Context: an optimization exercise on an open-source flow, tuned for small area. The choices shown serve that exercise and are no tape-out recipe. Where RTL was checked, it was by simulation tests only, not by an equivalence proof against the original. Some runs may be left out. An edit can pass the tests and still lose a function that they never use. Only the layout flow was run in runs 3 and 4; the RTL was not checked for function there.

### flow/config.mk
export PLATFORM = sky130hd
export DESIGN_NAME = Top
export DESIGN_NICKNAME = Top
export VERILOG_FILES = /design/flow/design.v
export SDC_FILE = /design/flow/constraint.sdc
export NUM_CORES = 4
export LEC_CHECK = 0
export CAP_MARGIN = 20
export CORE_MARGIN = 2
export CORE_UTILIZATION = 40
export SLEW_MARGIN = 20
### flow/constraint.sdc
create_clock -name core_clock -period 10.0 [get_ports {clk}]
set_input_delay 2.0000 -clock core_clock [delete_from_list [all_inputs] [get_ports {clk}]]
set_output_delay 2.0000 -clock core_clock [all_outputs]
set_load 0.01 [all_outputs]
### flow/design.v
`default_nettype	none
module	debouncer(i_clk, i_rst, i_in, o_debounced, o_debug);
	parameter	NIN=16+5, LGWAIT=17;
	input	wire			i_clk;
	input	wire			i_rst;
	input	wire	[(NIN-1):0]	i_in;
	output	reg	[(NIN-1):0]	o_debounced;
	output	wire	[30:0]		o_debug;
	reg			different, ztimer;
	reg	[(NIN-1):0]	r_in, q_in, r_last;
	reg	[(LGWAIT-1):0]	timer;
	always @(posedge i_clk)
		if (i_rst)
			q_in <= 0;
		else
			q_in <= i_in;
	always @(posedge i_clk)
		if (i_rst)
			r_in <= 0;
		else
			r_in <= q_in;
	always @(posedge i_clk)
		if (i_rst)
			r_last <= 0;
		else
			r_last <= r_in;
	always @(posedge i_clk)
		if (i_rst)
		begin
			ztimer <= 1'b1;
			timer  <= 0;
		end else if ((ztimer)&&(different))
		begin
			timer  <= {(LGWAIT) {1'b1} };
			ztimer <= 1'b0;
		end else if (!ztimer)
		begin
			timer  <= timer - 1'b1;
			ztimer <= (timer[(LGWAIT-1):1] == 0);
		end else begin
			ztimer <= 1'b1;
			timer  <= 0;
		end
	always @(posedge i_clk)
		if (i_rst)
			different <= 1'b0;
		else
			different <= ((different)&&(!ztimer))||(r_in != o_debounced);
	always @(posedge i_clk)
		if (i_rst)
			o_debounced <= { (NIN) {1'b0} };
		else if (ztimer)
			o_debounced <= r_last;
	reg	trigger;
	always @(posedge i_clk)
		if (i_rst)
			trigger <= 1'b0;
		else
			trigger <= (!ztimer)&&(!different)&&(!(|i_in))
				&&(timer[(LGWAIT-1):2]==0)&&(timer[1]);
	wire	[30:0]	debug;
	assign	debug[30] = ztimer;
	assign	debug[29] = trigger;
	assign	debug[28] = 1'b0;
	generate
	if (NIN >= 14)
	begin
		assign debug[27:14] = o_debounced[13:0];
		assign debug[13: 0] = r_in[13:0];
	end else begin
		assign	debug[27 :(14+NIN)] = 0;
		assign	debug[(14+NIN-1):14] = o_debounced;
		assign	debug[13 :NIN] = 0;
		assign	debug[(NIN-1):0] = r_in;
	end endgenerate
	assign	o_debug = debug;
endmodule
`default_nettype wire
`timescale 1ns / 1ps
module Clock_Generator (
    input clk,   
    input rst,   
    input btnU,  
    input btnC,  
    input btnD,  
    output reg slow_clk,  
    output reg reset
);
    logic btnU_debounced;
    logic btnC_debounced;
    logic btnD_debounced;
    logic prev_btnU_debounced;
    logic prev_btnC_debounced;
    logic prev_btnD_debounced;
    debouncer # (.NIN(1), .LGWAIT(3)) debouncer_inst1
    (
        .i_clk(clk),
        .i_rst(rst),
        .i_in(btnU),
        .o_debounced(btnU_debounced),
        .o_debug()
    );
    debouncer # (.NIN(1), .LGWAIT(3)) debouncer_inst2
    (
        .i_clk(clk),
        .i_rst(rst),
        .i_in(btnC),
        .o_debounced(btnC_debounced),
        .o_debug()
    );
    debouncer # (.NIN(1), .LGWAIT(3)) debouncer_inst3
    (
        .i_clk(clk),
        .i_rst(rst),
        .i_in(btnD),
        .o_debounced(btnD_debounced),
        .o_debug()
    );
    parameter [31:0] speed_1 = 7, speed_2 = 3, speed_3 = 1, speed_4 = 0;
    logic [31:0] speed_selection;
    logic [1:0] i;
    logic [31:0] counter;
    always @ (*) begin
        case (i)
            2'd0: speed_selection = speed_1;
            2'd1: speed_selection = speed_2;
            2'd2: speed_selection = speed_3;
            default: speed_selection = speed_4;
        endcase
    end
    logic pause;
    always @ (posedge clk) begin
        if (rst) begin
            pause = 1'b0;
            i <= 2'd0;
            counter <= 32'd0;
            slow_clk <= 1'b0;
            reset <= 1'b0;
            prev_btnU_debounced <= 1'b0;
            prev_btnC_debounced <= 1'b0;
            prev_btnD_debounced <= 1'b0;
        end else begin
            if (btnC_debounced && !prev_btnC_debounced) begin  
                pause = ~pause;
            end
            if (!pause && btnU_debounced && !prev_btnU_debounced) begin  
                i <= i + 1'd1;  
                if (i == 2'd3) begin
                    i <= 2'd0;
                end
            end
            if (!pause && (counter >= speed_selection)) begin  
                counter <= 32'd0;
                slow_clk <= ~slow_clk;
            end else if (!pause) begin
                counter <= counter + 1;
            end else begin
                counter <= counter;
            end
            if (btnD_debounced && !prev_btnD_debounced) begin  
                i <= 2'd0;
                counter <= 32'd0;
                reset <= 1'b1;
            end else begin
                reset <= 1'b0;
            end
            prev_btnU_debounced <= btnU_debounced;
            prev_btnC_debounced <= btnC_debounced;
            prev_btnD_debounced <= btnD_debounced;
        end
    end
endmodule
`timescale 1ns / 1ps
module Counter(
    input clk,  
    input rst,  
    input slow_clk,  
    input reset,  
    output [31:0] data  
);
    logic [3:0] a0, a1;                            
    logic [3:0] b2, b3;                           
    logic [3:0] b4, b5;                           
    logic [3:0] b6, b7;                           
    logic prev_slow_clk;
    always @ (posedge clk) begin
        if (rst || reset) begin
            a0 <= 4'd0;
            a1 <= 4'd0;
            b2 <= 4'd0;
            b3 <= 4'd0;
            b4 <= 4'd0;
            b5 <= 4'd0;
            b6 <= 4'd0;
            b7 <= 4'd0;
        end else if (slow_clk && !prev_slow_clk) begin
            if (a0 == 4'd9) begin
                a0 <= 4'd0;
                a1 <= a1 + 1'd1;
            end else begin
                a0 <= a0 + 1'd1;  
            end
            if (a1 == 4'd9 && a0 == 4'd9) begin
                a1 <= 4'd0;
                b2 <= b2 + 1'd1;
            end
            if (b2 == 4'd9 && a1 == 4'd9 && a0 == 4'd9) begin
                b2 <= 4'd0;
                b3 <= b3 + 1'd1;
            end
            if (b3 == 4'd5 && b2 == 4'd9 && a1 == 4'd9 && a0 == 4'd9) begin
                b3 <= 4'd0;
                b4 <= b4 + 1'd1;
            end
            if (b4 == 4'd9 && b3 == 4'd5 && b2 == 4'd9 && a1 == 4'd9 && a0 == 4'd9) begin
                b4 <= 4'd0;
                b5 <= b5 + 1'd1;
            end
            if (b5 == 4'd5 && b4 == 4'd9 && b3 == 4'd5 && b2 == 4'd9 && a1 == 4'd9 && a0 == 4'd9) begin
                b5 <= 4'd0;
                b6 <= b6 + 1'd1;
            end
            if (b6 == 4'd9 && b5 == 4'd5 && b4 == 4'd9 && b3 == 4'd5 && b2 == 4'd9 && a1 == 4'd9 && a0 == 4'd9) begin
                b6 <= 4'd0;
                b7 <= b7 + 1'd1;
            end
            if (b7 == 4'd9 && b6 == 4'd9 && b5 == 4'd5 && b4 == 4'd9 && b3 == 4'd5 && b2 == 4'd9 && a1 == 4'd9 && a0 == 4'd9) begin
                b7 <= 4'd0;
            end
        end
        if (rst)
            prev_slow_clk <= 1'b0;
        else
            prev_slow_clk <= slow_clk;  
    end
    assign data = {b7, b6, b5, b4, b3, b2, a1, a0};
endmodule
`default_nettype wire
`timescale 1ns / 1ps
module Seven_Seg(
    input clk,   
    input rst,   
    input [31:0] data,    
    output reg [7:0] anode,  
    output reg dp,   
    output reg [6:0] cathode  
    );
    reg [7:0] enable;    
    reg [3:0] data_disp;  
    reg [16:0] count_fast;           
    reg seven_seg_enable;            
     always @(posedge clk) begin
         if (rst) begin
            count_fast <= 17'b0;
            seven_seg_enable <= 1'b0;
         end else begin
         count_fast <= count_fast+1;     
         if(count_fast == 17'd100) begin   
            seven_seg_enable <= 1'b1;    
            count_fast <= 17'b0;     
         end
         else seven_seg_enable <= 0;     
         end
     end
     always @(posedge clk) begin
         if (rst) begin
            anode <= 8'hFF;   
            enable <= 8'b00000001;    
         end else if(seven_seg_enable) begin  
            enable <= (enable == 8'h80)? 8'h01 : (enable << 1);  
            anode <= ~enable;    
         end
     end
      always @ (*) begin                       
        case (anode)     
            8'b11111110 : begin
                data_disp = data[3:0];
                dp = 1'b1;
            end
            8'b11111101 : begin 
                data_disp = data[7:4];
                dp = 1'b1;
            end
            8'b11111011 : begin 
                data_disp = data[11:8];
                dp = 1'b0;   
            end
            8'b11110111 : begin  
                data_disp = data[15:12];
                dp = 1'b1; 
            end
            8'b11101111 : begin
                data_disp = data[19:16];
                dp = 1'b0;   
            end
            8'b11011111 : begin  
                data_disp = data[23:20];
                dp = 1'b1;
            end
            8'b10111111 : begin 
                data_disp = data[27:24];
                dp = 1'b0;   
            end
            8'b01111111 : begin  
                data_disp = data[31:28];
                dp = 1'b1;
            end
            default : begin
                data_disp = 4'h0;
                dp = 1'b1;
            end
        endcase 
        case (data_disp)  
            4'h0 : cathode = 7'b1000000; 
            4'h1 : cathode = 7'b1111001;
            4'h2 : cathode = 7'b0100100;
            4'h3 : cathode = 7'b0110000;
            4'h4 : cathode = 7'b0011001;
            4'h5 : cathode = 7'b0010010;
            4'h6 : cathode = 7'b0000010;
            4'h7 : cathode = 7'b1111000;
            4'h8 : cathode = 7'b0000000;
            4'h9 : cathode = 7'b0010000;
            4'hA : cathode = 7'b0001000;
            4'hB : cathode = 7'b0000011;
            4'hC : cathode = 7'b1000110;
            4'hD : cathode = 7'b0100001;
            4'hE : cathode = 7'b0000110;
            4'hF : cathode = 7'b0001110;
         endcase
    end 
endmodule
`default_nettype wire
`timescale 1ns / 1ps
module Top(
    input clk,  			 
    input rst,               
    input btnU,              
    input btnC, 			 
    input btnD,              
    output dp,  			 
    output [7:0]SevenSegAn, 		 
    output [6:0]SevenSegCat  	 
);
    wire slow_clk;
    wire reset;
    Clock_Generator Clock_Generator_inst(.clk(clk), .rst(rst), .btnU(btnU), .btnC(btnC), .btnD(btnD), .slow_clk(slow_clk), .reset(reset));
    wire [31:0] data;    
    Counter Counter_inst(.clk(clk), .rst(rst), .slow_clk(slow_clk), .reset(reset), .data(data));
    Seven_Seg Seven_Seg_inst(.clk(clk), .rst(rst), .data(data), .anode(SevenSegAn), .dp(dp), .cathode(SevenSegCat));
endmodule
### flow/run.sh
#!/bin/bash
# synth_recipe.tcl (not shown) runs the flow's synth.tcl, then flattens the netlist and writes it again
# the make line also repeats each setting of config.mk as NAME=value (left out here)
make -C /OpenROAD-flow-scripts/flow DESIGN_CONFIG=/design/flow/config.mk WORK_HOME=/design/flow/orfs CLKGATE_MAP_FILE= SYNTH_SCRIPT=/design/flow/synth_recipe.tcl finish
Run 1, metal 1:
(4 px per µm) Supply wires on this layer in grey. Cells faint in the background.
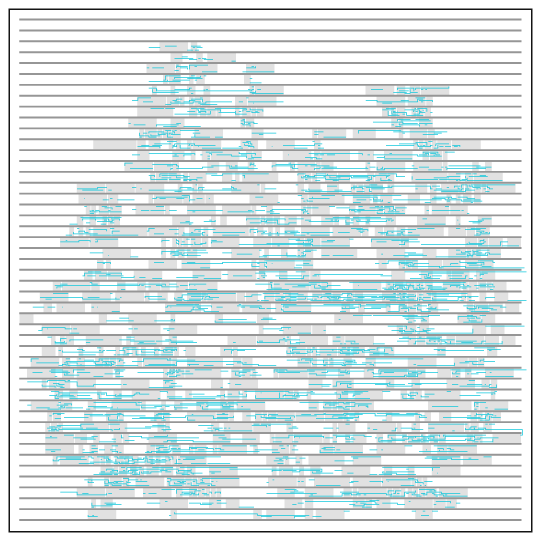
longest straight run: 30.4 µm
main direction: horizontal
nets with wire on the layer: 731

Run 1, metal 2:
(4 px per µm) Cells faint in the background.
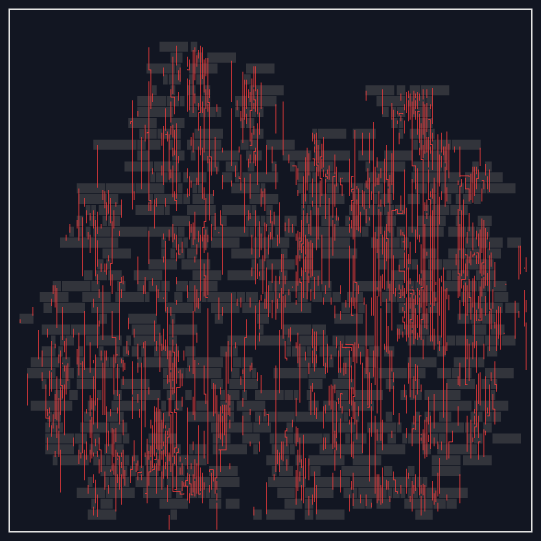
longest straight run: 52.4 µm
wire length on this layer: 6140 µm
main direction: vertical
share of all routed wire: 48%
nets with wire on the layer: 657
met2 Use GR: 27.2%
DR vias: 5084

Run 1, the metal 3 layer:
(4 px per µm) Cells faint in the background.
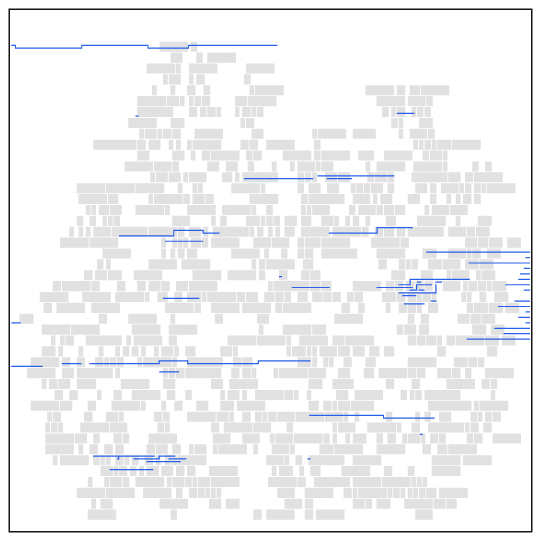
longest straight run: 25.6 µm
main direction: horizontal
share of all routed wire: 4.0%
GR met3 Demand/Resource: 4.76%
final wirelength: 12700 µm

==> summary.txt, run 1 <==
Setup crit end kind=primary output; Hold Buf Count CTS=0; setup bufs post-CTS=0; post-DP HPWL=8840 µm; Most Crowded Layer GR=met2; most common cell in the synthesized netlist=dfxtp_1; initial antenna violation count=0; Worst slew margin=36.5%; most frequent cells after synthesis=dfxtp_1 (134), nor2_1 (108), a21oi_1 (49), nand2_1 (41), inv_1 (35); clk_skew=0.00577 ns; Die W=130 µm; io pins=21; CTS tree=yes; Synthesized Nets=774; Max Transition Viols Final=0; WP buf/inv=1; CP Max Fanout=15; synth top area cells=dfxtp_1 (42%), ha_1 (6.7%), nor2_1 (6.4%); sequential area share after synthesis=42.1%; min cycle time layout=5.05 ns; Port Buffers=20; worst-margin pin slew=0.944 ns; GPL Wtd Cong=0.922; startpoint types=flop; fraction of registers with async set/reset=0%; first-pass GRT wire length=21800 µm; DRC Markers=0; routed len/inst=13.1 µm; clock latency (worst-skew pair)=0.42 ns; starting density of the core=40.6%; Core Box Area=15700 µm²; Clock transition at path regs=0.06 ns; # fillers=1511; CP Class=flop to primary output; Initial DRC Count=300; RSZ-0062 raised after global routing=false; antenna fix cells=0; status=no timing/DRC/antenna violations; CTS Buf Count=17; Max stage delay on crit path=0.53 ns; syn avg cell area=8.67 µm²; Bufs on Longest Clock Path=2; # nets final=783; critical path data arrival time=3.05 ns; met1 Track Usage GR=19.3%; pin count of the biggest net entering global routing=52; layout cell share with drive strength beyond 1=6.47%; Final Cell Area=7280 µm²; critical path cell sequence=nand2_1 -> or3_1 -> nor2b_1 -> a211o_1 -> mux2i_1 -> a21o_1 -> clkdlybuf4s50_1; Fin. Hold Viols=0; Warnings, synthesis=4; CP top delay family=simple AND/OR/NAND/NOR gates; CP max stage cell=clkdlybuf4s50_1; Tcrit/Tclk final=50.5%; CP required=8.00 ns; Rows=46; H-tree Lvls=4; CTS sink count=134; count of cell types in the netlist=58; register bit total from synthesis=134; global route total overflow=0; Top FF cell, synth=dfxtp_1; Die Y=130 µm; Setup TNS=0 ns; Multi-input gate area=3400 µm²; Max Clock Freq=198 MHz; Post-synth EDFFs=0; Via density=5.23; Seq. cell area=2680 µm²; Clock Tree Root=clkbuf_16; Mapped Area=6370 µm²; placement-stage cell area=6690 µm²; ANT nets after route=0; Global Route Usage Sum=16.1%; Synth Instances=735; Yosys top cell by area=dfxtp_1; Area growth syn-to-layout=14.2%; MaxCap Viol Count=0; drt first pass iters=5; DIE AREA=17000 µm²; post-cts gate resize count=0; worst min-delay path category=flop to flop; top-area cell type share of the netlist area=42.1%; number of setup violations in the final report=0; vias in the first global route=4723
==> run 1: cell families (layout without fill, tap and decap cells) <==
group                      Yosys count  count (layout)  synth area share (%)
AOI/OAI and AO/OA                  128             128                  12.6
buffers and inverters               66              88                  4.50
and+or+nand+nor                    315             315                  25.8
muxes                               20              20                  3.14
adders and majority gates           34              34                  6.67
xor gates and xnor gates            38              38                  5.22
DFF                                134             134                  42.1
==> run 1: cell type report <==
cell class / instances / share of cell area (%)
Clock buffer: 18 / 6.03
Clock inverter: 14 / 2.06
Inverter: 35 / 1.80
Multi-Input combinational cell: 535 / 46.8
Sequential cell: 134 / 36.8
Tap cell: 216 / 3.71
Timing Repair Buffer: 21 / 2.78
==> run 1: cell usage in the layout, fill, tap and decap left out, types with 13 or more instances in the layout <==
cell,Yosys,layout
nor2b_1,28,28
a21oi_1,49,49
clkdlybuf4s50_1,0,19
nand3_1,17,17
ha_1,34,34
nor2_1,108,108
nand2_1,41,41
clkbuf_16,0,17
xor2_1,19,19
nand2b_1,23,23
o21ai_0,20,20
xnor2_1,19,19
inv_1,35,35
nor3_1,19,19
nand4_1,13,13
a22oi_1,15,15
or3_1,16,16
dfxtp_1,134,134
mux2i_1,20,20
==> run 1: flip-flops by register name, summed over array words and instances, names as in the netlist, 2 cells and up <==
name,cells
Counter_inst.b2,4
Seven_Seg_inst.count_fast,17
Clock_Generator_inst.counter,32
Counter_inst.b3,4
Clock_Generator_inst.debouncer_inst1.timer,3
Counter_inst.b6,4
Seven_Seg_inst.anode,8
Counter_inst.b4,4
Counter_inst.b7,4
Clock_Generator_inst.debouncer_inst3.timer,3
Counter_inst.a1,4
Seven_Seg_inst.enable,8
Clock_Generator_inst.i,2
Counter_inst.a0,4
Counter_inst.b5,4
Clock_Generator_inst.debouncer_inst2.timer,3
==> run 1: through the flow <==
step / hold slack [ns] / setup WS [ns] / cells / util, %
after global routing: 0.453 / 4.75 / 973 / 46.3
after detailed placement: 0.426 / 5.43 / 941 / 42.6
final: 0.436 / 4.95 / 973 / 46.3
after floorplan: 0.414 / 5.96 / 735 / -
after global placement: 0.423 / 5.50 / 941 / 42.6
after CTS: 0.439 / 4.97 / 973 / 46.3
==> run 1: path summary, 6_finish.rpt <==
kind	from	endpoint	slack, ns	depth (start not counted)
setup reg to reg	Counter_inst.a1[0]$_SDFFE_PP0P_	Counter_inst.b4[0]$_SDFFE_PP0P_	7.54	6
hold reg to reg	Clock_Generator_inst.debouncer_inst1.q_in$_SDFF_PP0_	Clock_Generator_inst.debouncer_inst1.r_in$_SDFF_PP0_	0.44	1
setup / recovery	Seven_Seg_inst.anode[2]$_SDFFE_PP1P_	SevenSegCat[4]	4.95	7
hold / removal	Clock_Generator_inst.debouncer_inst1.q_in$_SDFF_PP0_	Clock_Generator_inst.debouncer_inst1.r_in$_SDFF_PP0_	0.44	1
==> run 1: metal layers <==
layer  vias up  wire (µm)
met5         -          0
met4         0        177
met3        14        508
met2        77       6140
met1      2421       5870
li1       2572          -
Run 1, signal routing as the flow saved it:
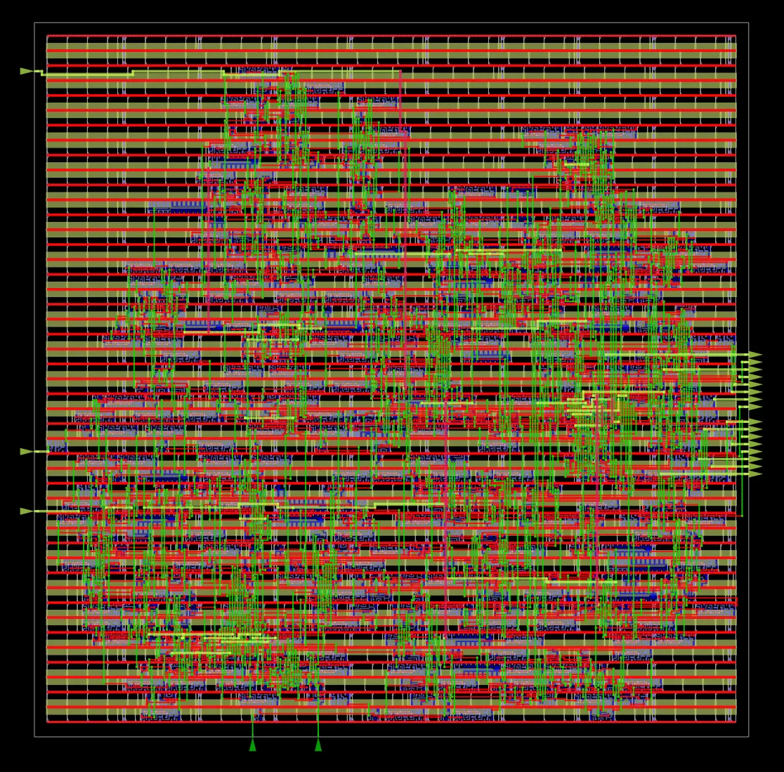

==> run 2: a larger rewrite; changed files in full <==
==> flow/design.v <==
`default_nettype none
module debouncer(
    input  wire i_clk,
    input  wire i_rst,
    input  wire i_in,
    output wire o_rise
);
    reg q_in, r_in, r_last, different, o_deb, prev;
    reg [2:0] timer;
    wire ztimer = (timer == 3'd0);
    always @(posedge i_clk)
        if (i_rst) begin
            q_in <= 1'b0;
            r_in <= 1'b0;
            r_last <= 1'b0;
            different <= 1'b0;
            o_deb <= 1'b0;
            prev <= 1'b0;
            timer <= 3'd0;
        end else begin
            q_in <= i_in;
            r_in <= q_in;
            r_last <= r_in;
            timer <= ztimer ? {3{different}} : timer - 3'd1;
            different <= (different & ~ztimer) | (r_in ^ o_deb);
            if (ztimer)
                o_deb <= r_last;
            prev <= o_deb;
        end
    assign o_rise = o_deb & ~prev;
endmodule
`default_nettype wire
`default_nettype wire
module Clock_Generator (
    input  clk,
    input  rst,
    input  btnU,
    input  btnC,
    input  btnD,
    output reg tick,
    output reg reset
);
    wire eU, eC, eD;
    debouncer dU (.i_clk(clk), .i_rst(rst), .i_in(btnU), .o_rise(eU));
    debouncer dC (.i_clk(clk), .i_rst(rst), .i_in(btnC), .o_rise(eC));
    debouncer dD (.i_clk(clk), .i_rst(rst), .i_in(btnD), .o_rise(eD));
    reg pause;
    reg [1:0] i;
    reg [2:0] counter;
    reg slow_clk;
    wire pause_n = pause ^ eC;
    reg  ge;
    always @(*) begin
        case (i)
            2'd0: ge = (counter == 3'd7);
            2'd1: ge = (counter >= 3'd3);
            2'd2: ge = (counter != 3'd0);
            default: ge = 1'b1;
        endcase
    end
    wire toggle = ~pause_n & ge;
    always @(posedge clk) begin
        if (rst) begin
            pause <= 1'b0;
            i <= 2'd0;
            counter <= 3'd0;
            slow_clk <= 1'b0;
            tick <= 1'b0;
            reset <= 1'b0;
        end else begin
            pause <= pause_n;
            if (eD)
                i <= 2'd0;
            else if (~pause_n & eU)
                i <= i + 2'd1;
            if (eD | toggle)
                counter <= 3'd0;
            else if (~pause_n)
                counter <= counter + 3'd1;
            if (toggle)
                slow_clk <= ~slow_clk;
            tick <= toggle & ~slow_clk;
            reset <= eD;
        end
    end
endmodule
module Counter(
    input clk,
    input rst,
    input tick,
    input reset,
    output [31:0] data
);
    reg [3:0] a0, a1, b2, b4, b6, b7;
    reg [2:0] b3, b5;
    wire c0 = tick;
    wire c1 = c0 & (a0 == 4'd9);
    wire c2 = c1 & (a1 == 4'd9);
    wire c3 = c2 & (b2 == 4'd9);
    wire c4 = c3 & (b3 == 3'd5);
    wire c5 = c4 & (b4 == 4'd9);
    wire c6 = c5 & (b5 == 3'd5);
    wire c7 = c6 & (b6 == 4'd9);
    always @(posedge clk) begin
        if (rst | reset) begin
            a0 <= 4'd0; a1 <= 4'd0; b2 <= 4'd0; b3 <= 3'd0;
            b4 <= 4'd0; b5 <= 3'd0; b6 <= 4'd0; b7 <= 4'd0;
        end else begin
            if (c0) a0 <= (a0 == 4'd9) ? 4'd0 : a0 + 4'd1;
            if (c1) a1 <= (a1 == 4'd9) ? 4'd0 : a1 + 4'd1;
            if (c2) b2 <= (b2 == 4'd9) ? 4'd0 : b2 + 4'd1;
            if (c3) b3 <= (b3 == 3'd5) ? 3'd0 : b3 + 3'd1;
            if (c4) b4 <= (b4 == 4'd9) ? 4'd0 : b4 + 4'd1;
            if (c5) b5 <= (b5 == 3'd5) ? 3'd0 : b5 + 3'd1;
            if (c6) b6 <= (b6 == 4'd9) ? 4'd0 : b6 + 4'd1;
            if (c7) b7 <= (b7 == 4'd9) ? 4'd0 : b7 + 4'd1;
        end
    end
    assign data = {b7, b6, 1'b0, b5, b4, 1'b0, b3, b2, a1, a0};
endmodule
`default_nettype wire
module Seven_Seg(
    input clk,
    input rst,
    input [31:0] data,
    output [7:0] anode,
    output dp,
    output reg [6:0] cathode
);
    reg [6:0] lfsr;
    reg       step;    
    reg [2:0] idx;     
    reg       valid;   
    wire wrap = (lfsr == 7'd22);    
    always @(posedge clk) begin
        if (rst) begin
            lfsr <= 7'd0;
            step <= 1'b0;
            idx <= 3'd7;
            valid <= 1'b0;
        end else begin
            lfsr <= wrap ? 7'd0 : {lfsr[5:0], ~(lfsr[6] ^ lfsr[5])};
            step <= wrap;
            if (step) begin
                idx <= idx + 3'd1;
                valid <= 1'b1;
            end
        end
    end
    wire [7:0] sel = valid ? (8'd1 << idx) : 8'd0;
    assign anode = ~sel;
    assign dp = ~(sel[2] | sel[4] | sel[6]);
    wire [3:0] d = ({4{sel[0]}} & data[3:0])   | ({4{sel[1]}} & data[7:4])
                 | ({4{sel[2]}} & data[11:8])  | ({4{sel[3]}} & data[15:12])
                 | ({4{sel[4]}} & data[19:16]) | ({4{sel[5]}} & data[23:20])
                 | ({4{sel[6]}} & data[27:24]) | ({4{sel[7]}} & data[31:28]);
    always @(*) begin
        case (d)
            4'h0: cathode = 7'b1000000;
            4'h1: cathode = 7'b1111001;
            4'h2: cathode = 7'b0100100;
            4'h3: cathode = 7'b0110000;
            4'h4: cathode = 7'b0011001;
            4'h5: cathode = 7'b0010010;
            4'h6: cathode = 7'b0000010;
            4'h7: cathode = 7'b1111000;
            4'h8: cathode = 7'b0000000;
            4'h9: cathode = 7'b0010000;
            4'hA: cathode = 7'b0001000;
            4'hB: cathode = 7'b0000011;
            4'hC: cathode = 7'b1000110;
            4'hD: cathode = 7'b0100001;
            4'hE: cathode = 7'b0000110;
            default: cathode = 7'b0001110;
        endcase
    end
endmodule
`default_nettype wire
`timescale 1ns / 1ps
module Top(
    input clk,
    input rst,
    input btnU,
    input btnC,
    input btnD,
    output dp,
    output [7:0] SevenSegAn,
    output [6:0] SevenSegCat
);
    wire tick, reset;
    Clock_Generator Clock_Generator_inst(.clk(clk), .rst(rst), .btnU(btnU), .btnC(btnC), .btnD(btnD), .tick(tick), .reset(reset));
    wire [31:0] data;
    Counter Counter_inst(.clk(clk), .rst(rst), .tick(tick), .reset(reset), .data(data));
    Seven_Seg Seven_Seg_inst(.clk(clk), .rst(rst), .data(data), .anode(SevenSegAn), .dp(dp), .cathode(SevenSegCat));
endmodule
Run 2, signal routing as the flow saved it:
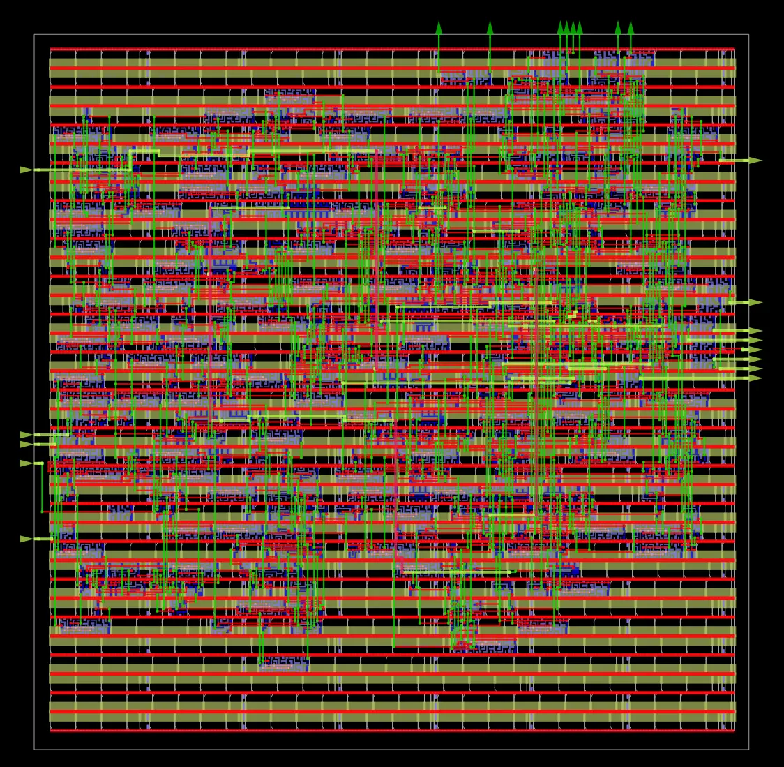
Metal-1 WL: 3580 µm
DR vias: 2939

Run 2, metal 2:
(4 px per µm) Cells faint in the background.
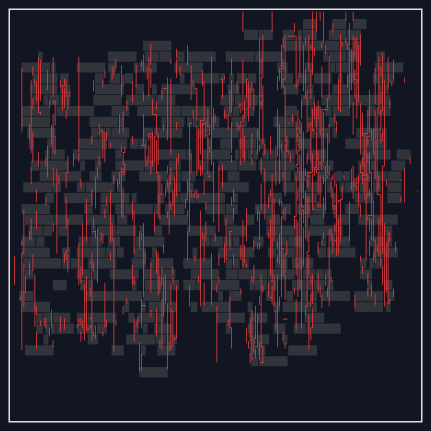
share of all routed wire: 47%
longest straight run: 33.3 µm
nets with wire on the layer: 378
wire length on this layer: 3500 µm
main direction: vertical
final wirelength: 7520 µm
met2 Use GR: 25.8%

Run 2, the metal 3 layer:
(4 px per µm) Cells faint in the background.
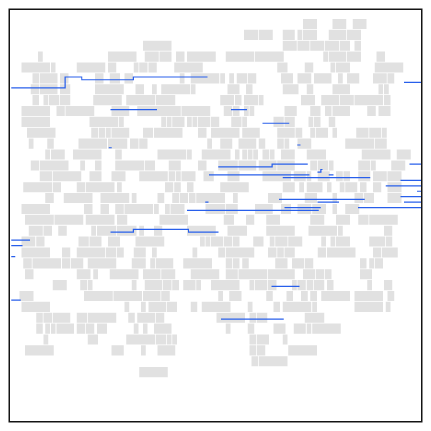
share of all routed wire: 4.2%
nets with wire on the layer: 25
wire length on this layer: 319 µm
longest straight run: 32.7 µm
main direction: horizontal
GR met3 Demand/Resource: 4.07%

==> summary.txt, run 2 <==
Bufs on Longest Clock Path=2; Setup crit end kind=primary output; Warnings, synthesis=4; Clock Tree Root=clkbuf_8; post-cts gate resize count=0; Area growth syn-to-layout=12.3%; dpl ws=4.96 ns; Layout Cells excl Fill=584; number of setup violations in the final report=0; Final Worst Setup Slack=4.55 ns; Top FF cell, synth=dfxtp_1; most frequent cells after synthesis=dfxtp_1 (78), nor2_1 (44), nor2b_1 (29), ha_1 (26), a21oi_1 (24); Fin. Hold Viols=0; WL met2=3500 µm; largest register by flop count=Seven_Seg_inst.lfsr; Yosys top cell by area=dfxtp_1; Die Y=103 µm; Post-synth EDFFs=0; Clock transition at path regs=0.09 ns; met3 wire length=318 µm; FF-to-FF Start=Counter_inst.a0[0]$_SDFFE_PP0P_; most common cell in the synthesized netlist=dfxtp_1; fraction of registers with async set/reset=0%; io pins=21; starting density of the core=40.5%; most frequent cells in the layout=dfxtp_1 (78), nor2_1 (44), nor2b_1 (29), ha_1 (26), a21oi_1 (24); global route total overflow=0; CTS tree=yes; CP Class=flop to primary output; hold path start=Clock_Generator_inst.dD.timer[0]$_SDFF_PP0_; Max Clock Freq=184 MHz; count of cell types in the netlist=57; MaxCap Viol Count=0; Final Cell Area=4380 µm²; DIE AREA=10600 µm²; Initial DRC Count=146; syn avg cell area=9.01 µm²; Hold Buf Count CTS=0; Setup TNS=0 ns; Synthesized Nets=464; register bit total from synthesis=78; layout cell share with drive strength beyond 1=5.32%; clock latency (worst-skew pair)=0.35 ns; Port Buffers=20; top sig layer=met4; dpl cells=568; startpoint types=flop; Rows=36; H-tree Lvls=3; vias in the first global route=2779; Die W=103 µm; Worst slew margin=35.8%; Max Transition Viols Final=0; RSZ-0062 raised after global routing=false; first-pass GRT wire length=12700 µm; worst-margin pin slew=0.963 ns; Via density=5.03; post-DP HPWL=5280 µm; min cycle time layout=5.45 ns; Core Box Area=9640 µm²; Mapped Area=3900 µm²; CTS sink count=78; top-area cell type share of the netlist area=40.0%; CTS Buf Count=9; CP required=8.00 ns; setup bufs post-CTS=0; # nets final=477; placement-stage cell area=4180 µm²; Min Hold Slack=0.433 ns; critical path data arrival time=3.45 ns; Synth Instances=433; drt first pass iters=5; antenna fix cells=0; Tcrit/Tclk final=54.5%; Global Route Usage Sum=15.4%; sequential area share after synthesis=40.0%; DRC Markers=0; Largest register FFs=7; clk_skew=0.00906 ns; worst min-delay path category=flop to flop; routed len/inst=12.9 µm; ANT nets after route=0; CP Max Fanout=16; CP Launch Point=Seven_Seg_inst.idx[2]$_SDFFE_PP1P_; status=no timing/DRC/antenna violations; initial antenna violation count=0; pin count of the biggest net entering global routing=37; synth top area cells=dfxtp_1 (40%), ha_1 (8.3%), mux2i_1 (5.4%); commonest non-fill, non-tap cell in the layout=dfxtp_1; GPL Wtd Cong=0.895
-- run 2: per-stage QoR --
stage,utilization [%]
global route,45.5
floorplan,-
global placement,43.3
CTS,45.5
detailed placement,43.3
finish,45.5
-- run 2: metal layers --
metal / GRT usage [%] / vias up
met3: 4.07 / 9
met4: 5.67 / 0
li1: - / 1520
met1: 19.1 / 1368
met5: 0 / -
met2: 25.8 / 42
-- run 2: path summary, 6_finish.rpt --
path	endpoint	slack [ns]	cells after the start
max	SevenSegCat[2]	4.55	9
min	Clock_Generator_inst.dD.timer[0]$_SDFF_PP0_	0.43	1
max reg2reg	Counter_inst.b6[3]$_SDFFE_PP0P_	8.06	5
min reg2reg	Clock_Generator_inst.dD.timer[0]$_SDFF_PP0_	0.43	1
-- run 2: kinds of logic (layout without fill, tap and decap cells) --
logic type	after synthesis	in the layout	share of synthesized area, %
AO/OA/AOI/OAI	70	70	11.6
XOR/XNOR	24	24	5.39
adder cells (fa/ha/maj)	26	26	8.34
buffers and inverters	42	60	4.78
flip-flops	78	78	40.0
multiplexers	21	21	5.39
AND/OR/NAND/NOR	172	172	24.5
-- run 2: cell type report --
cell class | count | area [µm²]
fill | 993 | 5260
multi-input combinational | 313 | 2150
sequential | 78 | 1560
timing repair buffer | 21 | 208
tap | 133 | 166
clock buffer | 9 | 124
inverter | 23 | 86.3
clock inverter | 7 | 81.3
-- run 2: critical path, stage by stage, from the launching register on --
cell,delay (ns)
dfxtp_1,0.71
inv_1,0.13
ha_1,0.26
a22oi_1,0.21
o21ai_0,0.14
o21ai_1,0.37
inv_1,0.14
ha_1,0.29
o31ai_1,0.26
clkdlybuf4s50_1,0.58
Run 2, metal 1:
(6 px per µm) Supply wires on this layer in grey. Cells faint in the background.
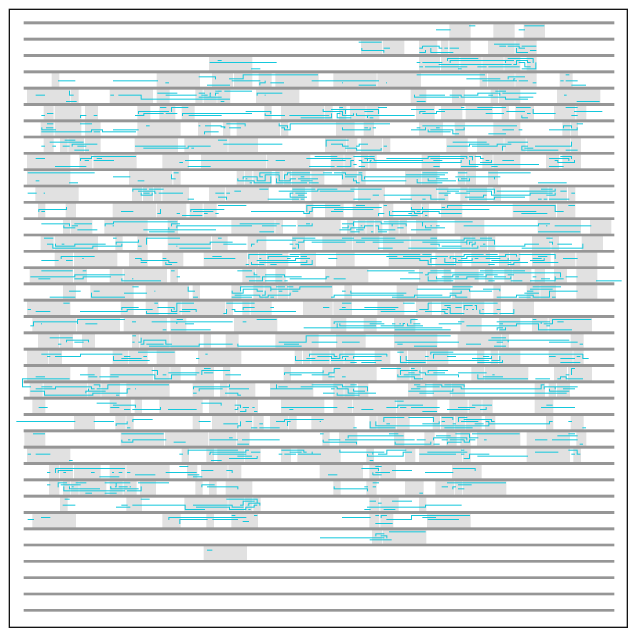

==> run 3, diff against run 2 <==
--- a/flow/design.v
+++ b/flow/design.v
@@ -166,12 +166,12 @@
             4'h7: cathode = 7'b1111000;
             4'h8: cathode = 7'b0000000;
             4'h9: cathode = 7'b0010000;
-            4'hA: cathode = 7'b0001000;
-            4'hB: cathode = 7'b0000011;
-            4'hC: cathode = 7'b1000110;
-            4'hD: cathode = 7'b0100001;
-            4'hE: cathode = 7'b0000110;
-            default: cathode = 7'b0001110;
+            4'hA: cathode = 7'b0100100;
+            4'hB: cathode = 7'b0110000;
+            4'hC: cathode = 7'b0011001;
+            4'hD: cathode = 7'b0010010;
+            4'hE: cathode = 7'b0000010;
+            default: cathode = 7'b1111000;
         endcase
     end
 endmodule
==> flow/flow/run.sh (new file) <==
#!/bin/bash
# Own layout flow: the standard synthesis, then an area re-mapping of its
# combinational logic (registers untouched), then the standard layout steps
# with small port buffers and a clock tree without dummy loads.
set -euo pipefail
W=$(pwd)
F=$W/flow
R=$W/orfs/results/$FLOW_PLATFORM/Top/base
YOSYS=${YOSYS_EXE:-$(command -v yosys || echo /OpenROAD-flow-scripts/tools/install/yosys/bin/yosys)}

bash standard.sh synth > $W/standard_synth.log 2>&1

cp $R/1_2_yosys.v $W/standard_synth_netlist.v
REMAP_LIB=$FLOW_HOME/platforms/sky130hd/lib/sky130_fd_sc_hd__tt_025C_1v80.lib \
REMAP_IN=$W/standard_synth_netlist.v REMAP_OUT=$W/remapped.v REMAP_ABC=$F/abc.script \
  $YOSYS -c $F/remap.tcl > $W/remap.log 2>&1
cp $W/remapped.v $R/1_2_yosys.v
rm -f $R/1_synth.odb

export BUFFER_PORTS_ARGS="-buffer_cell sky130_fd_sc_hd__buf_1"
export CTS_ARGS="$(cat $F/cts_args.txt)"
bash standard.sh > $W/standard_layout.log 2>&1
==> flow/flow/abc.script (new file) <==
strash
&get -n
&deepsyn -T 30
&put
dch -f
&get -n
&nf -a -R 1000
&put
topo
==> flow/flow/cts_args.txt (new file) <==
-sink_clustering_enable -repair_clock_nets -dont_use_dummy_load -buf_list sky130_fd_sc_hd__clkbuf_8 -root_buf sky130_fd_sc_hd__clkbuf_8 -sink_clustering_size 30 -sink_clustering_max_diameter 100 -sink_clustering_levels 1
==> flow/flow/remap.tcl (new file) <==
# Re-map the combinational logic of the standard synthesis netlist for area.
# The flip-flops stay as they are: same instances, names and cell types.
set lib $::env(REMAP_LIB)
yosys read_liberty -ignore_miss_func $lib
yosys blackbox sky130_fd_sc_hd__dfxtp_1
yosys read_verilog $::env(REMAP_IN)
yosys hierarchy -top $::env(FLOW_TOP)
yosys flatten
yosys opt_clean -purge
yosys abc -liberty $lib -dont_use *lpflow* -dont_use *probe* -script $::env(REMAP_ABC)
yosys opt_clean -purge
yosys hilomap -singleton -hicell sky130_fd_sc_hd__conb_1 HI -locell sky130_fd_sc_hd__conb_1 LO
yosys splitnets
yosys opt_clean -purge
yosys stat -liberty $lib
yosys write_verilog -noattr -nohex -nodec $::env(REMAP_OUT)
==> flow/standard.sh (new file) <==
#!/bin/bash
# synth_recipe.tcl (not shown) runs the flow's synth.tcl, then flattens the netlist and writes it again
# the make line also repeats each setting of config.mk as NAME=value (left out here)
make -C /OpenROAD-flow-scripts/flow DESIGN_CONFIG=/design/flow/config.mk WORK_HOME=/design/flow/orfs CLKGATE_MAP_FILE= SYNTH_SCRIPT=/design/flow/synth_recipe.tcl "${@:-finish}"
removed: flow/run.sh
Run 3, metal 1:
(8 px per µm) Supply wires on this layer in grey. Cells faint in the background.
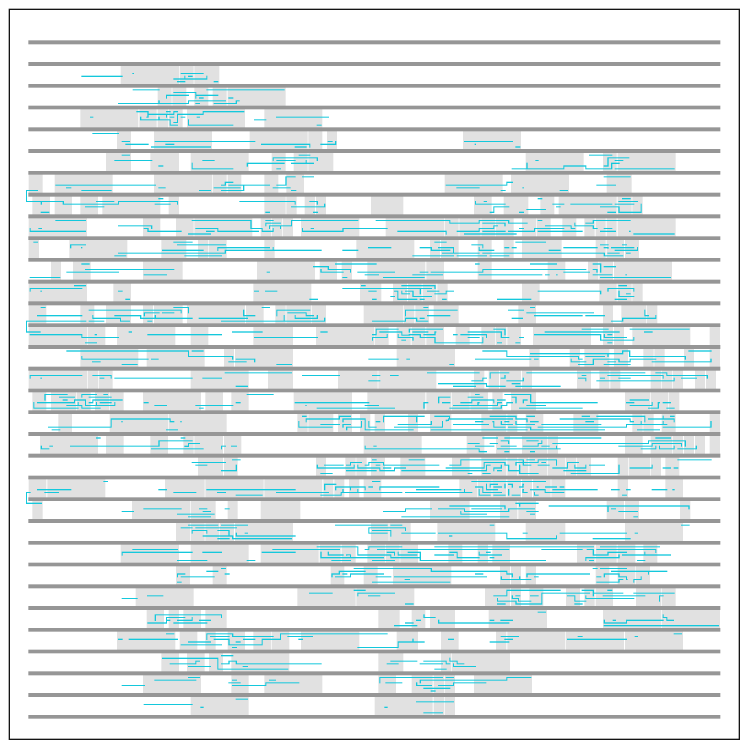
main direction: horizontal
share of all routed wire: 50%
wire length on this layer: 2730 µm

Run 3, the metal 3 layer:
(4 px per µm) Cells faint in the background.
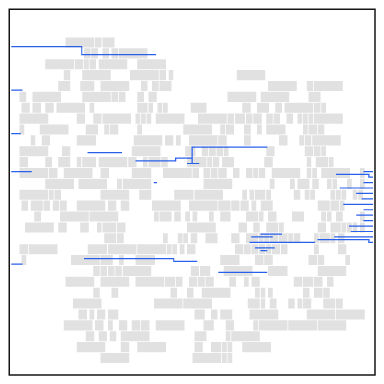
wire length on this layer: 250 µm
share of all routed wire: 4.6%
DR vias: 2318
final wirelength: 5490 µm
GR met3 Demand/Resource: 5.56%

Run 3, metal 2:
(4 px per µm) Cells faint in the background.
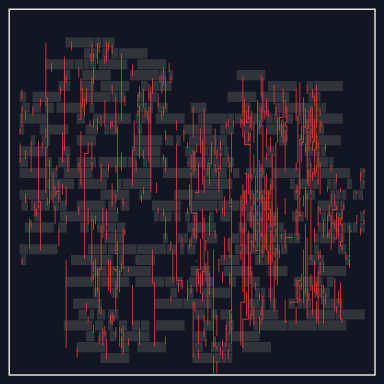
main direction: vertical
nets with wire on the layer: 310
share of all routed wire: 45%
longest straight run: 34.2 µm
wire length on this layer: 2470 µm
met2 Use GR: 22.5%

==> summary.txt, run 3 <==
io pins=21; Worst slew margin=45.5%; ANT nets after route=0; Die W=91.1 µm; CTS tree=yes; R2R depth=22; Mapped Area=3030 µm²; routed len/inst=11.6 µm; Hold Buf Count CTS=0; CP required=10.21 ns; Die Y=91.1 µm; number of setup violations in the final report=0; CP Max Fanout=7; critical path cell sequence=and3_1 -> nor3_1 -> and2_0 -> a21oi_1 -> and2_0 -> nand3_1 -> nor2_1 -> nor3_1 -> and2_0 -> nand2_1 -> nor2_1 -> and2_0 -> a21oi_1 -> and3_1 -> nand2_1 -> nor2_1 -> and2_0 -> a21oi_1 -> and2_0 -> nand2_1 -> o21ai_0 -> nor2_1; worst min-delay path category=flop to flop; critical path data arrival time=4.81 ns; dpl ws=5.45 ns; CP Launch Point=Clock_Generator_inst.tick$_SDFF_PP0_; WP buf/inv=0; Via density=4.90; vias in the first global route=2140; status=no timing/DRC/antenna violations; largest register by flop count=Seven_Seg_inst.lfsr; Max Transition Viols Final=0; syn avg cell area=8.82 µm²; Setup crit end kind=flop; layout cell share with drive strength beyond 1=2.94%; MaxCap Viol Count=0; Final Worst Setup Slack=5.40 ns; Max stage delay on crit path=0.34 ns; drt first pass iters=4; Port Buffers=20; # nets final=381; Largest register FFs=7; H-tree Lvls=3; Synthesized Nets=349; RSZ-0062 raised after global routing=false; CTS Buf Count=9; Rows=31; worst-margin pin slew=0.817 ns; pin count of the biggest net entering global routing=45; Tcrit/Tclk final=46.0%; Synth Instances=344; min cycle time layout=4.60 ns; GPL Wtd Cong=0.875; setup bufs post-CTS=0; first-pass GRT wire length=9540 µm; Bufs on Longest Clock Path=2; Warnings, synthesis=4; commonest non-fill, non-tap cell in the layout=dfxtp_1; Fin. Hold Viols=0; post-DP HPWL=4000 µm; Area growth syn-to-layout=11.1%; Max Clock Freq=217 MHz; DIE AREA=8290 µm²; starting density of the core=41.6%; post-cts gate resize count=0; Multi-input gate area=1450 µm²; Seq. cell area=1560 µm²; crit path to=Counter_inst.b7[1]$_SDFFE_PP0P_; CP top delay family=simple AND/OR/NAND/NOR gates; CP max stage cell=dfxtp_1; global route total overflow=0; antenna fix cells=0; Clock Tree Root=clkbuf_8; DRC Markers=0; most used cell, CP=and2_0; most frequent cells in the layout=dfxtp_1 (78), nor2_1 (44), nor3_1 (29), nand2_1 (27), a21oi_1 (24); CP Class=flop to flop; # fillers=745; R2R setup slack=5.40 ns; Core Box Area=7290 µm²; FF-to-FF End=Counter_inst.b7[1]$_SDFFE_PP0P_; CTS sink count=78; clock latency (worst-skew pair)=0.35 ns; Crit path depth=22; Clock transition at path regs=0.09 ns
==> run 3: how the worst min path moves through the flow <==
stage,from,end,depth (start not counted)
2_1_floorplan,Clock_Generator_inst.dD.prev$_SDFF_PP0_,Clock_Generator_inst.reset$_SDFF_PP0_,1
3_3_place_gp,Clock_Generator_inst.dD.prev$_SDFF_PP0_,Clock_Generator_inst.reset$_SDFF_PP0_,1
3_5_place_dp,Clock_Generator_inst.dD.prev$_SDFF_PP0_,Clock_Generator_inst.reset$_SDFF_PP0_,1
4_1_cts,Clock_Generator_inst.slow_clk$_SDFFE_PP0P_,Clock_Generator_inst.tick$_SDFF_PP0_,1
5_1_grt,Clock_Generator_inst.slow_clk$_SDFFE_PP0P_,Clock_Generator_inst.tick$_SDFF_PP0_,1
6_report,Clock_Generator_inst.dD.prev$_SDFF_PP0_,Clock_Generator_inst.reset$_SDFF_PP0_,1
==> run 3: cell type report <==
type / instances / share of cell area [%]
timing repair buffer: 21 / 2.60
tap: 99 / 3.68
sequential: 78 / 46.4
inverter: 7 / 0.780
clock buffer: 9 / 3.68
multi-input combinational: 259 / 42.9
==> run 3: per-layer routing <==
| layer | up-vias | GRT usage, % | routed length [µm] |
|---|---|---|---|
| met5 | - | 0 | 0 |
| met1 | 1023 | 18.1 | 2730 |
| met4 | 0 | 4.04 | 31 |
| li1 | 1253 | - | - |
| met2 | 40 | 22.5 | 2470 |
| met3 | 2 | 5.56 | 249 |
==> run 3: metrics by stage <==
| stage | cell area (µm²) | utilization, % | hold slack (ns) | std cells |
|---|---|---|---|---|
| 2_1_floorplan | 3030 | - | 0.389 | 344 |
| 3_3_place_gp | 3230 | 44.3 | 0.408 | 463 |
| 3_5_place_dp | 3230 | 44.3 | 0.404 | 463 |
| 4_1_cts | 3360 | 46.0 | 0.441 | 472 |
| 5_1_grt | 3370 | 46.2 | 0.450 | 473 |
| 6_report | 3370 | 46.2 | 0.437 | 473 |
==> run 4, diff against run 3 <==
==> flow/flow/cts_args.txt (replaced) <==
-sink_clustering_enable -repair_clock_nets -dont_use_dummy_load -buf_list sky130_fd_sc_hd__clkbuf_4 -root_buf sky130_fd_sc_hd__clkbuf_8
Run 4, signal routing as the flow saved it:
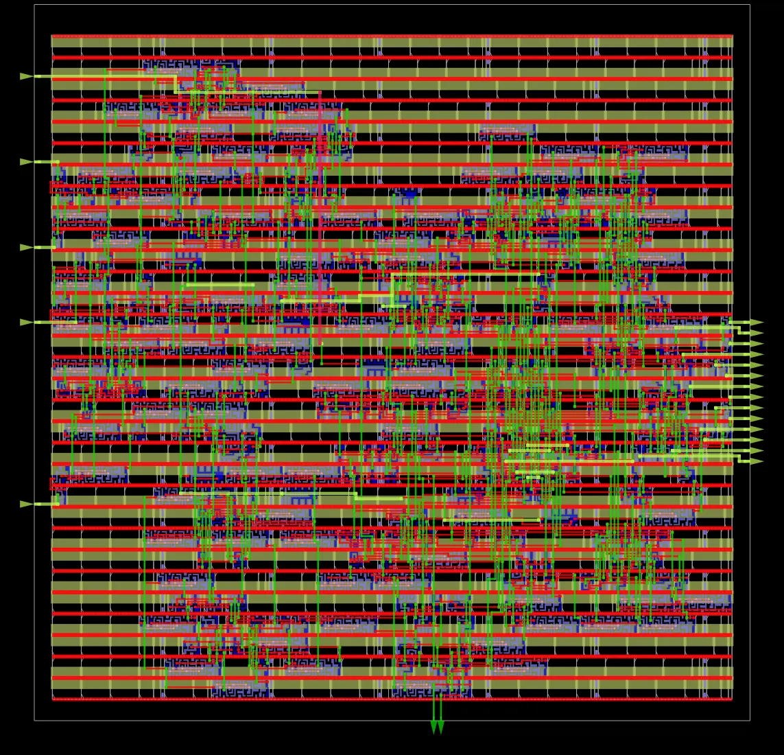
top sig layer: met4
Global Route Usage Sum: 14.2%

==> summary.txt, run 4 <==
commonest non-fill, non-tap cell in the layout=dfxtp_1; Setup crit end kind=flop; critical path data arrival time=4.81 ns; CP Max Fanout=7; Mapped Area=3030 µm²; Bufs on Longest Clock Path=2; clock latency (worst-skew pair)=0.35 ns; Warnings, synthesis=4; global route total overflow=0; worst min-delay path category=flop to flop; Hold Path Depth=1; placement-stage cell area=3230 µm²; Clock transition at path regs=0.09 ns; io pins=21; worst-margin pin slew=0.817 ns; CTS sink count=78; post-DP HPWL=4000 µm; layout cell share with drive strength beyond 1=2.94%; post-cts gate resize count=0; Fin. Hold Viols=0; initial antenna violation count=0; number of setup violations in the final report=0; CP required=10.21 ns; ANT nets after route=0; Area growth syn-to-layout=11.1%; drt first pass iters=4; syn avg cell area=8.82 µm²; CTS Buf Count=9; H-tree Lvls=3; WL met2=2470 µm; DR vias=2318; largest register by flop count=Seven_Seg_inst.lfsr; Initial DRC Count=85; Max Transition Viols Final=0; DRC Markers=0; # nets final=381; Max Clock Freq=217 MHz; Worst slew margin=45.5%; Largest register FFs=7; min cycle time layout=4.60 ns; Setup TNS=0 ns; pin count of the biggest net entering global routing=45; GPL Wtd Cong=0.875; Final Cell Area=3370 µm²; status=no timing/DRC/antenna violations; Hold Buf Count CTS=0; Tcrit/Tclk final=46.0%; Synth Instances=344; starting density of the core=41.6%; Synthesized Nets=349; CP Class=flop to flop; Clock Tree Root=clkbuf_8; Via density=4.90; Port Buffers=20; startpoint types=flop; setup bufs post-CTS=0; MaxCap Viol Count=0; CTS tree=yes; RSZ-0062 raised after global routing=false; met3 wire length=249 µm; R2R depth=22; DIE AREA=8290 µm²; routed len/inst=11.6 µm; first-pass GRT wire length=9540 µm; Rows=31; clk_skew=0.0287 ns; final wirelength=5490 µm; antenna fix cells=0; vias in the first global route=2140; Metal-1 WL=2730 µm; most frequent cells in the layout=dfxtp_1 (78), nor2_1 (44), nor3_1 (29), nand2_1 (27), a21oi_1 (24)
Run 4, PDN straps and rails:
(4 px per µm) Pins as bars on the die edge.
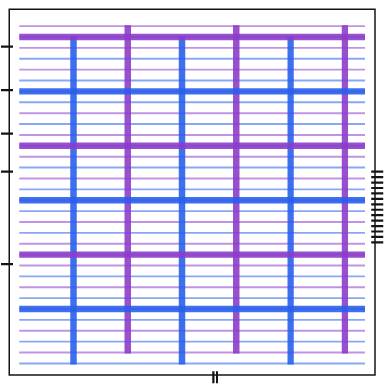
[blue] VSS
[purple] VDD
signal pins: 21
met4 straps: 6
Core Box Area: 7290 µm²
Die W: 91.1 µm
Die Y: 91.1 µm

==> run 4: worst max-delay path, stage by stage, from the launching register on <==
cell,delay [ns]
dfxtp_1,0.34
and3_1,0.23
nor3_1,0.27
and2_0,0.30
a21oi_1,0.12
and2_0,0.23
nand3_1,0.12
nor2_1,0.09
nor3_1,0.28
and2_0,0.28
nand2_1,0.10
nor2_1,0.13
and2_0,0.30
a21oi_1,0.14
and3_1,0.26
nand2_1,0.10
nor2_1,0.05
and2_0,0.24
a21oi_1,0.20
and2_0,0.24
nand2_1,0.14
o21ai_0,0.25
nor2_1,0.07
==> run 4: per-layer routing <==
| layer | global-route usage [%] | up-vias |
|---|---|---|
| met5 | 0 | - |
| met4 | 4.04 | 0 |
| li1 | - | 1253 |
| met3 | 5.56 | 2 |
| met2 | 22.5 | 40 |
| met1 | 18.1 | 1023 |
==> run 4: worst paths after layout <==
| check | slack, ns | from | to |
|---|---|---|---|
| max | 5.40 | Clock_Generator_inst.tick$_SDFF_PP0_ | Counter_inst.b7[1]$_SDFFE_PP0P_ |
| min reg2reg | 0.44 | Clock_Generator_inst.dD.prev$_SDFF_PP0_ | Clock_Generator_inst.reset$_SDFF_PP0_ |
| max reg2reg | 5.40 | Clock_Generator_inst.tick$_SDFF_PP0_ | Counter_inst.b7[1]$_SDFFE_PP0P_ |
| min | 0.44 | Clock_Generator_inst.dD.prev$_SDFF_PP0_ | Clock_Generator_inst.reset$_SDFF_PP0_ |
==> run 4: cell type report <==
type	count	area (µm²)
inverters	7	26.3
fillers	745	3920
repair buffers	21	87.6
clock buffers	9	124
flip-flops and latches	78	1560
well taps	99	124
multi-input cells	259	1450
==> run 4: metrics by stage <==
stage | std cells | worst slack [ns] | hold WS, ns | utilization (%)
after floorplan | 344 | 5.99 | 0.389 | -
after global placement | 463 | 5.63 | 0.408 | 44.3
after detailed placement | 463 | 5.45 | 0.404 | 44.3
after CTS | 472 | 5.42 | 0.441 | 46.0
after global routing | 473 | 4.75 | 0.450 | 46.2
final | 473 | 5.40 | 0.437 | 46.2
==> run 5, diff against run 4 <==
--- a/flow/design.v
+++ b/flow/design.v
@@ -5,7 +5,7 @@
     input  wire i_in,
     output wire o_rise
 );
-    reg q_in, r_in, r_last, different, o_deb, prev;
+    reg q_in, r_in, r_last, different, o_deb;
     reg [2:0] timer;
     wire ztimer = (timer == 3'd0);
     always @(posedge i_clk)
@@ -15,7 +15,6 @@
             r_last <= 1'b0;
             different <= 1'b0;
             o_deb <= 1'b0;
-            prev <= 1'b0;
             timer <= 3'd0;
         end else begin
             q_in <= i_in;
@@ -25,9 +24,8 @@
             different <= (different & ~ztimer) | (r_in ^ o_deb);
             if (ztimer)
                 o_deb <= r_last;
-            prev <= o_deb;
         end
-    assign o_rise = o_deb & ~prev;
+    assign o_rise = o_deb & (timer == 3'd7) & ~(different ^ r_last);
 endmodule
 `default_nettype wire
 `default_nettype wire
==> flow/flow/cts_args.txt (replaced) <==
-sink_clustering_enable -repair_clock_nets -dont_use_dummy_load -buf_list sky130_fd_sc_hd__clkbuf_4 -root_buf sky130_fd_sc_hd__clkbuf_16
Run 5, metal 1:
(8 px per µm) Supply wires on this layer in grey. Cells faint in the background.
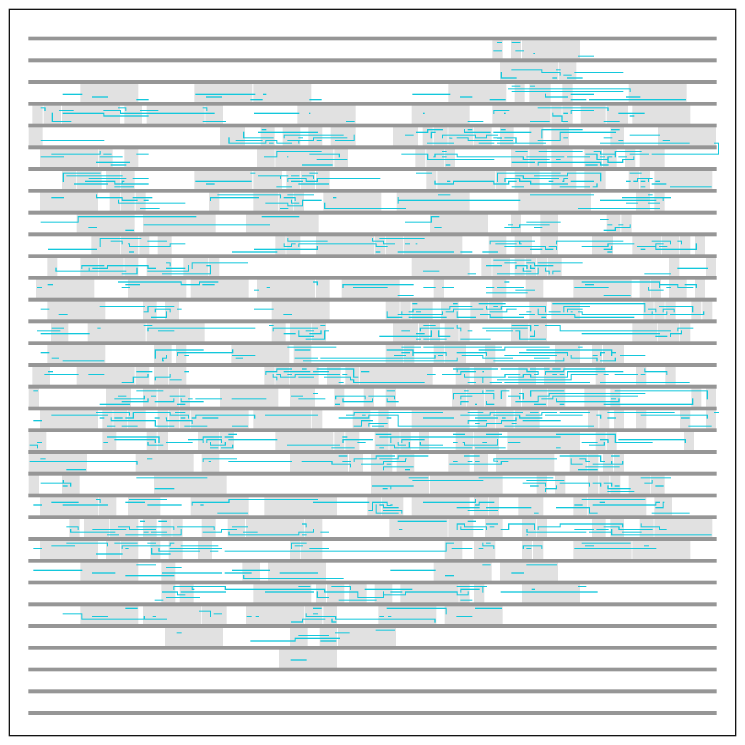
wire length on this layer: 2850 µm
nets with wire on the layer: 354
share of all routed wire: 50%
longest straight run: 27.6 µm
main direction: horizontal
final wirelength: 5690 µm
DR vias: 2409
met1 Track Usage GR: 18.1%

Run 5, PDN straps and rails:
(4 px per µm) Pins as bars on the die edge.
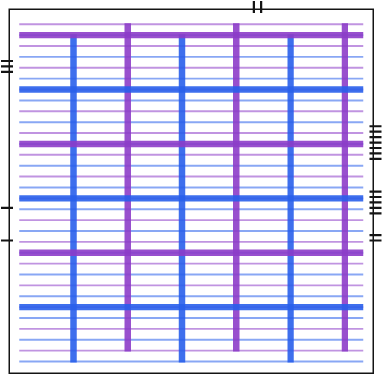
[purple] VDD
[blue] VSS
met5 straps: 6
signal pins: 21

==> summary.txt, run 5 <==
R2R setup slack=5.74 ns; worst-margin pin slew=0.946 ns; DIE AREA=8210 µm²; Setup TNS=0 ns; Max Clock Freq=214 MHz; Largest register FFs=7; MaxCap Viol Count=0; Metal-1 WL=2850 µm; Bufs on Longest Clock Path=2; antenna fix cells=0; Port Buffers=20; number of setup violations in the final report=0; Synth Instances=345; Area growth syn-to-layout=14.2%; commonest non-fill, non-tap cell in the layout=dfxtp_1; GPL Wtd Cong=0.826; CP Max Fanout=11; routed len/inst=12.0 µm; largest register by flop count=Seven_Seg_inst.lfsr; dpl ws=5.70 ns; Rows=31; Via density=5.09; CTS sink count=75; setup bufs post-CTS=0; Global Route Usage Sum=14.5%; Warnings, synthesis=4; Core Box Area=7250 µm²; io pins=21; critical path data arrival time=2.68 ns; Initial DRC Count=89; CP Class=flop to primary output; # nets final=381; Final Worst Setup Slack=5.32 ns; H-tree Lvls=3; drt first pass iters=4; Tcrit/Tclk final=46.8%; CP required=8.00 ns; syn avg cell area=8.70 µm²; Die Y=90.6 µm; first-pass GRT wire length=9780 µm; # fillers=733; CTS Buf Count=9; min cycle time layout=4.68 ns; status=no timing/DRC/antenna violations; post-DP HPWL=4070 µm; initial antenna violation count=0; WL met2=2540 µm; Hold Buf Count CTS=0; Fin. Hold Viols=0; met3 wire length=240 µm; clock latency (worst-skew pair)=0.32 ns; Final Core Density=47.2%; CTS tree=yes; most frequent cells in the layout=dfxtp_1 (75), nor2_1 (45), nand2_1 (40), a21oi_1 (26), nor3_1 (25); Clock Tree Root=clkbuf_16; Clock transition at path regs=0.06 ns; Mapped Area=3000 µm²; Die W=90.6 µm; vias in the first global route=2198; pin count of the biggest net entering global routing=43
Run 5, metal 2:
(4 px per µm) Cells faint in the background.
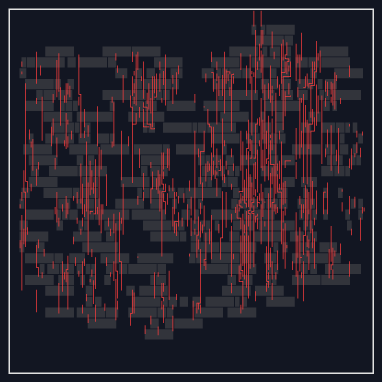
longest straight run: 25.5 µm
nets with wire on the layer: 305
wire length on this layer: 2540 µm

## run 5: routing by layer
layer	GRT usage, %	vias up
li1	-	1274
met5	0	-
met2	23.4	40
met3	5.09	6
met4	4.74	0
met1	18.1	1089
## run 5: final timing paths
path         cells past startpoint                                       to                                     from
max                              8                           SevenSegCat[0]       Seven_Seg_inst.idx[1]$_SDFFE_PP1P_
min                              1  Clock_Generator_inst.dD.r_in$_SDFF_PP0_  Clock_Generator_inst.dD.q_in$_SDFF_PP0_
max reg2reg                     21          Counter_inst.b7[3]$_SDFFE_PP0P_          Counter_inst.a0[0]$_SDFFE_PP0P_
min reg2reg                      1  Clock_Generator_inst.dD.r_in$_SDFF_PP0_  Clock_Generator_inst.dD.q_in$_SDFF_PP0_
## run 5: critical path, cell delays in order (launching register included)
cell,delay (ns)
dfxtp_1,0.53
nor2b_1,0.56
a22oi_1,0.17
nand2_1,0.11
a22o_1,0.23
xor2_1,0.23
mux2i_1,0.24
nor2b_1,0.14
buf_1,0.16
## run 5: cell type report
type,count,area (µm²),share of cell area [%]
sequential,75,1500,43.8
multi-input combinational,265,1480,43.2
clock buffer,9,225,6.57
tap,99,124,3.62
timing repair buffer,20,76.3,2.23
inverter,5,18.8,0.548
## run 5: through the flow
stage / hold slack (ns) / area, µm² / cells
floorplan: 0.405 / 3000 / 345
global placement: 0.423 / 3200 / 464
detailed placement: 0.423 / 3200 / 464
CTS: 0.437 / 3430 / 473
global route: 0.468 / 3430 / 473
finish: 0.436 / 3430 / 473
Run 5, signal routing as the flow saved it:
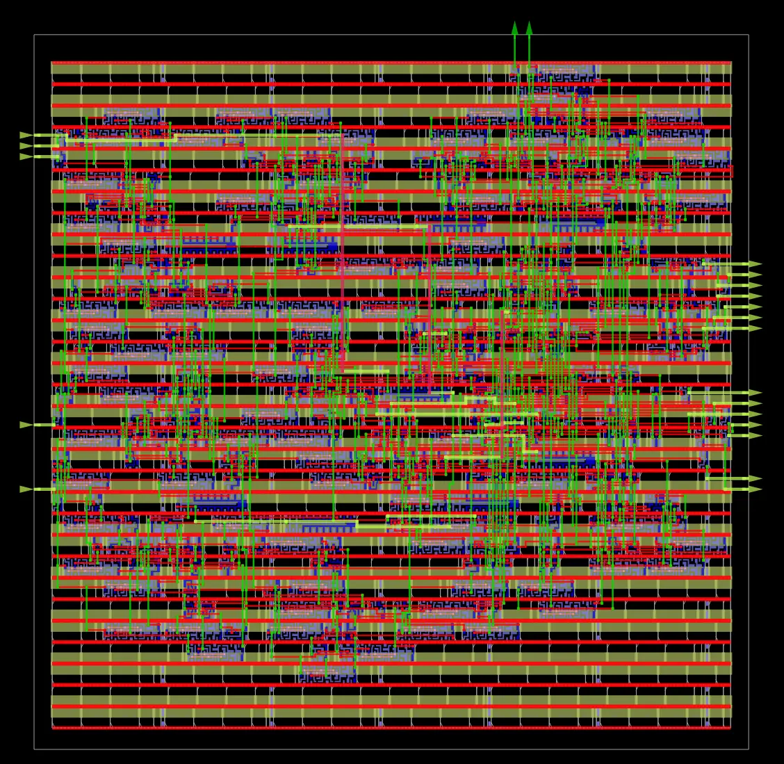

==> run 6, diff against run 5 <==
==> flow/flow/cts_args.txt (replaced) <==
-sink_clustering_enable -repair_clock_nets -dont_use_dummy_load -buf_list {sky130_fd_sc_hd__clkbuf_4 sky130_fd_sc_hd__clkbuf_8}
Run 6, signal routing as the flow saved it:
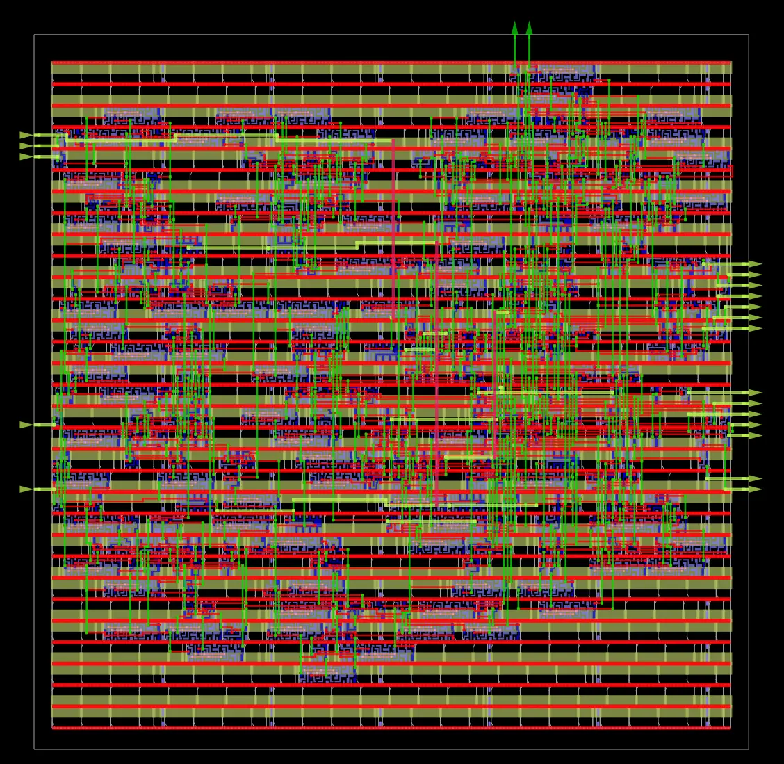
final wirelength: 5600 µm
DR vias: 2397
met3 wire length: 242 µm
Metal-1 WL: 2800 µm
routed len/inst: 11.8 µm

Run 6, the metal 3 layer:
(4 px per µm) Cells faint in the background.
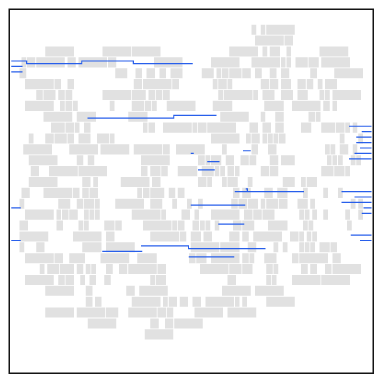
wire length on this layer: 243 µm
nets with wire on the layer: 25
GR met3 Demand/Resource: 5.34%

Run 6, metal 2:
(4 px per µm) Cells faint in the background.
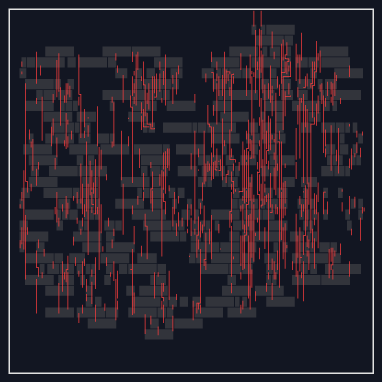
share of all routed wire: 44%
main direction: vertical
wire length on this layer: 2480 µm
nets with wire on the layer: 304

==> summary.txt, run 6 <==
Die W=90.6 µm; Bufs on Longest Clock Path=2; worst-margin pin slew=0.928 ns; dpl ws=5.70 ns; drt first pass iters=4; Setup crit end kind=primary output; Min Hold Slack=0.438 ns; Largest register FFs=7; Global Route Usage Sum=14.4%; CP Max Fanout=11; post-cts gate resize count=0; Hold Buf Count CTS=0; io pins=21; Layout Cells excl Fill=473; Setup TNS=0 ns; Synth Instances=345; CP required=8.00 ns; vias in the first global route=2167; hold path start=Clock_Generator_inst.slow_clk$_SDFFE_PP0P_; min cycle time layout=4.68 ns; CTS sink count=75; starting density of the core=41.4%; largest register by flop count=Seven_Seg_inst.lfsr; CP Launch Point=Seven_Seg_inst.idx[1]$_SDFFE_PP1P_; placement-stage cell area=3200 µm²; antenna fix cells=0; DIE AREA=8210 µm²; WP buf/inv=1; GPL Wtd Cong=0.826; R2R setup slack=5.75 ns; startpoint types=flop; Initial DRC Count=98; Clock Tree Root=clkbuf_8; CTS Buf Count=9; global route total overflow=0; Max Clock Freq=214 MHz; RSZ-0062 raised after global routing=false; dpl cells=464; most frequent cells in the layout=dfxtp_1 (75), nor2_1 (45), nand2_1 (40), a21oi_1 (26), nor3_1 (25); Rows=31; Core Box Area=7250 µm²; Final Worst Setup Slack=5.32 ns; Fin. Hold Viols=0; critical path cell sequence=nor2b_1 -> a22oi_1 -> nand2_1 -> a22o_1 -> xor2_1 -> mux2i_1 -> nor2b_1 -> buf_1; CP Class=flop to primary output; first-pass GRT wire length=9690 µm; status=no timing/DRC/antenna violations; Clock transition at path regs=0.07 ns; critical path data arrival time=2.68 ns; pin count of the biggest net entering global routing=43; setup bufs post-CTS=0; Mapped Area=3000 µm²; Die Y=90.6 µm; Port Buffers=20; layout cell share with drive strength beyond 1=2.67%; CP top delay family=simple AND/OR/NAND/NOR gates; # nets final=381; clock latency (worst-skew pair)=0.33 ns; DRC Markers=0; Worst slew margin=38.1%; CP max stage cell=nor2b_1; Tcrit/Tclk final=46.8%; Warnings, synthesis=4; syn avg cell area=8.70 µm²; post-DP HPWL=4070 µm; ANT nets after route=0; commonest non-fill, non-tap cell in the layout=dfxtp_1; clk_skew=0.0151 ns; Final Cell Area=3320 µm²; Max stage delay on crit path=0.56 ns; Max Transition Viols Final=0; Via density=5.07; Synthesized Nets=350; Area growth syn-to-layout=10.8%; initial antenna violation count=0; most used cell, CP=nor2b_1; FF-to-FF Start=Counter_inst.a0[0]$_SDFFE_PP0P_; H-tree Lvls=3; CTS tree=yes; MaxCap Viol Count=0; worst min-delay path category=flop to flop; number of setup violations in the final report=0
==> run 6: per-stage QoR <==
stage / util (%)
after floorplan: -
after global placement: 44.1
after detailed placement: 44.1
after CTS: 45.8
after global routing: 45.8
final: 45.8
==> run 6: layer usage <==
metal	vias to the layer above	part of all wire, %	GRT usage, %	wire, µm
met5	-	0	0	0
met4	0	1.3	3.85	74
met3	7	4.3	5.34	242
met2	39	44	23.6	2480
met1	1076	50	17.8	2800
li1	1275	-	-	-
==> run 6: worst register-to-register path: cells and delay by family, from the launching register on <==
| family | cells | cell delay, ns |
|---|---|---|
| and+or+nand+nor | 18 | 3.09 |
| DFF | 1 | 0.44 |
| xor gates and xnor gates | 2 | 0.34 |
| AOI/OAI and AO/OA | 1 | 0.26 |
==> run 6: cell type report <==
class / instances / area [µm²]
tap: 99 / 124
multi-input combinational: 265 / 1480
fill: 749 / 3930
sequential: 75 / 1500
timing repair buffer: 20 / 76.3
inverter: 5 / 18.8
clock buffer: 9 / 124
==> run 6: path summary, 6_finish.rpt <==
path,to,depth (start not counted)
worst max-delay path,SevenSegCat[0],8
worst min-delay path,Clock_Generator_inst.tick$_SDFF_PP0_,1
worst max register to register,Counter_inst.b7[3]$_SDFFE_PP0P_,21
worst min register to register,Clock_Generator_inst.tick$_SDFF_PP0_,1
Run 6, metal 1:
(8 px per µm) Supply wires on this layer in grey. Cells faint in the background.
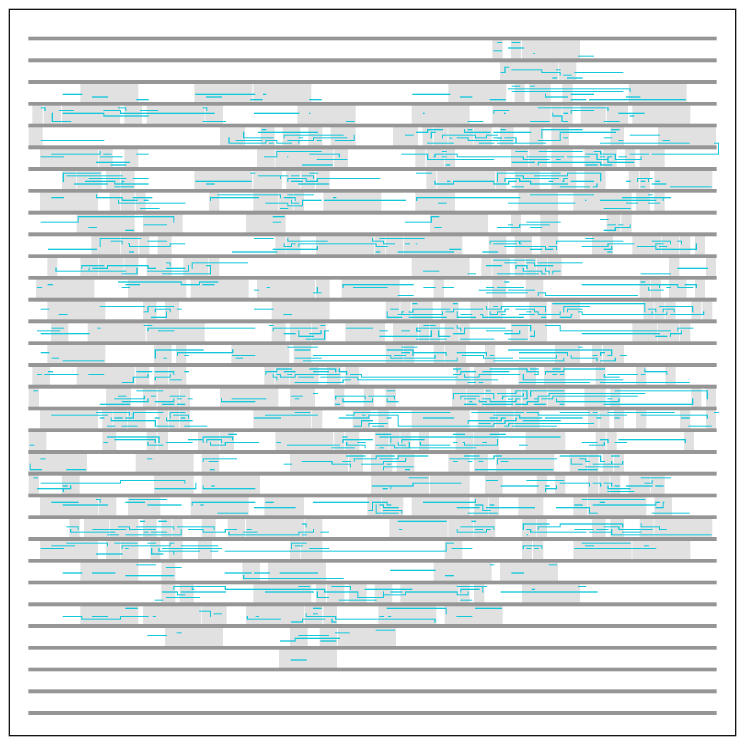

==> run 7, diff against run 6 <==
==> flow/flow/cts_args.txt (replaced) <==
-sink_clustering_enable -repair_clock_nets -dont_use_dummy_load -buf_list sky130_fd_sc_hd__clkbuf_4 -root_buf sky130_fd_sc_hd__clkbuf_4 -tree_buf sky130_fd_sc_hd__clkbuf_4 -sink_clustering_size 10 -sink_clustering_max_diameter 40
Run 7, metal 1:
(8 px per µm) Supply wires on this layer in grey. Cells faint in the background.
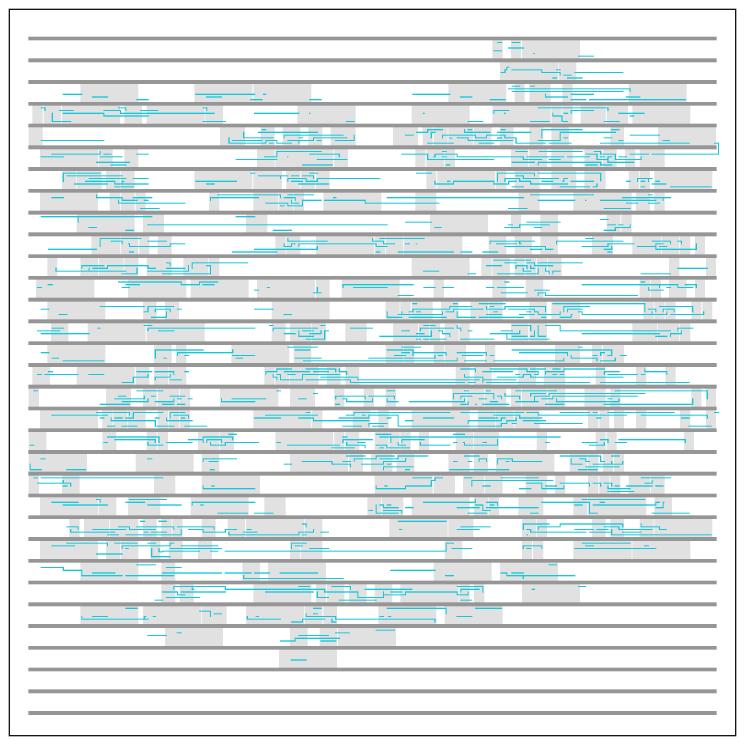
nets with wire on the layer: 355
wire length on this layer: 2780 µm

Run 7, the metal 3 layer:
(4 px per µm) Cells faint in the background.
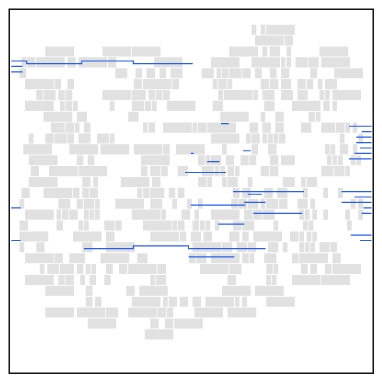
longest straight run: 19.1 µm
main direction: horizontal

Run 7, signal routing as the flow saved it:
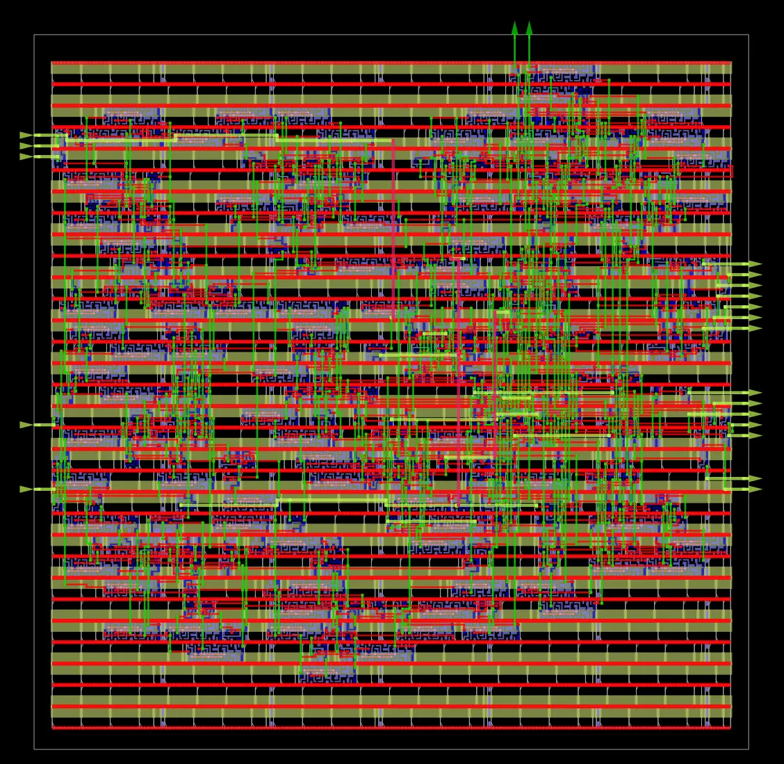
Global Route Usage Sum: 14.3%
DR vias: 2407
routed len/inst: 11.8 µm

==> summary.txt, run 7 <==
Synth Instances=345; Port Buffers=20; WP buf/inv=1; worst min-delay path category=flop to flop; Max Transition Viols Final=0; CTS sink count=75; CP Max Fanout=11; Max Clock Freq=212 MHz; pin count of the biggest net entering global routing=43; worst-margin pin slew=0.942 ns; CTS Buf Count=9; Max stage delay on crit path=0.54 ns; Area growth syn-to-layout=8.92%; Most Crowded Layer GR=met2; MaxCap Viol Count=0; hold path start=Clock_Generator_inst.slow_clk$_SDFFE_PP0P_; CP Class=flop to primary output; critical path data arrival time=2.71 ns; Hold Path Depth=1; global route total overflow=0; met1 Track Usage GR=17.6%; met2 Use GR=23.6%; vias in the first global route=2153; RSZ-0062 raised after global routing=false; largest register by flop count=Seven_Seg_inst.lfsr; Die W=90.6 µm; clock latency (worst-skew pair)=0.39 ns; min cycle time layout=4.71 ns; DRC Markers=0; Mapped Area=3000 µm²; # nets final=381; GR met3 Demand/Resource=5.34%; Setup crit end kind=primary output; syn avg cell area=8.70 µm²; CP max stage cell=dfxtp_1; ANT nets after route=0; CP top delay family=simple AND/OR/NAND/NOR gates; R2R setup slack=5.71 ns; R2R depth=21; Tcrit/Tclk final=47.1%; Setup TNS=0 ns; commonest non-fill, non-tap cell in the layout=dfxtp_1; Worst slew margin=37.2%; CTS tree=yes; Initial DRC Count=95; Rows=31; Hold Path End=Clock_Generator_inst.tick$_SDFF_PP0_; clk_skew=0.0257 ns; H-tree Lvls=3; post-cts gate resize count=0; post-DP HPWL=4070 µm; critical path cell sequence=nor2b_1 -> a22oi_1 -> nand2_1 -> a22o_1 -> xor2_1 -> mux2i_1 -> nor2b_1 -> buf_1; first-pass GRT wire length=9630 µm; Warnings, synthesis=4; DIE AREA=8210 µm²; layout cell share with drive strength beyond 1=2.67%; final wirelength=5580 µm; setup bufs post-CTS=0; Largest register FFs=7; io pins=21; startpoint types=flop; Synthesized Nets=350; CP required=8.00 ns; dpl ws=5.70 ns; antenna fix cells=0; Die Y=90.6 µm; status=no timing/DRC/antenna violations; number of setup violations in the final report=0; FF-to-FF Start=Counter_inst.a0[0]$_SDFFE_PP0P_; starting density of the core=41.4%; Hold Buf Count CTS=0; most frequent cells in the layout=dfxtp_1 (75), nor2_1 (45), nand2_1 (40), a21oi_1 (26), nor3_1 (25); Fin. Hold Viols=0; Clock transition at path regs=0.11 ns; Via density=5.09; Core Box Area=7250 µm²; drt first pass iters=4; # fillers=759; GPL Wtd Cong=0.826; most used cell, CP=nor2b_1; FF-to-FF End=Counter_inst.b7[3]$_SDFFE_PP0P_; Final Worst Setup Slack=5.29 ns; Clock Tree Root=clkbuf_4; Bufs on Longest Clock Path=2; initial antenna violation count=0
==> run 7: cell types whose count changed in the layout (fill, tap and decap cells not counted) <==
| cell | previous run | this run |
|---|---|---|
| clkbuf_4 | 0 | 9 |
| clkbuf_8 | 9 | 0 |
==> run 7: worst max-delay path by stage <==
stage / from / end / slack [ns] / depth (start not counted)
after floorplan: Seven_Seg_inst.idx[0]$_SDFFE_PP1P_ / SevenSegCat[0] / 5.97 / 7
after global routing: Seven_Seg_inst.valid$_SDFFE_PP0P_ / SevenSegCat[0] / 4.98 / 9
after detailed placement: Seven_Seg_inst.valid$_SDFFE_PP0P_ / SevenSegCat[0] / 5.70 / 8
final: Seven_Seg_inst.idx[1]$_SDFFE_PP1P_ / SevenSegCat[0] / 5.29 / 8
after CTS: Seven_Seg_inst.valid$_SDFFE_PP0P_ / SevenSegCat[0] / 5.27 / 8
after global placement: Seven_Seg_inst.idx[1]$_SDFFE_PP1P_ / SevenSegCat[0] / 5.65 / 8
==> run 7: area by class of cell <==
type                            count  area (µm²)  area share, %
Clock buffer                        9        67.6           2.07
Inverter                            5        18.8          0.574
Multi-Input combinational cell    265        1480           45.3
Sequential cell                    75        1500           45.9
Tap cell                           99         124           3.79
Timing Repair Buffer               20        76.3           2.34
==> run 7: stage by stage <==
stage / area [µm²] / utilization (%) / cells / hold slack [ns]
6_report: 3270 / 45.1 / 473 / 0.443
3_5_place_dp: 3200 / 44.1 / 464 / 0.423
2_1_floorplan: 3000 / - / 345 / 0.405
4_1_cts: 3270 / 45.1 / 473 / 0.452
5_1_grt: 3270 / 45.1 / 473 / 0.473
3_3_place_gp: 3200 / 44.1 / 464 / 0.423
==> run 7: layer usage <==
| metal | wire length [µm] | up-vias | share of wire [%] |
|---|---|---|---|
| met3 | 243 | 7 | 4.4 |
| li1 | - | 1276 | - |
| met4 | 73 | 0 | 1.3 |
| met1 | 2780 | 1082 | 50 |
| met5 | 0 | - | 0 |
| met2 | 2490 | 42 | 45 |
==> run 8, diff against run 7 <==
==> flow/flow/cts_args.txt (replaced) <==
-sink_clustering_enable -repair_clock_nets -dont_use_dummy_load -buf_list sky130_fd_sc_hd__clkbuf_4 -root_buf sky130_fd_sc_hd__clkbuf_8 -tree_buf sky130_fd_sc_hd__clkbuf_4
==> summary.txt, run 8 <==
CTS Buf Count=9; dpl ws=5.70 ns; drt first pass iters=4; syn avg cell area=8.70 µm²; setup bufs post-CTS=0; Setup crit end kind=primary output; CTS sink count=75; Synthesized Nets=350; Worst slew margin=38.1%; post-cts gate resize count=0; Warnings, synthesis=4; Min Hold Slack=0.438 ns; H-tree Lvls=3; critical path data arrival time=2.68 ns; DIE AREA=8210 µm²; Hold Buf Count CTS=0; post-DP HPWL=4070 µm; routed len/inst=11.8 µm; DRC Markers=0; status=no timing/DRC/antenna violations; MaxCap Viol Count=0; Tcrit/Tclk final=46.8%; global route total overflow=0; number of setup violations in the final report=0; worst min-delay path category=flop to flop; commonest non-fill, non-tap cell in the layout=dfxtp_1; RSZ-0062 raised after global routing=false; worst-margin pin slew=0.928 ns; placement-stage cell area=3200 µm²; Die Y=90.6 µm; Synth Instances=345; initial antenna violation count=0; CTS tree=yes; Layout Cells excl Fill=473; Via density=5.07; Largest register FFs=7; Bufs on Longest Clock Path=2; R2R setup slack=5.75 ns; Max Transition Viols Final=0; layout cell share with drive strength beyond 1=2.67%; # fillers=749; Global Route Usage Sum=14.4%; starting density of the core=41.4%; GPL Wtd Cong=0.826; Clock Tree Root=clkbuf_8; # nets final=381; Max Clock Freq=214 MHz; Final Cell Area=3320 µm²; Initial DRC Count=98; ANT nets after route=0; Final Worst Setup Slack=5.32 ns; Die W=90.6 µm; DR vias=2397; startpoint types=flop; CP Max Fanout=11; clk_skew=0.0151 ns; CP required=8.00 ns; Clock transition at path regs=0.07 ns; Rows=31; pin count of the biggest net entering global routing=43; vias in the first global route=2167; most frequent cells in the layout=dfxtp_1 (75), nor2_1 (45), nand2_1 (40), a21oi_1 (26), nor3_1 (25); CP Class=flop to primary output; Core Box Area=7250 µm²; first-pass GRT wire length=9690 µm; Setup TNS=0 ns; final wirelength=5600 µm; Final Core Density=45.8%; Mapped Area=3000 µm²; min cycle time layout=4.68 ns; Port Buffers=20; Area growth syn-to-layout=10.8%; antenna fix cells=0; io pins=21; dpl cells=464; largest register by flop count=Seven_Seg_inst.lfsr; Fin. Hold Viols=0; clock latency (worst-skew pair)=0.33 ns
[run 8: changes by cell type in the layout (fill, tap and decap cells not counted)]
cell and delta:
clkbuf_4 -9, clkbuf_8 +9
[run 8: area by class of cell]
cell class | instances | area (µm²) | area share (%)
flip-flops and latches | 75 | 1500 | 45.2
multi-input cells | 265 | 1480 | 44.5
clock buffers | 9 | 124 | 3.73
well taps | 99 | 124 | 3.73
repair buffers | 20 | 76.3 | 2.30
inverters | 5 | 18.8 | 0.565
[run 8: final timing paths]
path / from / end / cells after the start
max: Seven_Seg_inst.idx[1]$_SDFFE_PP1P_ / SevenSegCat[0] / 8
min: Clock_Generator_inst.slow_clk$_SDFFE_PP0P_ / Clock_Generator_inst.tick$_SDFF_PP0_ / 1
max reg2reg: Counter_inst.a0[0]$_SDFFE_PP0P_ / Counter_inst.b7[3]$_SDFFE_PP0P_ / 21
min reg2reg: Clock_Generator_inst.slow_clk$_SDFFE_PP0P_ / Clock_Generator_inst.tick$_SDFF_PP0_ / 1
[run 8: metal layers]
| metal | global-route usage [%] | wire length [µm] | up-vias |
|---|---|---|---|
| li1 | - | - | 1275 |
| met1 | 17.8 | 2800 | 1076 |
| met2 | 23.6 | 2480 | 39 |
| met3 | 5.34 | 242 | 7 |
| met4 | 3.85 | 74 | 0 |
| met5 | 0 | 0 | - |
[run 8: worst max-delay path: stages, from the launching register on]
cell	delay (ns)
dfxtp_1	0.53
nor2b_1	0.56
a22oi_1	0.17
nand2_1	0.11
a22o_1	0.23
xor2_1	0.23
mux2i_1	0.24
nor2b_1	0.14
buf_1	0.16
==> run 9, diff against run 8 <==
--- a/flow/design.v
+++ b/flow/design.v
@@ -5,7 +5,7 @@
     input  wire i_in,
     output wire o_rise
 );
-    reg q_in, r_in, r_last, different, o_deb;
+    reg q_in, r_in, r_last, different, o_deb, prev;
     reg [2:0] timer;
     wire ztimer = (timer == 3'd0);
     always @(posedge i_clk)
@@ -15,6 +15,7 @@
             r_last <= 1'b0;
             different <= 1'b0;
             o_deb <= 1'b0;
+            prev <= 1'b0;
             timer <= 3'd0;
         end else begin
             q_in <= i_in;
@@ -24,8 +25,9 @@
             different <= (different & ~ztimer) | (r_in ^ o_deb);
             if (ztimer)
                 o_deb <= r_last;
+            prev <= o_deb;
         end
-    assign o_rise = o_deb & (timer == 3'd7) & ~(different ^ r_last);
+    assign o_rise = o_deb & ~prev;
 endmodule
 `default_nettype wire
 `default_nettype wire
@@ -164,12 +166,12 @@
             4'h7: cathode = 7'b1111000;
             4'h8: cathode = 7'b0000000;
             4'h9: cathode = 7'b0010000;
-            4'hA: cathode = 7'b0100100;
-            4'hB: cathode = 7'b0110000;
-            4'hC: cathode = 7'b0011001;
-            4'hD: cathode = 7'b0010010;
-            4'hE: cathode = 7'b0000010;
-            default: cathode = 7'b1111000;
+            4'hA: cathode = 7'b0001000;
+            4'hB: cathode = 7'b0000011;
+            4'hC: cathode = 7'b1000110;
+            4'hD: cathode = 7'b0100001;
+            4'hE: cathode = 7'b0000110;
+            default: cathode = 7'b0001110;
         endcase
     end
 endmodule
--- a/flow/flow/run.sh
+++ b/flow/flow/run.sh
@@ -18,5 +18,5 @@
 rm -f $R/1_synth.odb
 
 export BUFFER_PORTS_ARGS="-buffer_cell sky130_fd_sc_hd__buf_1"
-export CTS_ARGS="$(cat $F/cts_args.txt)"
+export CTS_ARGS="-sink_clustering_enable -repair_clock_nets -dont_use_dummy_load"
 bash standard.sh > $W/standard_layout.log 2>&1
==> flow/flow/abc.script (replaced) <==
strash
dch
map -a
topo
removed: flow/flow/cts_args.txt
Run 9, signal routing as the flow saved it:
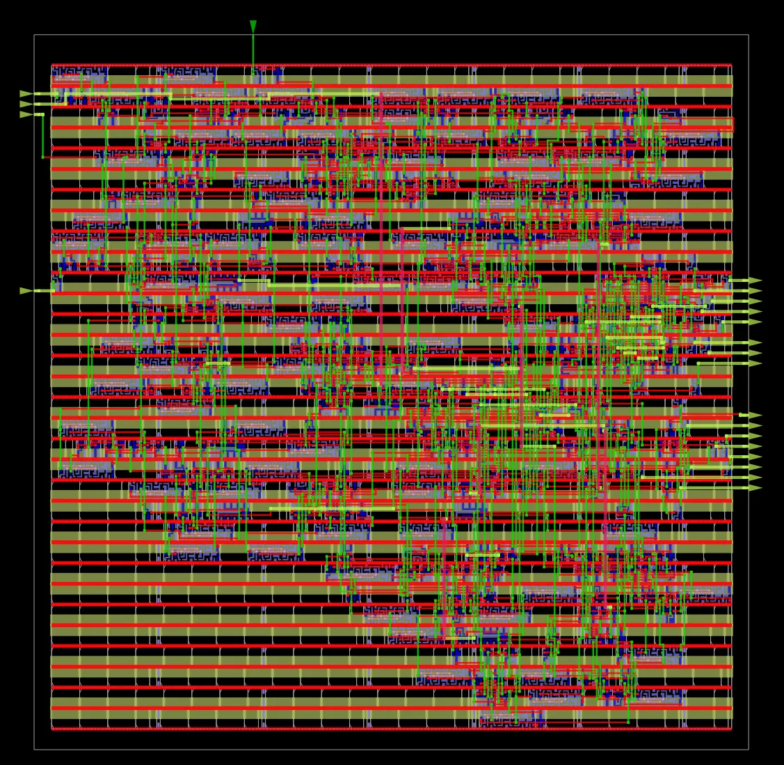
WL met2: 2830 µm
Metal-1 WL: 3350 µm

Run 9, metal 1:
(8 px per µm) Supply wires on this layer in grey. Cells faint in the background.
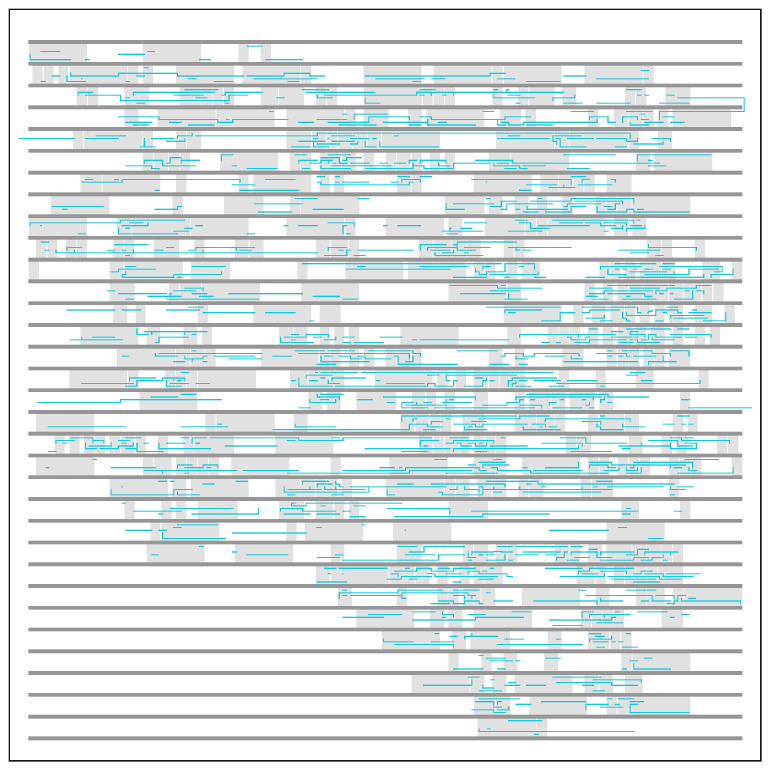
share of all routed wire: 50%
wire length on this layer: 3350 µm
nets with wire on the layer: 435

==> summary.txt, run 9 <==
Synth Instances=433; Largest register FFs=7; ANT nets after route=0; commonest non-fill, non-tap cell in the layout=nor2_1; setup bufs post-CTS=0; Most Crowded Layer GR=met2; routed len/inst=11.7 µm; starting density of the core=41.5%; CTS sink count=78; met1 Track Usage GR=22.5%; GPL Wtd Cong=0.927; Synthesized Nets=438; Setup TNS=0 ns; post-cts gate resize count=0; Clock Tree Root=clkbuf_8; drt first pass iters=4; io pins=21; MaxCap Viol Count=0; post-DP HPWL=4970 µm; Rows=32; Bufs on Longest Clock Path=2; Initial DRC Count=104; RSZ-0062 raised after global routing=false; GR met3 Demand/Resource=3.13%; Final Worst Setup Slack=4.88 ns; worst-margin pin slew=0.680 ns; Setup crit end kind=primary output; status=no timing/DRC/antenna violations; Max Clock Freq=195 MHz; min cycle time layout=5.12 ns; # nets final=470; Warnings, synthesis=4; pin count of the biggest net entering global routing=30; Fin. Hold Viols=0; CP Max Fanout=5; Via density=4.99; most frequent cells in the layout=nor2_1 (85), dfxtp_1 (78), clkinv_1 (76), nand2_1 (41), a21oi_1 (38); CP Class=flop to primary output; Global Route Usage Sum=16.7%; H-tree Lvls=3; Core Box Area=7770 µm²; number of setup violations in the final report=0; syn avg cell area=7.44 µm²; startpoint types=flop; critical path data arrival time=3.12 ns; worst min-delay path category=flop to flop; antenna fix cells=0; Clock transition at path regs=0.08 ns; Max Transition Viols Final=0; DRC Markers=0; first-pass GRT wire length=11700 µm; CTS Buf Count=9; layout cell share with drive strength beyond 1=3.02%; Mapped Area=3220 µm²; CTS tree=yes; Die W=93.8 µm; CP required=8.00 ns; initial antenna violation count=0; largest register by flop count=Seven_Seg_inst.lfsr; Die Y=93.8 µm; global route total overflow=0; DIE AREA=8790 µm²; Area growth syn-to-layout=10.4%; dpl ws=5.30 ns; clk_skew=0.0300 ns; Worst slew margin=54.5%; Port Buffers=20; Tcrit/Tclk final=51.2%; clock latency (worst-skew pair)=0.34 ns; Hold Buf Count CTS=0; vias in the first global route=2557
Run 9, metal 2:
(4 px per µm) Cells faint in the background.
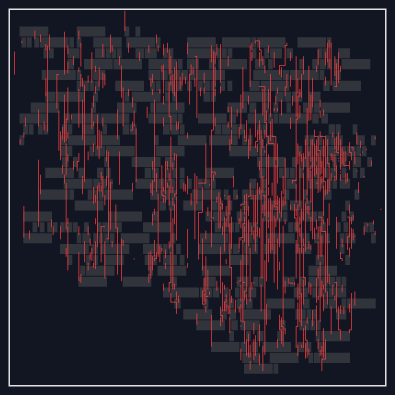
longest straight run: 37.1 µm
wire length on this layer: 2830 µm
met2 Use GR: 25.2%
DR vias: 2818
final wirelength: 6640 µm

run 9: critical path, cell delays in order, from the launching register on:
cell,delay (ns)
dfxtp_1,0.38
clkinv_1,0.18
nor2_1,0.33
clkinv_1,0.24
o21ai_0,0.20
a21oi_1,0.06
a32oi_1,0.20
clkinv_1,0.11
nor2_1,0.23
clkinv_1,0.15
nor3_1,0.28
o21ai_0,0.14
o311ai_0,0.11
buf_1,0.19
run 9: path summary, 6_finish.rpt:
path | from | endpoint | slack (ns) | cells past startpoint
worst max-delay path | Seven_Seg_inst.idx[0]$_SDFFE_PP1P_ | SevenSegCat[3] | 4.88 | 13
worst min-delay path | Clock_Generator_inst.dD.q_in$_SDFF_PP0_ | Clock_Generator_inst.dD.r_in$_SDFF_PP0_ | 0.39 | 2
worst max register to register | Counter_inst.a0[3]$_SDFFE_PP0P_ | Counter_inst.b7[2]$_SDFFE_PP0P_ | 7.10 | 12
worst min register to register | Clock_Generator_inst.dD.q_in$_SDFF_PP0_ | Clock_Generator_inst.dD.r_in$_SDFF_PP0_ | 0.39 | 2
run 9: metrics by stage:
stage	instances	cell area, µm²	utilization (%)	hold WS, ns
6_report	565	3560	45.8	0.388
5_1_grt	565	3560	45.8	0.402
4_1_cts	565	3560	45.8	0.386
3_5_place_dp	556	3430	44.2	0.390
3_3_place_gp	556	3430	44.2	0.385
2_1_floorplan	433	3220	-	0.383
run 9: routing by layer:
layer	wire [µm]	vias up
met1	3350	1242
met5	0	-
met3	308	16
met2	2830	65
li1	-	1495
met4	155	0
run 9: area by class of cell:
class / count / area [µm²]
clock buffer: 9 / 124
fill: 804 / 4210
inverter: 76 / 285
multi-input combinational: 279 / 1380
sequential: 78 / 1560
tap: 102 / 128
timing repair buffer: 21 / 82.6
Run 9, the metal 3 layer:
(4 px per µm) Cells faint in the background.
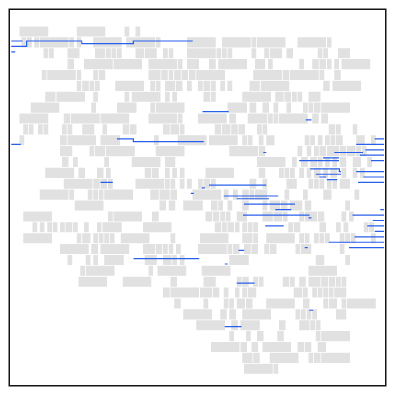

==> run 10, diff against run 9 <==
--- a/flow/design.v
+++ b/flow/design.v
@@ -5,7 +5,7 @@
     input  wire i_in,
     output wire o_rise
 );
-    reg q_in, r_in, r_last, different, o_deb, prev;
+    reg q_in, r_in, r_last, different, o_deb;
     reg [2:0] timer;
     wire ztimer = (timer == 3'd0);
     always @(posedge i_clk)
@@ -15,7 +15,6 @@
             r_last <= 1'b0;
             different <= 1'b0;
             o_deb <= 1'b0;
-            prev <= 1'b0;
             timer <= 3'd0;
         end else begin
             q_in <= i_in;
@@ -25,9 +24,8 @@
             different <= (different & ~ztimer) | (r_in ^ o_deb);
             if (ztimer)
                 o_deb <= r_last;
-            prev <= o_deb;
         end
-    assign o_rise = o_deb & ~prev;
+    assign o_rise = o_deb & (timer == 3'd7) & ~(different ^ r_last);
 endmodule
 `default_nettype wire
 `default_nettype wire
@@ -166,12 +164,12 @@
             4'h7: cathode = 7'b1111000;
             4'h8: cathode = 7'b0000000;
             4'h9: cathode = 7'b0010000;
-            4'hA: cathode = 7'b0001000;
-            4'hB: cathode = 7'b0000011;
-            4'hC: cathode = 7'b1000110;
-            4'hD: cathode = 7'b0100001;
-            4'hE: cathode = 7'b0000110;
-            default: cathode = 7'b0001110;
+            4'hA: cathode = 7'b0100100;
+            4'hB: cathode = 7'b0110000;
+            4'hC: cathode = 7'b0011001;
+            4'hD: cathode = 7'b0010010;
+            4'hE: cathode = 7'b0000010;
+            default: cathode = 7'b1111000;
         endcase
     end
 endmodule
==> flow/flow/run.sh (replaced) <==
#!/bin/bash
# Own layout flow: the standard synthesis, then an area re-mapping of its
# combinational logic (registers untouched: same instances, names and cell
# types), then the standard layout steps with small port buffers and a clock
# tree without dummy loads. Each tool writes its own log in this folder.
set -euo pipefail
W=$(pwd)
F=$W/flow
R=$W/orfs/results/$FLOW_PLATFORM/Top/base
YOSYS=${YOSYS_EXE:-$(command -v yosys || echo /OpenROAD-flow-scripts/tools/install/yosys/bin/yosys)}
LIB=$FLOW_HOME/platforms/sky130hd/lib/sky130_fd_sc_hd__tt_025C_1v80.lib

bash standard.sh synth > $W/standard_synth.log 2>&1
cp $R/1_2_yosys.v $W/standard_synth_netlist.v

# Several re-mappings with different seeds; keep the smallest.
pids=()
for s in $(cat $F/seeds.txt); do
  sed "s/@SEED@/$s/" $F/abc.script > $W/abc_$s.script
  REMAP_LIB=$LIB REMAP_IN=$W/standard_synth_netlist.v REMAP_OUT=$W/remapped_$s.v \
  REMAP_ABC=$W/abc_$s.script $YOSYS -c $F/remap.tcl > $W/remap_$s.log 2>&1 &
  pids+=($!)
done
for p in "${pids[@]}"; do wait $p || true; done
nff=$(grep -c 'sky130_fd_sc_hd__dfxtp_1 ' $W/standard_synth_netlist.v)
best=""; bestA=""
for s in $(cat $F/seeds.txt); do
  [[ -f $W/remapped_$s.v ]] || continue
  grep -q "ERROR" $W/remap_$s.log && continue
  [[ $(grep -c 'sky130_fd_sc_hd__dfxtp_1 ' $W/remapped_$s.v) == $nff ]] || continue
  a=$(grep "Chip area for module" $W/remap_$s.log | tail -1 | awk '{print $NF}')
  # a mapping that lost its logic is not a candidate
  awk -v a=$a -v n=$nff 'BEGIN{exit !(a > n*20.02*1.3)}' || continue
  if [[ -z $best ]] || awk -v a=$a -v b=$bestA 'BEGIN{exit !(a < b)}'; then best=$s; bestA=$a; fi
done
echo "remap: seed $best area $bestA" > $W/remap_choice.log
if [[ -n $best ]]; then
  cp $W/remapped_$best.v $R/1_2_yosys.v
  rm -f $R/1_synth.odb
fi

export BUFFER_PORTS_ARGS="-buffer_cell sky130_fd_sc_hd__buf_1"
export CTS_ARGS="$(cat $F/cts_args.txt)"
bash standard.sh > $W/standard_layout.log 2>&1
==> flow/flow/abc.script (replaced) <==
strash
&get -n
&deepsyn -T 40 -S @SEED@
&put
dch -f
&get -n
&nf -a -R 1000
&put
topo
==> flow/flow/cts_args.txt (new file) <==
-sink_clustering_enable -repair_clock_nets -dont_use_dummy_load -buf_list sky130_fd_sc_hd__clkbuf_4 -root_buf sky130_fd_sc_hd__clkbuf_4 -tree_buf sky130_fd_sc_hd__clkbuf_4 -sink_clustering_size 10 -sink_clustering_max_diameter 40
==> flow/flow/seeds.txt (new file) <==
1 2 3 4
Run 10, the metal 3 layer:
(4 px per µm) Cells faint in the background.
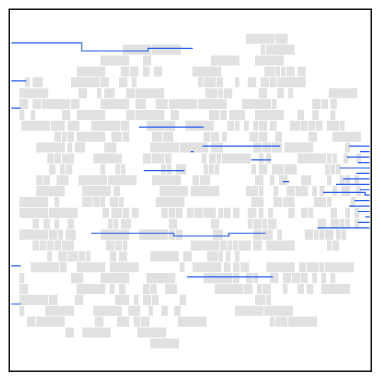
wire length on this layer: 254 µm
longest straight run: 21.2 µm
main direction: horizontal
nets with wire on the layer: 25

Run 10, metal 2:
(4 px per µm) Cells faint in the background.
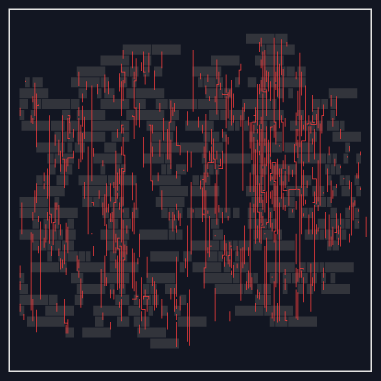
nets with wire on the layer: 303
share of all routed wire: 43%
wire length on this layer: 2430 µm
main direction: vertical

==> summary.txt, run 10 <==
Worst slew margin=40.0%; clock latency (worst-skew pair)=0.41 ns; Multi-input gate area=1450 µm²; clk_skew=0.0355 ns; worst-margin pin slew=0.900 ns; CP required=8.00 ns; Final Core Density=45.0%; CTS sink count=75; Largest register FFs=7; Hold Buf Count CTS=0; hold path start=Clock_Generator_inst.dD.q_in$_SDFF_PP0_; starting density of the core=41.2%; routed len/inst=11.9 µm; Max Clock Freq=210 MHz; Rows=31; layout cell share with drive strength beyond 1=2.69%; Via density=4.98; FF-to-FF Start=Counter_inst.a0[0]$_SDFFE_PP0P_; Fin. Hold Viols=0; Synth Instances=342; initial antenna violation count=0; number of setup violations in the final report=0; RSZ-0062 raised after global routing=false; H-tree Lvls=3; GPL Wtd Cong=0.838; CP Class=flop to primary output; # nets final=379; min cycle time layout=4.77 ns; ANT nets after route=0; Warnings, synthesis=4; critical path data arrival time=2.77 ns; startpoint types=flop; Clock Tree Root=clkbuf_4; Setup crit end kind=primary output; post-DP HPWL=4000 µm; drt first pass iters=4; critical path cell sequence=nand2b_1 -> nor2_1 -> a32oi_1 -> nand4_1 -> or2_0 -> nand2_1 -> and3_1 -> nor2b_1 -> buf_1; setup bufs post-CTS=0; Global Route Usage Sum=14.4%; largest register by flop count=Seven_Seg_inst.lfsr; Area growth syn-to-layout=9.23%; Initial DRC Count=121; commonest non-fill, non-tap cell in the layout=dfxtp_1; first-pass GRT wire length=9420 µm; Setup TNS=0 ns; Max Transition Viols Final=0; global route total overflow=0; io pins=21; post-cts gate resize count=0; Max stage delay on crit path=0.62 ns; CTS Buf Count=9; most frequent cells in the layout=dfxtp_1 (75), nor2_1 (49), nor3_1 (32), nand2_1 (28), a21oi_1 (26); Mapped Area=2970 µm²; Tcrit/Tclk final=47.7%; CP Max Fanout=13; vias in the first global route=2045; final wirelength=5600 µm; Seq. cell area=1500 µm²; CP Launch Point=Seven_Seg_inst.idx[0]$_SDFFE_PP1P_; CP max stage cell=dfxtp_1; status=no timing/DRC/antenna violations; syn avg cell area=8.68 µm²; Port Buffers=20; # fillers=734; Bufs on Longest Clock Path=2; DIE AREA=8130 µm²; CTS tree=yes; Synthesized Nets=347; Clock transition at path regs=0.12 ns; MaxCap Viol Count=0; antenna fix cells=0; pin count of the biggest net entering global routing=42; DR vias=2347; DRC Markers=0; worst min-delay path category=flop to flop
Run 10, PDN straps and rails:
(4 px per µm) Pins as bars on the die edge.
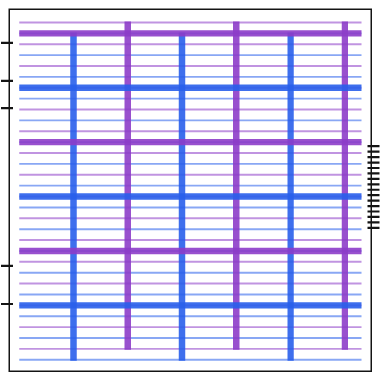
[blue] VSS
[purple] VDD
met4 straps: 6
signal pins: 21
Die Y: 90.2 µm
Core Box Area: 7210 µm²
Die W: 90.2 µm

run 10: changes by cell type in the layout (fill, tap and decap cells not counted), moves of 11 or more:
cell / before / now
clkinv_1: 76 / 6
nor2_1: 85 / 49
o21ai_0: 32 / 11
nor3_1: 15 / 32
nor2b_1: 0 / 16
nand2_1: 41 / 28
nand2b_1: 0 / 13
a21oi_1: 38 / 26
and2_0: 0 / 11
and3_1: 0 / 11
run 10: per-layer routing:
layer	vias to the layer above	GRT usage [%]	routed length, µm
met5	-	0	0
met3	7	5.62	254
met2	35	22.7	2430
li1	1264	-	-
met1	1041	18.2	2850
met4	0	4.23	58
run 10: per-stage QoR:
stage / setup WS, ns / cell area (µm²) / hold WS [ns] / instances
5_1_grt: 4.69 / 3240 / 0.459 / 471
6_report: 5.23 / 3240 / 0.447 / 471
3_5_place_dp: 5.31 / 3180 / 0.427 / 462
4_1_cts: 5.22 / 3240 / 0.455 / 471
2_1_floorplan: 5.85 / 2970 / 0.405 / 342
3_3_place_gp: 5.54 / 3180 / 0.417 / 462
run 10: worst max-delay path: cells and delay by family, from the launching register on:
family                 cells  cell delay [ns]
AOI/OAI and AO/OA          1             0.18
and+or+nand+nor            7             1.41
DFF                        1             0.62
buffers and inverters      1             0.16
run 10: cell type report:
type,instances,area share [%]
flip-flops and latches,75,46.3
multi-input cells,261,44.6
well taps,99,3.82
repair buffers,21,2.55
clock buffers,9,2.08
inverters,6,0.694
run 10: worst paths after layout:
| path | slack (ns) | cells after the start | end |
|---|---|---|---|
| worst max register to register | 5.24 | 22 | Counter_inst.b7[1]$_SDFFE_PP0P_ |
| worst min-delay path | 0.45 | 1 | Clock_Generator_inst.dD.r_in$_SDFF_PP0_ |
| worst max-delay path | 5.23 | 9 | SevenSegCat[0] |
| worst min register to register | 0.45 | 1 | Clock_Generator_inst.dD.r_in$_SDFF_PP0_ |
Run 10, metal 1:
(8 px per µm) Supply wires on this layer in grey. Cells faint in the background.
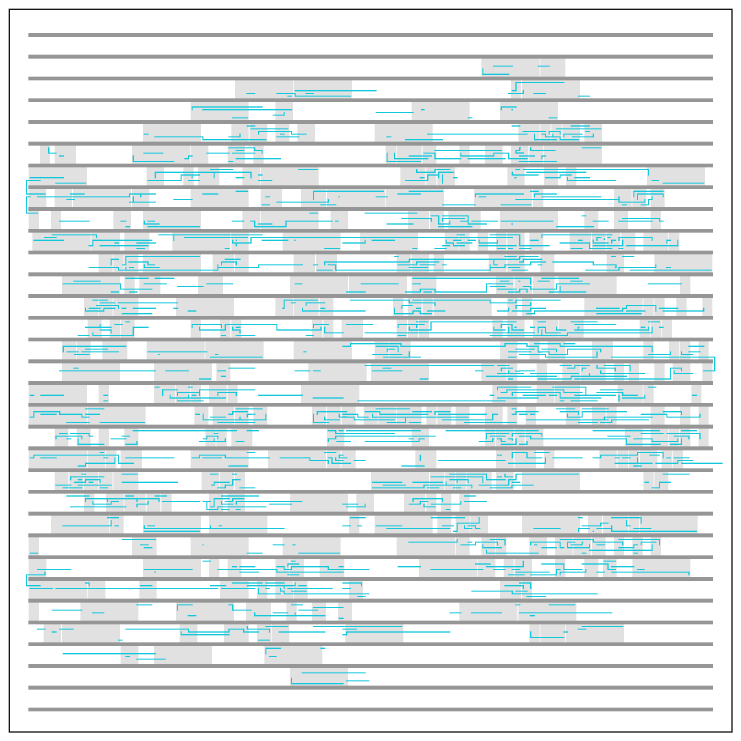

==> run 11, diff against run 10 <==
--- a/flow/design.v
+++ b/flow/design.v
@@ -7,7 +7,10 @@
 );
     reg q_in, r_in, r_last, different, o_deb;
     reg [2:0] timer;
-    wire ztimer = (timer == 3'd0);
+    wire ztimer = (timer == 3'b000);
+    wire first  = (timer == 3'b001);
+    wire fb     = ztimer ? different
+                : ((~timer[2] & timer[0]) | (timer[2] & timer[1] & ~timer[0]));
     always @(posedge i_clk)
         if (i_rst) begin
             q_in <= 1'b0;
@@ -15,17 +18,17 @@
             r_last <= 1'b0;
             different <= 1'b0;
             o_deb <= 1'b0;
-            timer <= 3'd0;
+            timer <= 3'b000;
         end else begin
             q_in <= i_in;
             r_in <= q_in;
             r_last <= r_in;
-            timer <= ztimer ? {3{different}} : timer - 3'd1;
+            timer <= {timer[1:0], fb};
             different <= (different & ~ztimer) | (r_in ^ o_deb);
             if (ztimer)
                 o_deb <= r_last;
         end
-    assign o_rise = o_deb & (timer == 3'd7) & ~(different ^ r_last);
+    assign o_rise = o_deb & first & ~(different ^ r_last);
 endmodule
 `default_nettype wire
 `default_nettype wire
@@ -129,7 +132,7 @@
     reg       step;    
     reg [2:0] idx;     
     reg       valid;   
-    wire wrap = (lfsr == 7'd22);    
+    wire wrap = lfsr[6] & (lfsr[3:0] == 4'd0);    
     always @(posedge clk) begin
         if (rst) begin
             lfsr <= 7'd0;
@@ -137,7 +140,7 @@
             idx <= 3'd7;
             valid <= 1'b0;
         end else begin
-            lfsr <= wrap ? 7'd0 : {lfsr[5:0], ~(lfsr[6] ^ lfsr[5])};
+            lfsr <= wrap ? 7'd0 : {lfsr[5:0], ~(lfsr[6] ^ lfsr[3])};
             step <= wrap;
             if (step) begin
                 idx <= idx + 3'd1;
--- a/flow/flow/run.sh
+++ b/flow/flow/run.sh
@@ -20,8 +20,12 @@
   REMAP_LIB=$LIB REMAP_IN=$W/standard_synth_netlist.v REMAP_OUT=$W/remapped_$s.v \
   REMAP_ABC=$W/abc_$s.script $YOSYS -c $F/remap.tcl > $W/remap_$s.log 2>&1 &
   pids+=($!)
+  if (( ${#pids[@]} >= 4 )); then
+    for p in "${pids[@]}"; do wait $p || true; done
+    pids=()
+  fi
 done
-for p in "${pids[@]}"; do wait $p || true; done
+for p in "${pids[@]+"${pids[@]}"}"; do wait $p || true; done
 nff=$(grep -c 'sky130_fd_sc_hd__dfxtp_1 ' $W/standard_synth_netlist.v)
 best=""; bestA=""
 for s in $(cat $F/seeds.txt); do
==> flow/flow/abc.script (replaced) <==
strash
&get -n
&deepsyn -T 15 -S @SEED@
&put
dch -f
&get -n
&nf -a -R 1000
&put
topo
==> flow/flow/seeds.txt (replaced) <==
1 2 3 4 5 6 7 8 9 10 11 12
Run 11, metal 1:
(8 px per µm) Supply wires on this layer in grey. Cells faint in the background.
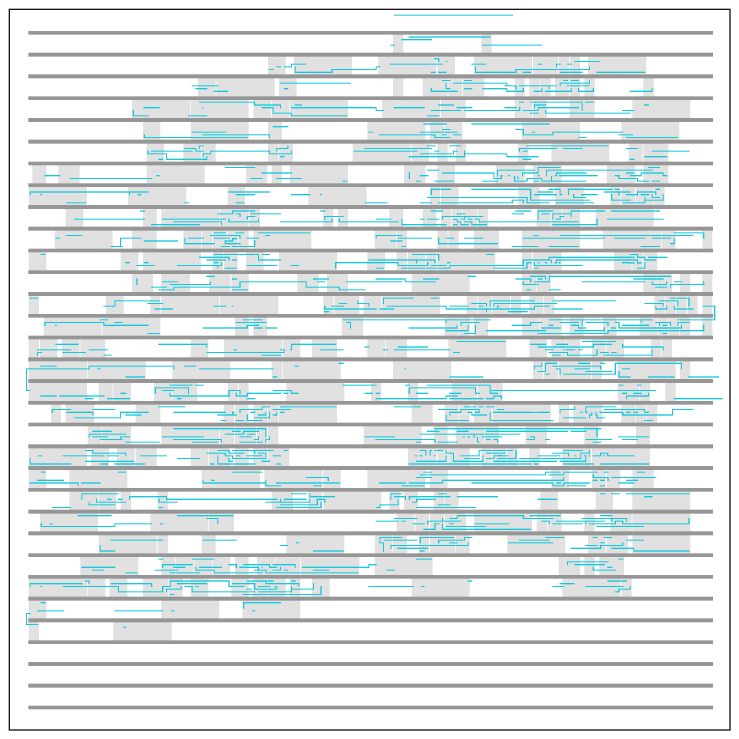
nets with wire on the layer: 339
main direction: horizontal
wire length on this layer: 2770 µm
longest straight run: 20.7 µm
final wirelength: 5590 µm
DR vias: 2337
met1 Track Usage GR: 19.4%

Run 11, metal 2:
(6 px per µm) Cells faint in the background.
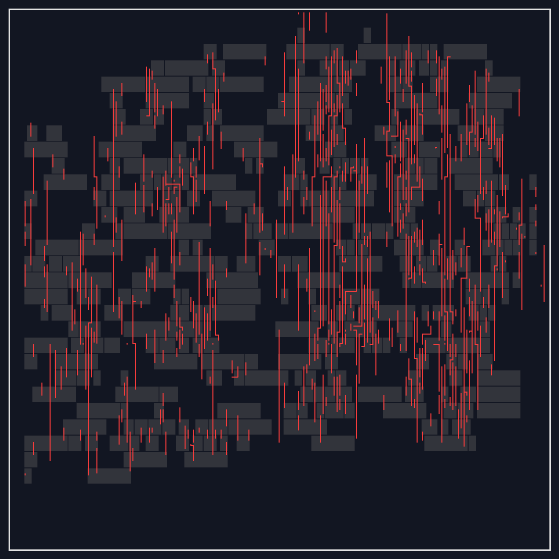
wire length on this layer: 2440 µm
longest straight run: 29.6 µm
nets with wire on the layer: 290

==> summary.txt, run 11 <==
largest register by flop count=Seven_Seg_inst.lfsr; Largest register FFs=7; most frequent cells in the layout=dfxtp_1 (75), nor2_1 (43), nor2b_1 (28), nand2_1 (28), nor3_1 (22); RSZ-0062 raised after global routing=false; Min Hold Slack=0.432 ns; status=no timing/DRC/antenna violations; CTS sink count=75; H-tree Lvls=3; clock latency (worst-skew pair)=0.42 ns; Setup crit end kind=primary output; CP required=8.00 ns; critical path data arrival time=2.89 ns; Hold Buf Count CTS=0; Area growth syn-to-layout=9.58%; Tcrit/Tclk final=48.9%; DIE AREA=8080 µm²; Warnings, synthesis=4; Max Transition Viols Final=0; pin count of the biggest net entering global routing=43; Core Box Area=7210 µm²; worst min-delay path category=flop to flop; routed len/inst=12.2 µm; first-pass GRT wire length=9570 µm; antenna fix cells=0; starting density of the core=40.9%; initial antenna violation count=0; syn avg cell area=8.97 µm²; dpl cells=450; io pins=21; setup bufs post-CTS=0; Global Route Usage Sum=14.6%; layout cell share with drive strength beyond 1=3.33%; number of setup violations in the final report=0; GPL Wtd Cong=0.761; MaxCap Viol Count=0; GR met3 Demand/Resource=4.53%; Via density=5.09; global route total overflow=0; Max Clock Freq=205 MHz; CP Max Fanout=9; worst-margin pin slew=0.779 ns; drt first pass iters=5; Fin. Hold Viols=0; clk_skew=0.0388 ns; Synthesized Nets=334; Rows=31; Initial DRC Count=109; Synth Instances=329; Clock transition at path regs=0.09 ns; min cycle time layout=4.89 ns; placement-stage cell area=3170 µm²; Bufs on Longest Clock Path=2; commonest non-fill, non-tap cell in the layout=dfxtp_1; CTS Buf Count=9; ANT nets after route=0; Mapped Area=2950 µm²; post-cts gate resize count=0; Setup TNS=0 ns; post-DP HPWL=3830 µm; Layout Cells excl Fill=459; CP Class=flop to primary output; CTS tree=yes; DRC Markers=0; vias in the first global route=2114; Port Buffers=20; Most Crowded Layer GR=met2; startpoint types=flop; # nets final=367; # fillers=715; met2 Use GR=22.3%; Clock Tree Root=clkbuf_4; Final Cell Area=3230 µm²; Worst slew margin=48.0%
Run 11, PDN straps and rails:
(6 px per µm) Pins as bars on the die edge.
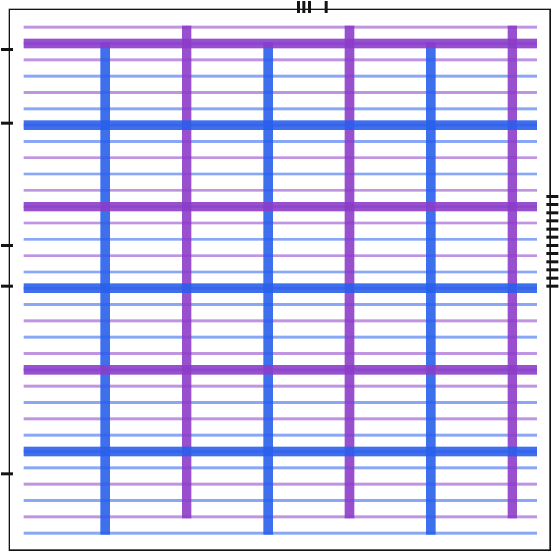
[purple] VDD
[blue] VSS
met5 straps: 6
signal pins: 21
rows: 31
met4 straps: 6
met1 rails: 32
Die W: 89.9 µm
Die Y: 89.9 µm

[run 11: routing by layer]
layer / share of wire [%] / vias to the layer above
li1: - / 1228
met4: 1.6 / 0
met5: 0 / -
met2: 44 / 53
met1: 50 / 1047
met3: 5.1 / 9
[run 11: cell type report]
cell class	instances	area [µm²]	share of cell area, %
multi-input combinational	250	1440	44.4
sequential	75	1500	46.4
timing repair buffer	22	91.3	2.82
inverter	4	15.0	0.464
tap	99	124	3.83
clock buffer	9	67.6	2.09
[run 11: final timing paths]
path | from | end | slack, ns | cells past startpoint
worst max register to register | Counter_inst.a0[0]$_SDFFE_PP0P_ | Counter_inst.b7[1]$_SDFFE_PP0P_ | 5.40 | 20
worst min register to register | Clock_Generator_inst.slow_clk$_SDFFE_PP0P_ | Clock_Generator_inst.tick$_SDFF_PP0_ | 0.43 | 1
worst max-delay path | Seven_Seg_inst.idx[0]$_SDFFE_PP1P_ | SevenSegCat[0] | 5.11 | 11
worst min-delay path | Clock_Generator_inst.slow_clk$_SDFFE_PP0P_ | Clock_Generator_inst.tick$_SDFF_PP0_ | 0.43 | 1
[run 11: metrics by stage]
step / utilization [%] / setup slack [ns]
floorplan: - / 5.91
global placement: 43.9 / 5.54
detailed placement: 43.9 / 5.42
CTS: 44.8 / 5.11
global route: 44.8 / 4.64
finish: 44.8 / 5.11
[run 11: worst max-delay path: stages (launching register included)]
cell	delay, ns
dfxtp_1	0.44
clkinv_1	0.11
nor2_1	0.55
a222oi_1	0.19
nand2_1	0.14
nand3_1	0.16
nor2_1	0.18
a21oi_1	0.07
a21oi_1	0.18
o21a_1	0.14
and2_0	0.15
buf_1	0.16
Run 11, the metal 3 layer:
(6 px per µm) Cells faint in the background.
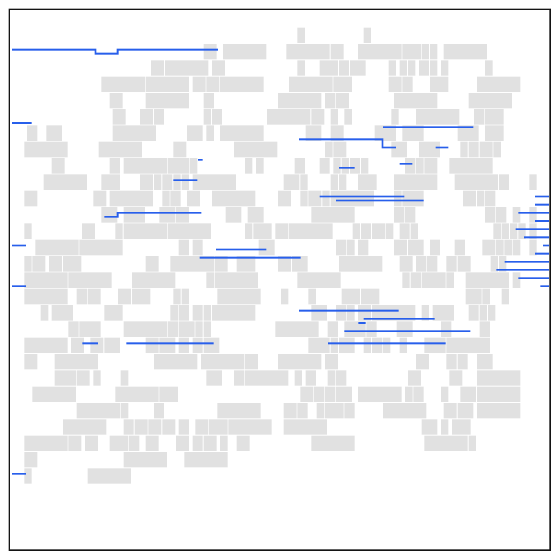

==> run 12, diff against run 11 <==
--- a/flow/design.v
+++ b/flow/design.v
@@ -94,27 +94,38 @@
 );
     reg [3:0] a0, a1, b2, b4, b6, b7;
     reg [2:0] b3, b5;
+    function [3:0] inc10(input [3:0] d, input c);
+        inc10 = d ^ {c & ((d[3] & d[0]) | (d[2] & d[1] & d[0])),
+                     c & d[1] & d[0],
+                     c & d[0] & ~d[3],
+                     c};
+    endfunction
+    function [2:0] inc6(input [2:0] d, input c);
+        inc6 = d ^ {c & d[0] & (d[2] | d[1]),
+                    c & d[0] & ~d[2],
+                    c};
+    endfunction
     wire c0 = tick;
-    wire c1 = c0 & (a0 == 4'd9);
-    wire c2 = c1 & (a1 == 4'd9);
-    wire c3 = c2 & (b2 == 4'd9);
-    wire c4 = c3 & (b3 == 3'd5);
-    wire c5 = c4 & (b4 == 4'd9);
-    wire c6 = c5 & (b5 == 3'd5);
-    wire c7 = c6 & (b6 == 4'd9);
+    wire c1 = c0 & a0[3] & a0[0];
+    wire c2 = c1 & a1[3] & a1[0];
+    wire c3 = c2 & b2[3] & b2[0];
+    wire c4 = c3 & b3[2] & b3[0];
+    wire c5 = c4 & b4[3] & b4[0];
+    wire c6 = c5 & b5[2] & b5[0];
+    wire c7 = c6 & b6[3] & b6[0];
     always @(posedge clk) begin
         if (rst | reset) begin
             a0 <= 4'd0; a1 <= 4'd0; b2 <= 4'd0; b3 <= 3'd0;
             b4 <= 4'd0; b5 <= 3'd0; b6 <= 4'd0; b7 <= 4'd0;
         end else begin
-            if (c0) a0 <= (a0 == 4'd9) ? 4'd0 : a0 + 4'd1;
-            if (c1) a1 <= (a1 == 4'd9) ? 4'd0 : a1 + 4'd1;
-            if (c2) b2 <= (b2 == 4'd9) ? 4'd0 : b2 + 4'd1;
-            if (c3) b3 <= (b3 == 3'd5) ? 3'd0 : b3 + 3'd1;
-            if (c4) b4 <= (b4 == 4'd9) ? 4'd0 : b4 + 4'd1;
-            if (c5) b5 <= (b5 == 3'd5) ? 3'd0 : b5 + 3'd1;
-            if (c6) b6 <= (b6 == 4'd9) ? 4'd0 : b6 + 4'd1;
-            if (c7) b7 <= (b7 == 4'd9) ? 4'd0 : b7 + 4'd1;
+            a0 <= inc10(a0, c0);
+            a1 <= inc10(a1, c1);
+            b2 <= inc10(b2, c2);
+            b3 <= inc6(b3, c3);
+            b4 <= inc10(b4, c4);
+            b5 <= inc6(b5, c5);
+            b6 <= inc10(b6, c6);
+            b7 <= inc10(b7, c7);
         end
     end
     assign data = {b7, b6, 1'b0, b5, b4, 1'b0, b3, b2, a1, a0};
==> flow/flow/cts_args.txt (replaced) <==
-sink_clustering_enable -repair_clock_nets -dont_use_dummy_load -buf_list sky130_fd_sc_hd__clkbuf_4 -root_buf sky130_fd_sc_hd__clkbuf_4 -tree_buf sky130_fd_sc_hd__clkbuf_4 -sink_clustering_size 6 -sink_clustering_max_diameter 25
Run 12, the metal 3 layer:
(6 px per µm) Cells faint in the background.
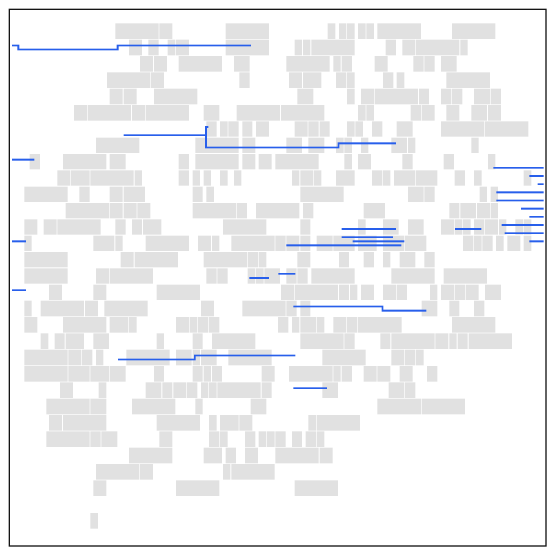
wire length on this layer: 256 µm
share of all routed wire: 4.6%
nets with wire on the layer: 20
longest straight run: 22.1 µm
final wirelength: 5580 µm
DR vias: 2343
GR met3 Demand/Resource: 6.09%

Run 12, PDN straps and rails:
(6 px per µm) Pins as bars on the die edge.
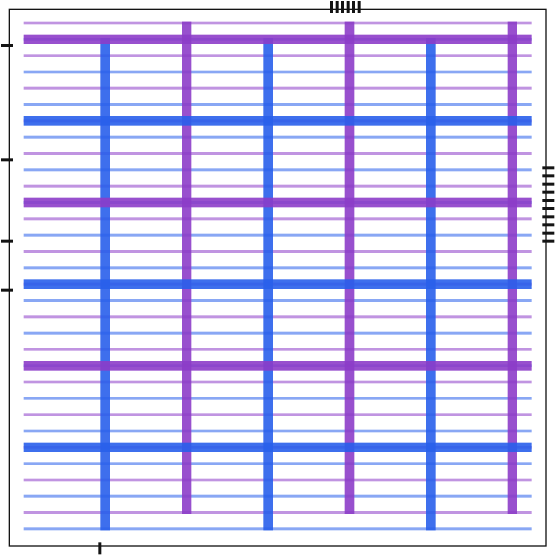
[purple] VDD
[blue] VSS
met5 straps: 6
met4 straps: 6
rows: 31
signal pins: 21
Core Box Area: 7140 µm²
Die Y: 89.2 µm
Die W: 89.2 µm

Run 12, metal 1:
(8 px per µm) Supply wires on this layer in grey. Cells faint in the background.
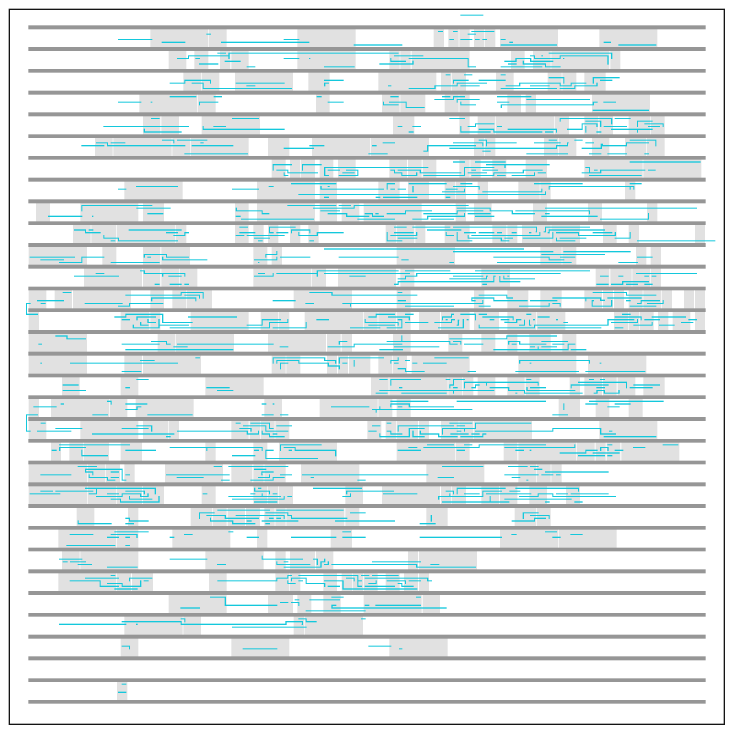
share of all routed wire: 50%
longest straight run: 30.8 µm
met1 Track Usage GR: 20.7%

==> summary.txt, run 12 <==
Worst slew margin=43.8%; clock latency (worst-skew pair)=0.41 ns; Hold Path Depth=1; hold path start=Seven_Seg_inst.lfsr[4]$_SDFF_PP0_; worst min-delay path category=flop to flop; inverter count=7; post-cts gate resize count=0; critical path data arrival time=3.07 ns; Hold Path End=Seven_Seg_inst.lfsr[5]$_SDFF_PP0_; Seq/total area=47.2%; status=no timing/DRC/antenna violations; antenna fix cells=0; top sig layer=met4; CP Max Fanout=10; Fin. Hold Viols=0; ANT nets after route=0; Max Clock Freq=197 MHz; vias in the first global route=1983; Rows=31; pin count of the biggest net entering global routing=43; setup bufs post-CTS=0; min cycle time layout=5.07 ns; CP Launch Point=Seven_Seg_inst.idx[0]$_SDFFE_PP1P_; Tcrit/Tclk final=50.7%; Crit path depth=10; MaxCap Viol Count=0; syn avg cell area=8.88 µm²; Area-dominant class=flip-flops and latches; H-tree Lvls=3; worst-margin pin slew=0.843 ns
-- run 12: changes by cell type in the layout (fill, tap and decap cells not counted), moves of 4 or more --
cell,change
a222oi_1,-4
a31oi_1,-4
xnor2_1,-6
nand3_1,-4
nand2_1,-5
and2_0,-4
nor3_1,+5
a21oi_1,+17
and3_1,+10
nor2_1,-10
nor3b_1,-5
-- run 12: metal layers --
metal  GRT usage, %  up-vias
li1               -     1237
met1           20.7     1064
met2           22.0       35
met3           6.09        7
met4           4.88        0
met5              0        -
-- run 12: stage by stage --
stage / setup WS (ns) / cells
finish: 4.93 / 456
global route: 4.61 / 456
CTS: 4.94 / 456
detailed placement: 5.38 / 447
global placement: 5.54 / 447
floorplan: 5.58 / 327

-- afterwards: timing with drivers on the ports --
The results above use ideal ports. As a check the final layouts listed here were re-extracted and re-timed, cells and wires unchanged. Step 1 (the two cells are an assumption about what drives the block):
set clk [get_ports {clk}]
set_driving_cell -lib_cell sky130_fd_sc_hd__clkbuf_16 $clk
set_driving_cell -lib_cell sky130_fd_sc_hd__buf_2 [delete_from_list [all_inputs] $clk]
Step 2, shift: input delay + t, output delay - t, t = (earliest + latest rising clock arrival at the registers) / 2. This alone moves slack from input paths to output paths. Three values: ideal, step 1, step 2; two values: the first two.
| run | t, ns | slack for setup (ns) | hold slack, ns | worst setup path after step 2 | clock arrival spread, ns |
|---|---|---|---|---|---|
| run 1 | 0.455 | 4.951 / 4.911 / 5.366 | 0.436 / 0.436 / 0.436 | register to output | 0.006 / 0.006 |
| run 2 | 0.377 | 4.553 / 4.520 / 4.897 | 0.433 / 0.433 / 0.433 | register to output | 0.010 / 0.010 |
| run 3 | 0.360 | 5.397 / 5.397 / 5.397 | 0.437 / 0.437 / 0.437 | register to register | 0.029 / 0.029 |
| run 4 | 0.360 | 5.397 / 5.397 / 5.397 | 0.437 / 0.437 / 0.437 | register to register | 0.029 / 0.029 |
| run 5 | 0.348 | 5.318 / 5.284 / 5.632 | 0.436 / 0.436 / 0.436 | register to output | 0.013 / 0.013 |
| run 6 | 0.351 | 5.317 / 5.288 / 5.639 | 0.438 / 0.438 / 0.438 | register to output | 0.018 / 0.018 |
| run 7 | 0.402 | 5.286 / 5.259 / 5.661 | 0.443 / 0.443 / 0.443 | register to output | 0.030 / 0.031 |
| run 8 | 0.351 | 5.317 / 5.288 / 5.639 | 0.438 / 0.438 / 0.438 | register to output | 0.018 / 0.018 |
| run 9 | 0.359 | 4.880 / 4.848 / 5.207 | 0.388 / 0.388 / 0.388 | register to output | 0.031 / 0.031 |
| run 10 | 0.414 | 5.230 / 5.203 / 5.243 | 0.447 / 0.447 / 0.447 | register to register | 0.035 / 0.035 |
| run 11 | 0.424 | 5.114 / 5.088 / 5.400 | 0.432 / 0.432 / 0.432 | register to register | 0.039 / 0.039 |
| run 12 | 0.421 | 4.928 / 4.900 / 5.321 | 0.436 / 0.436 / 0.436 | register to output | 0.040 / 0.040 |
After both steps setup and hold are still met in every run listed.
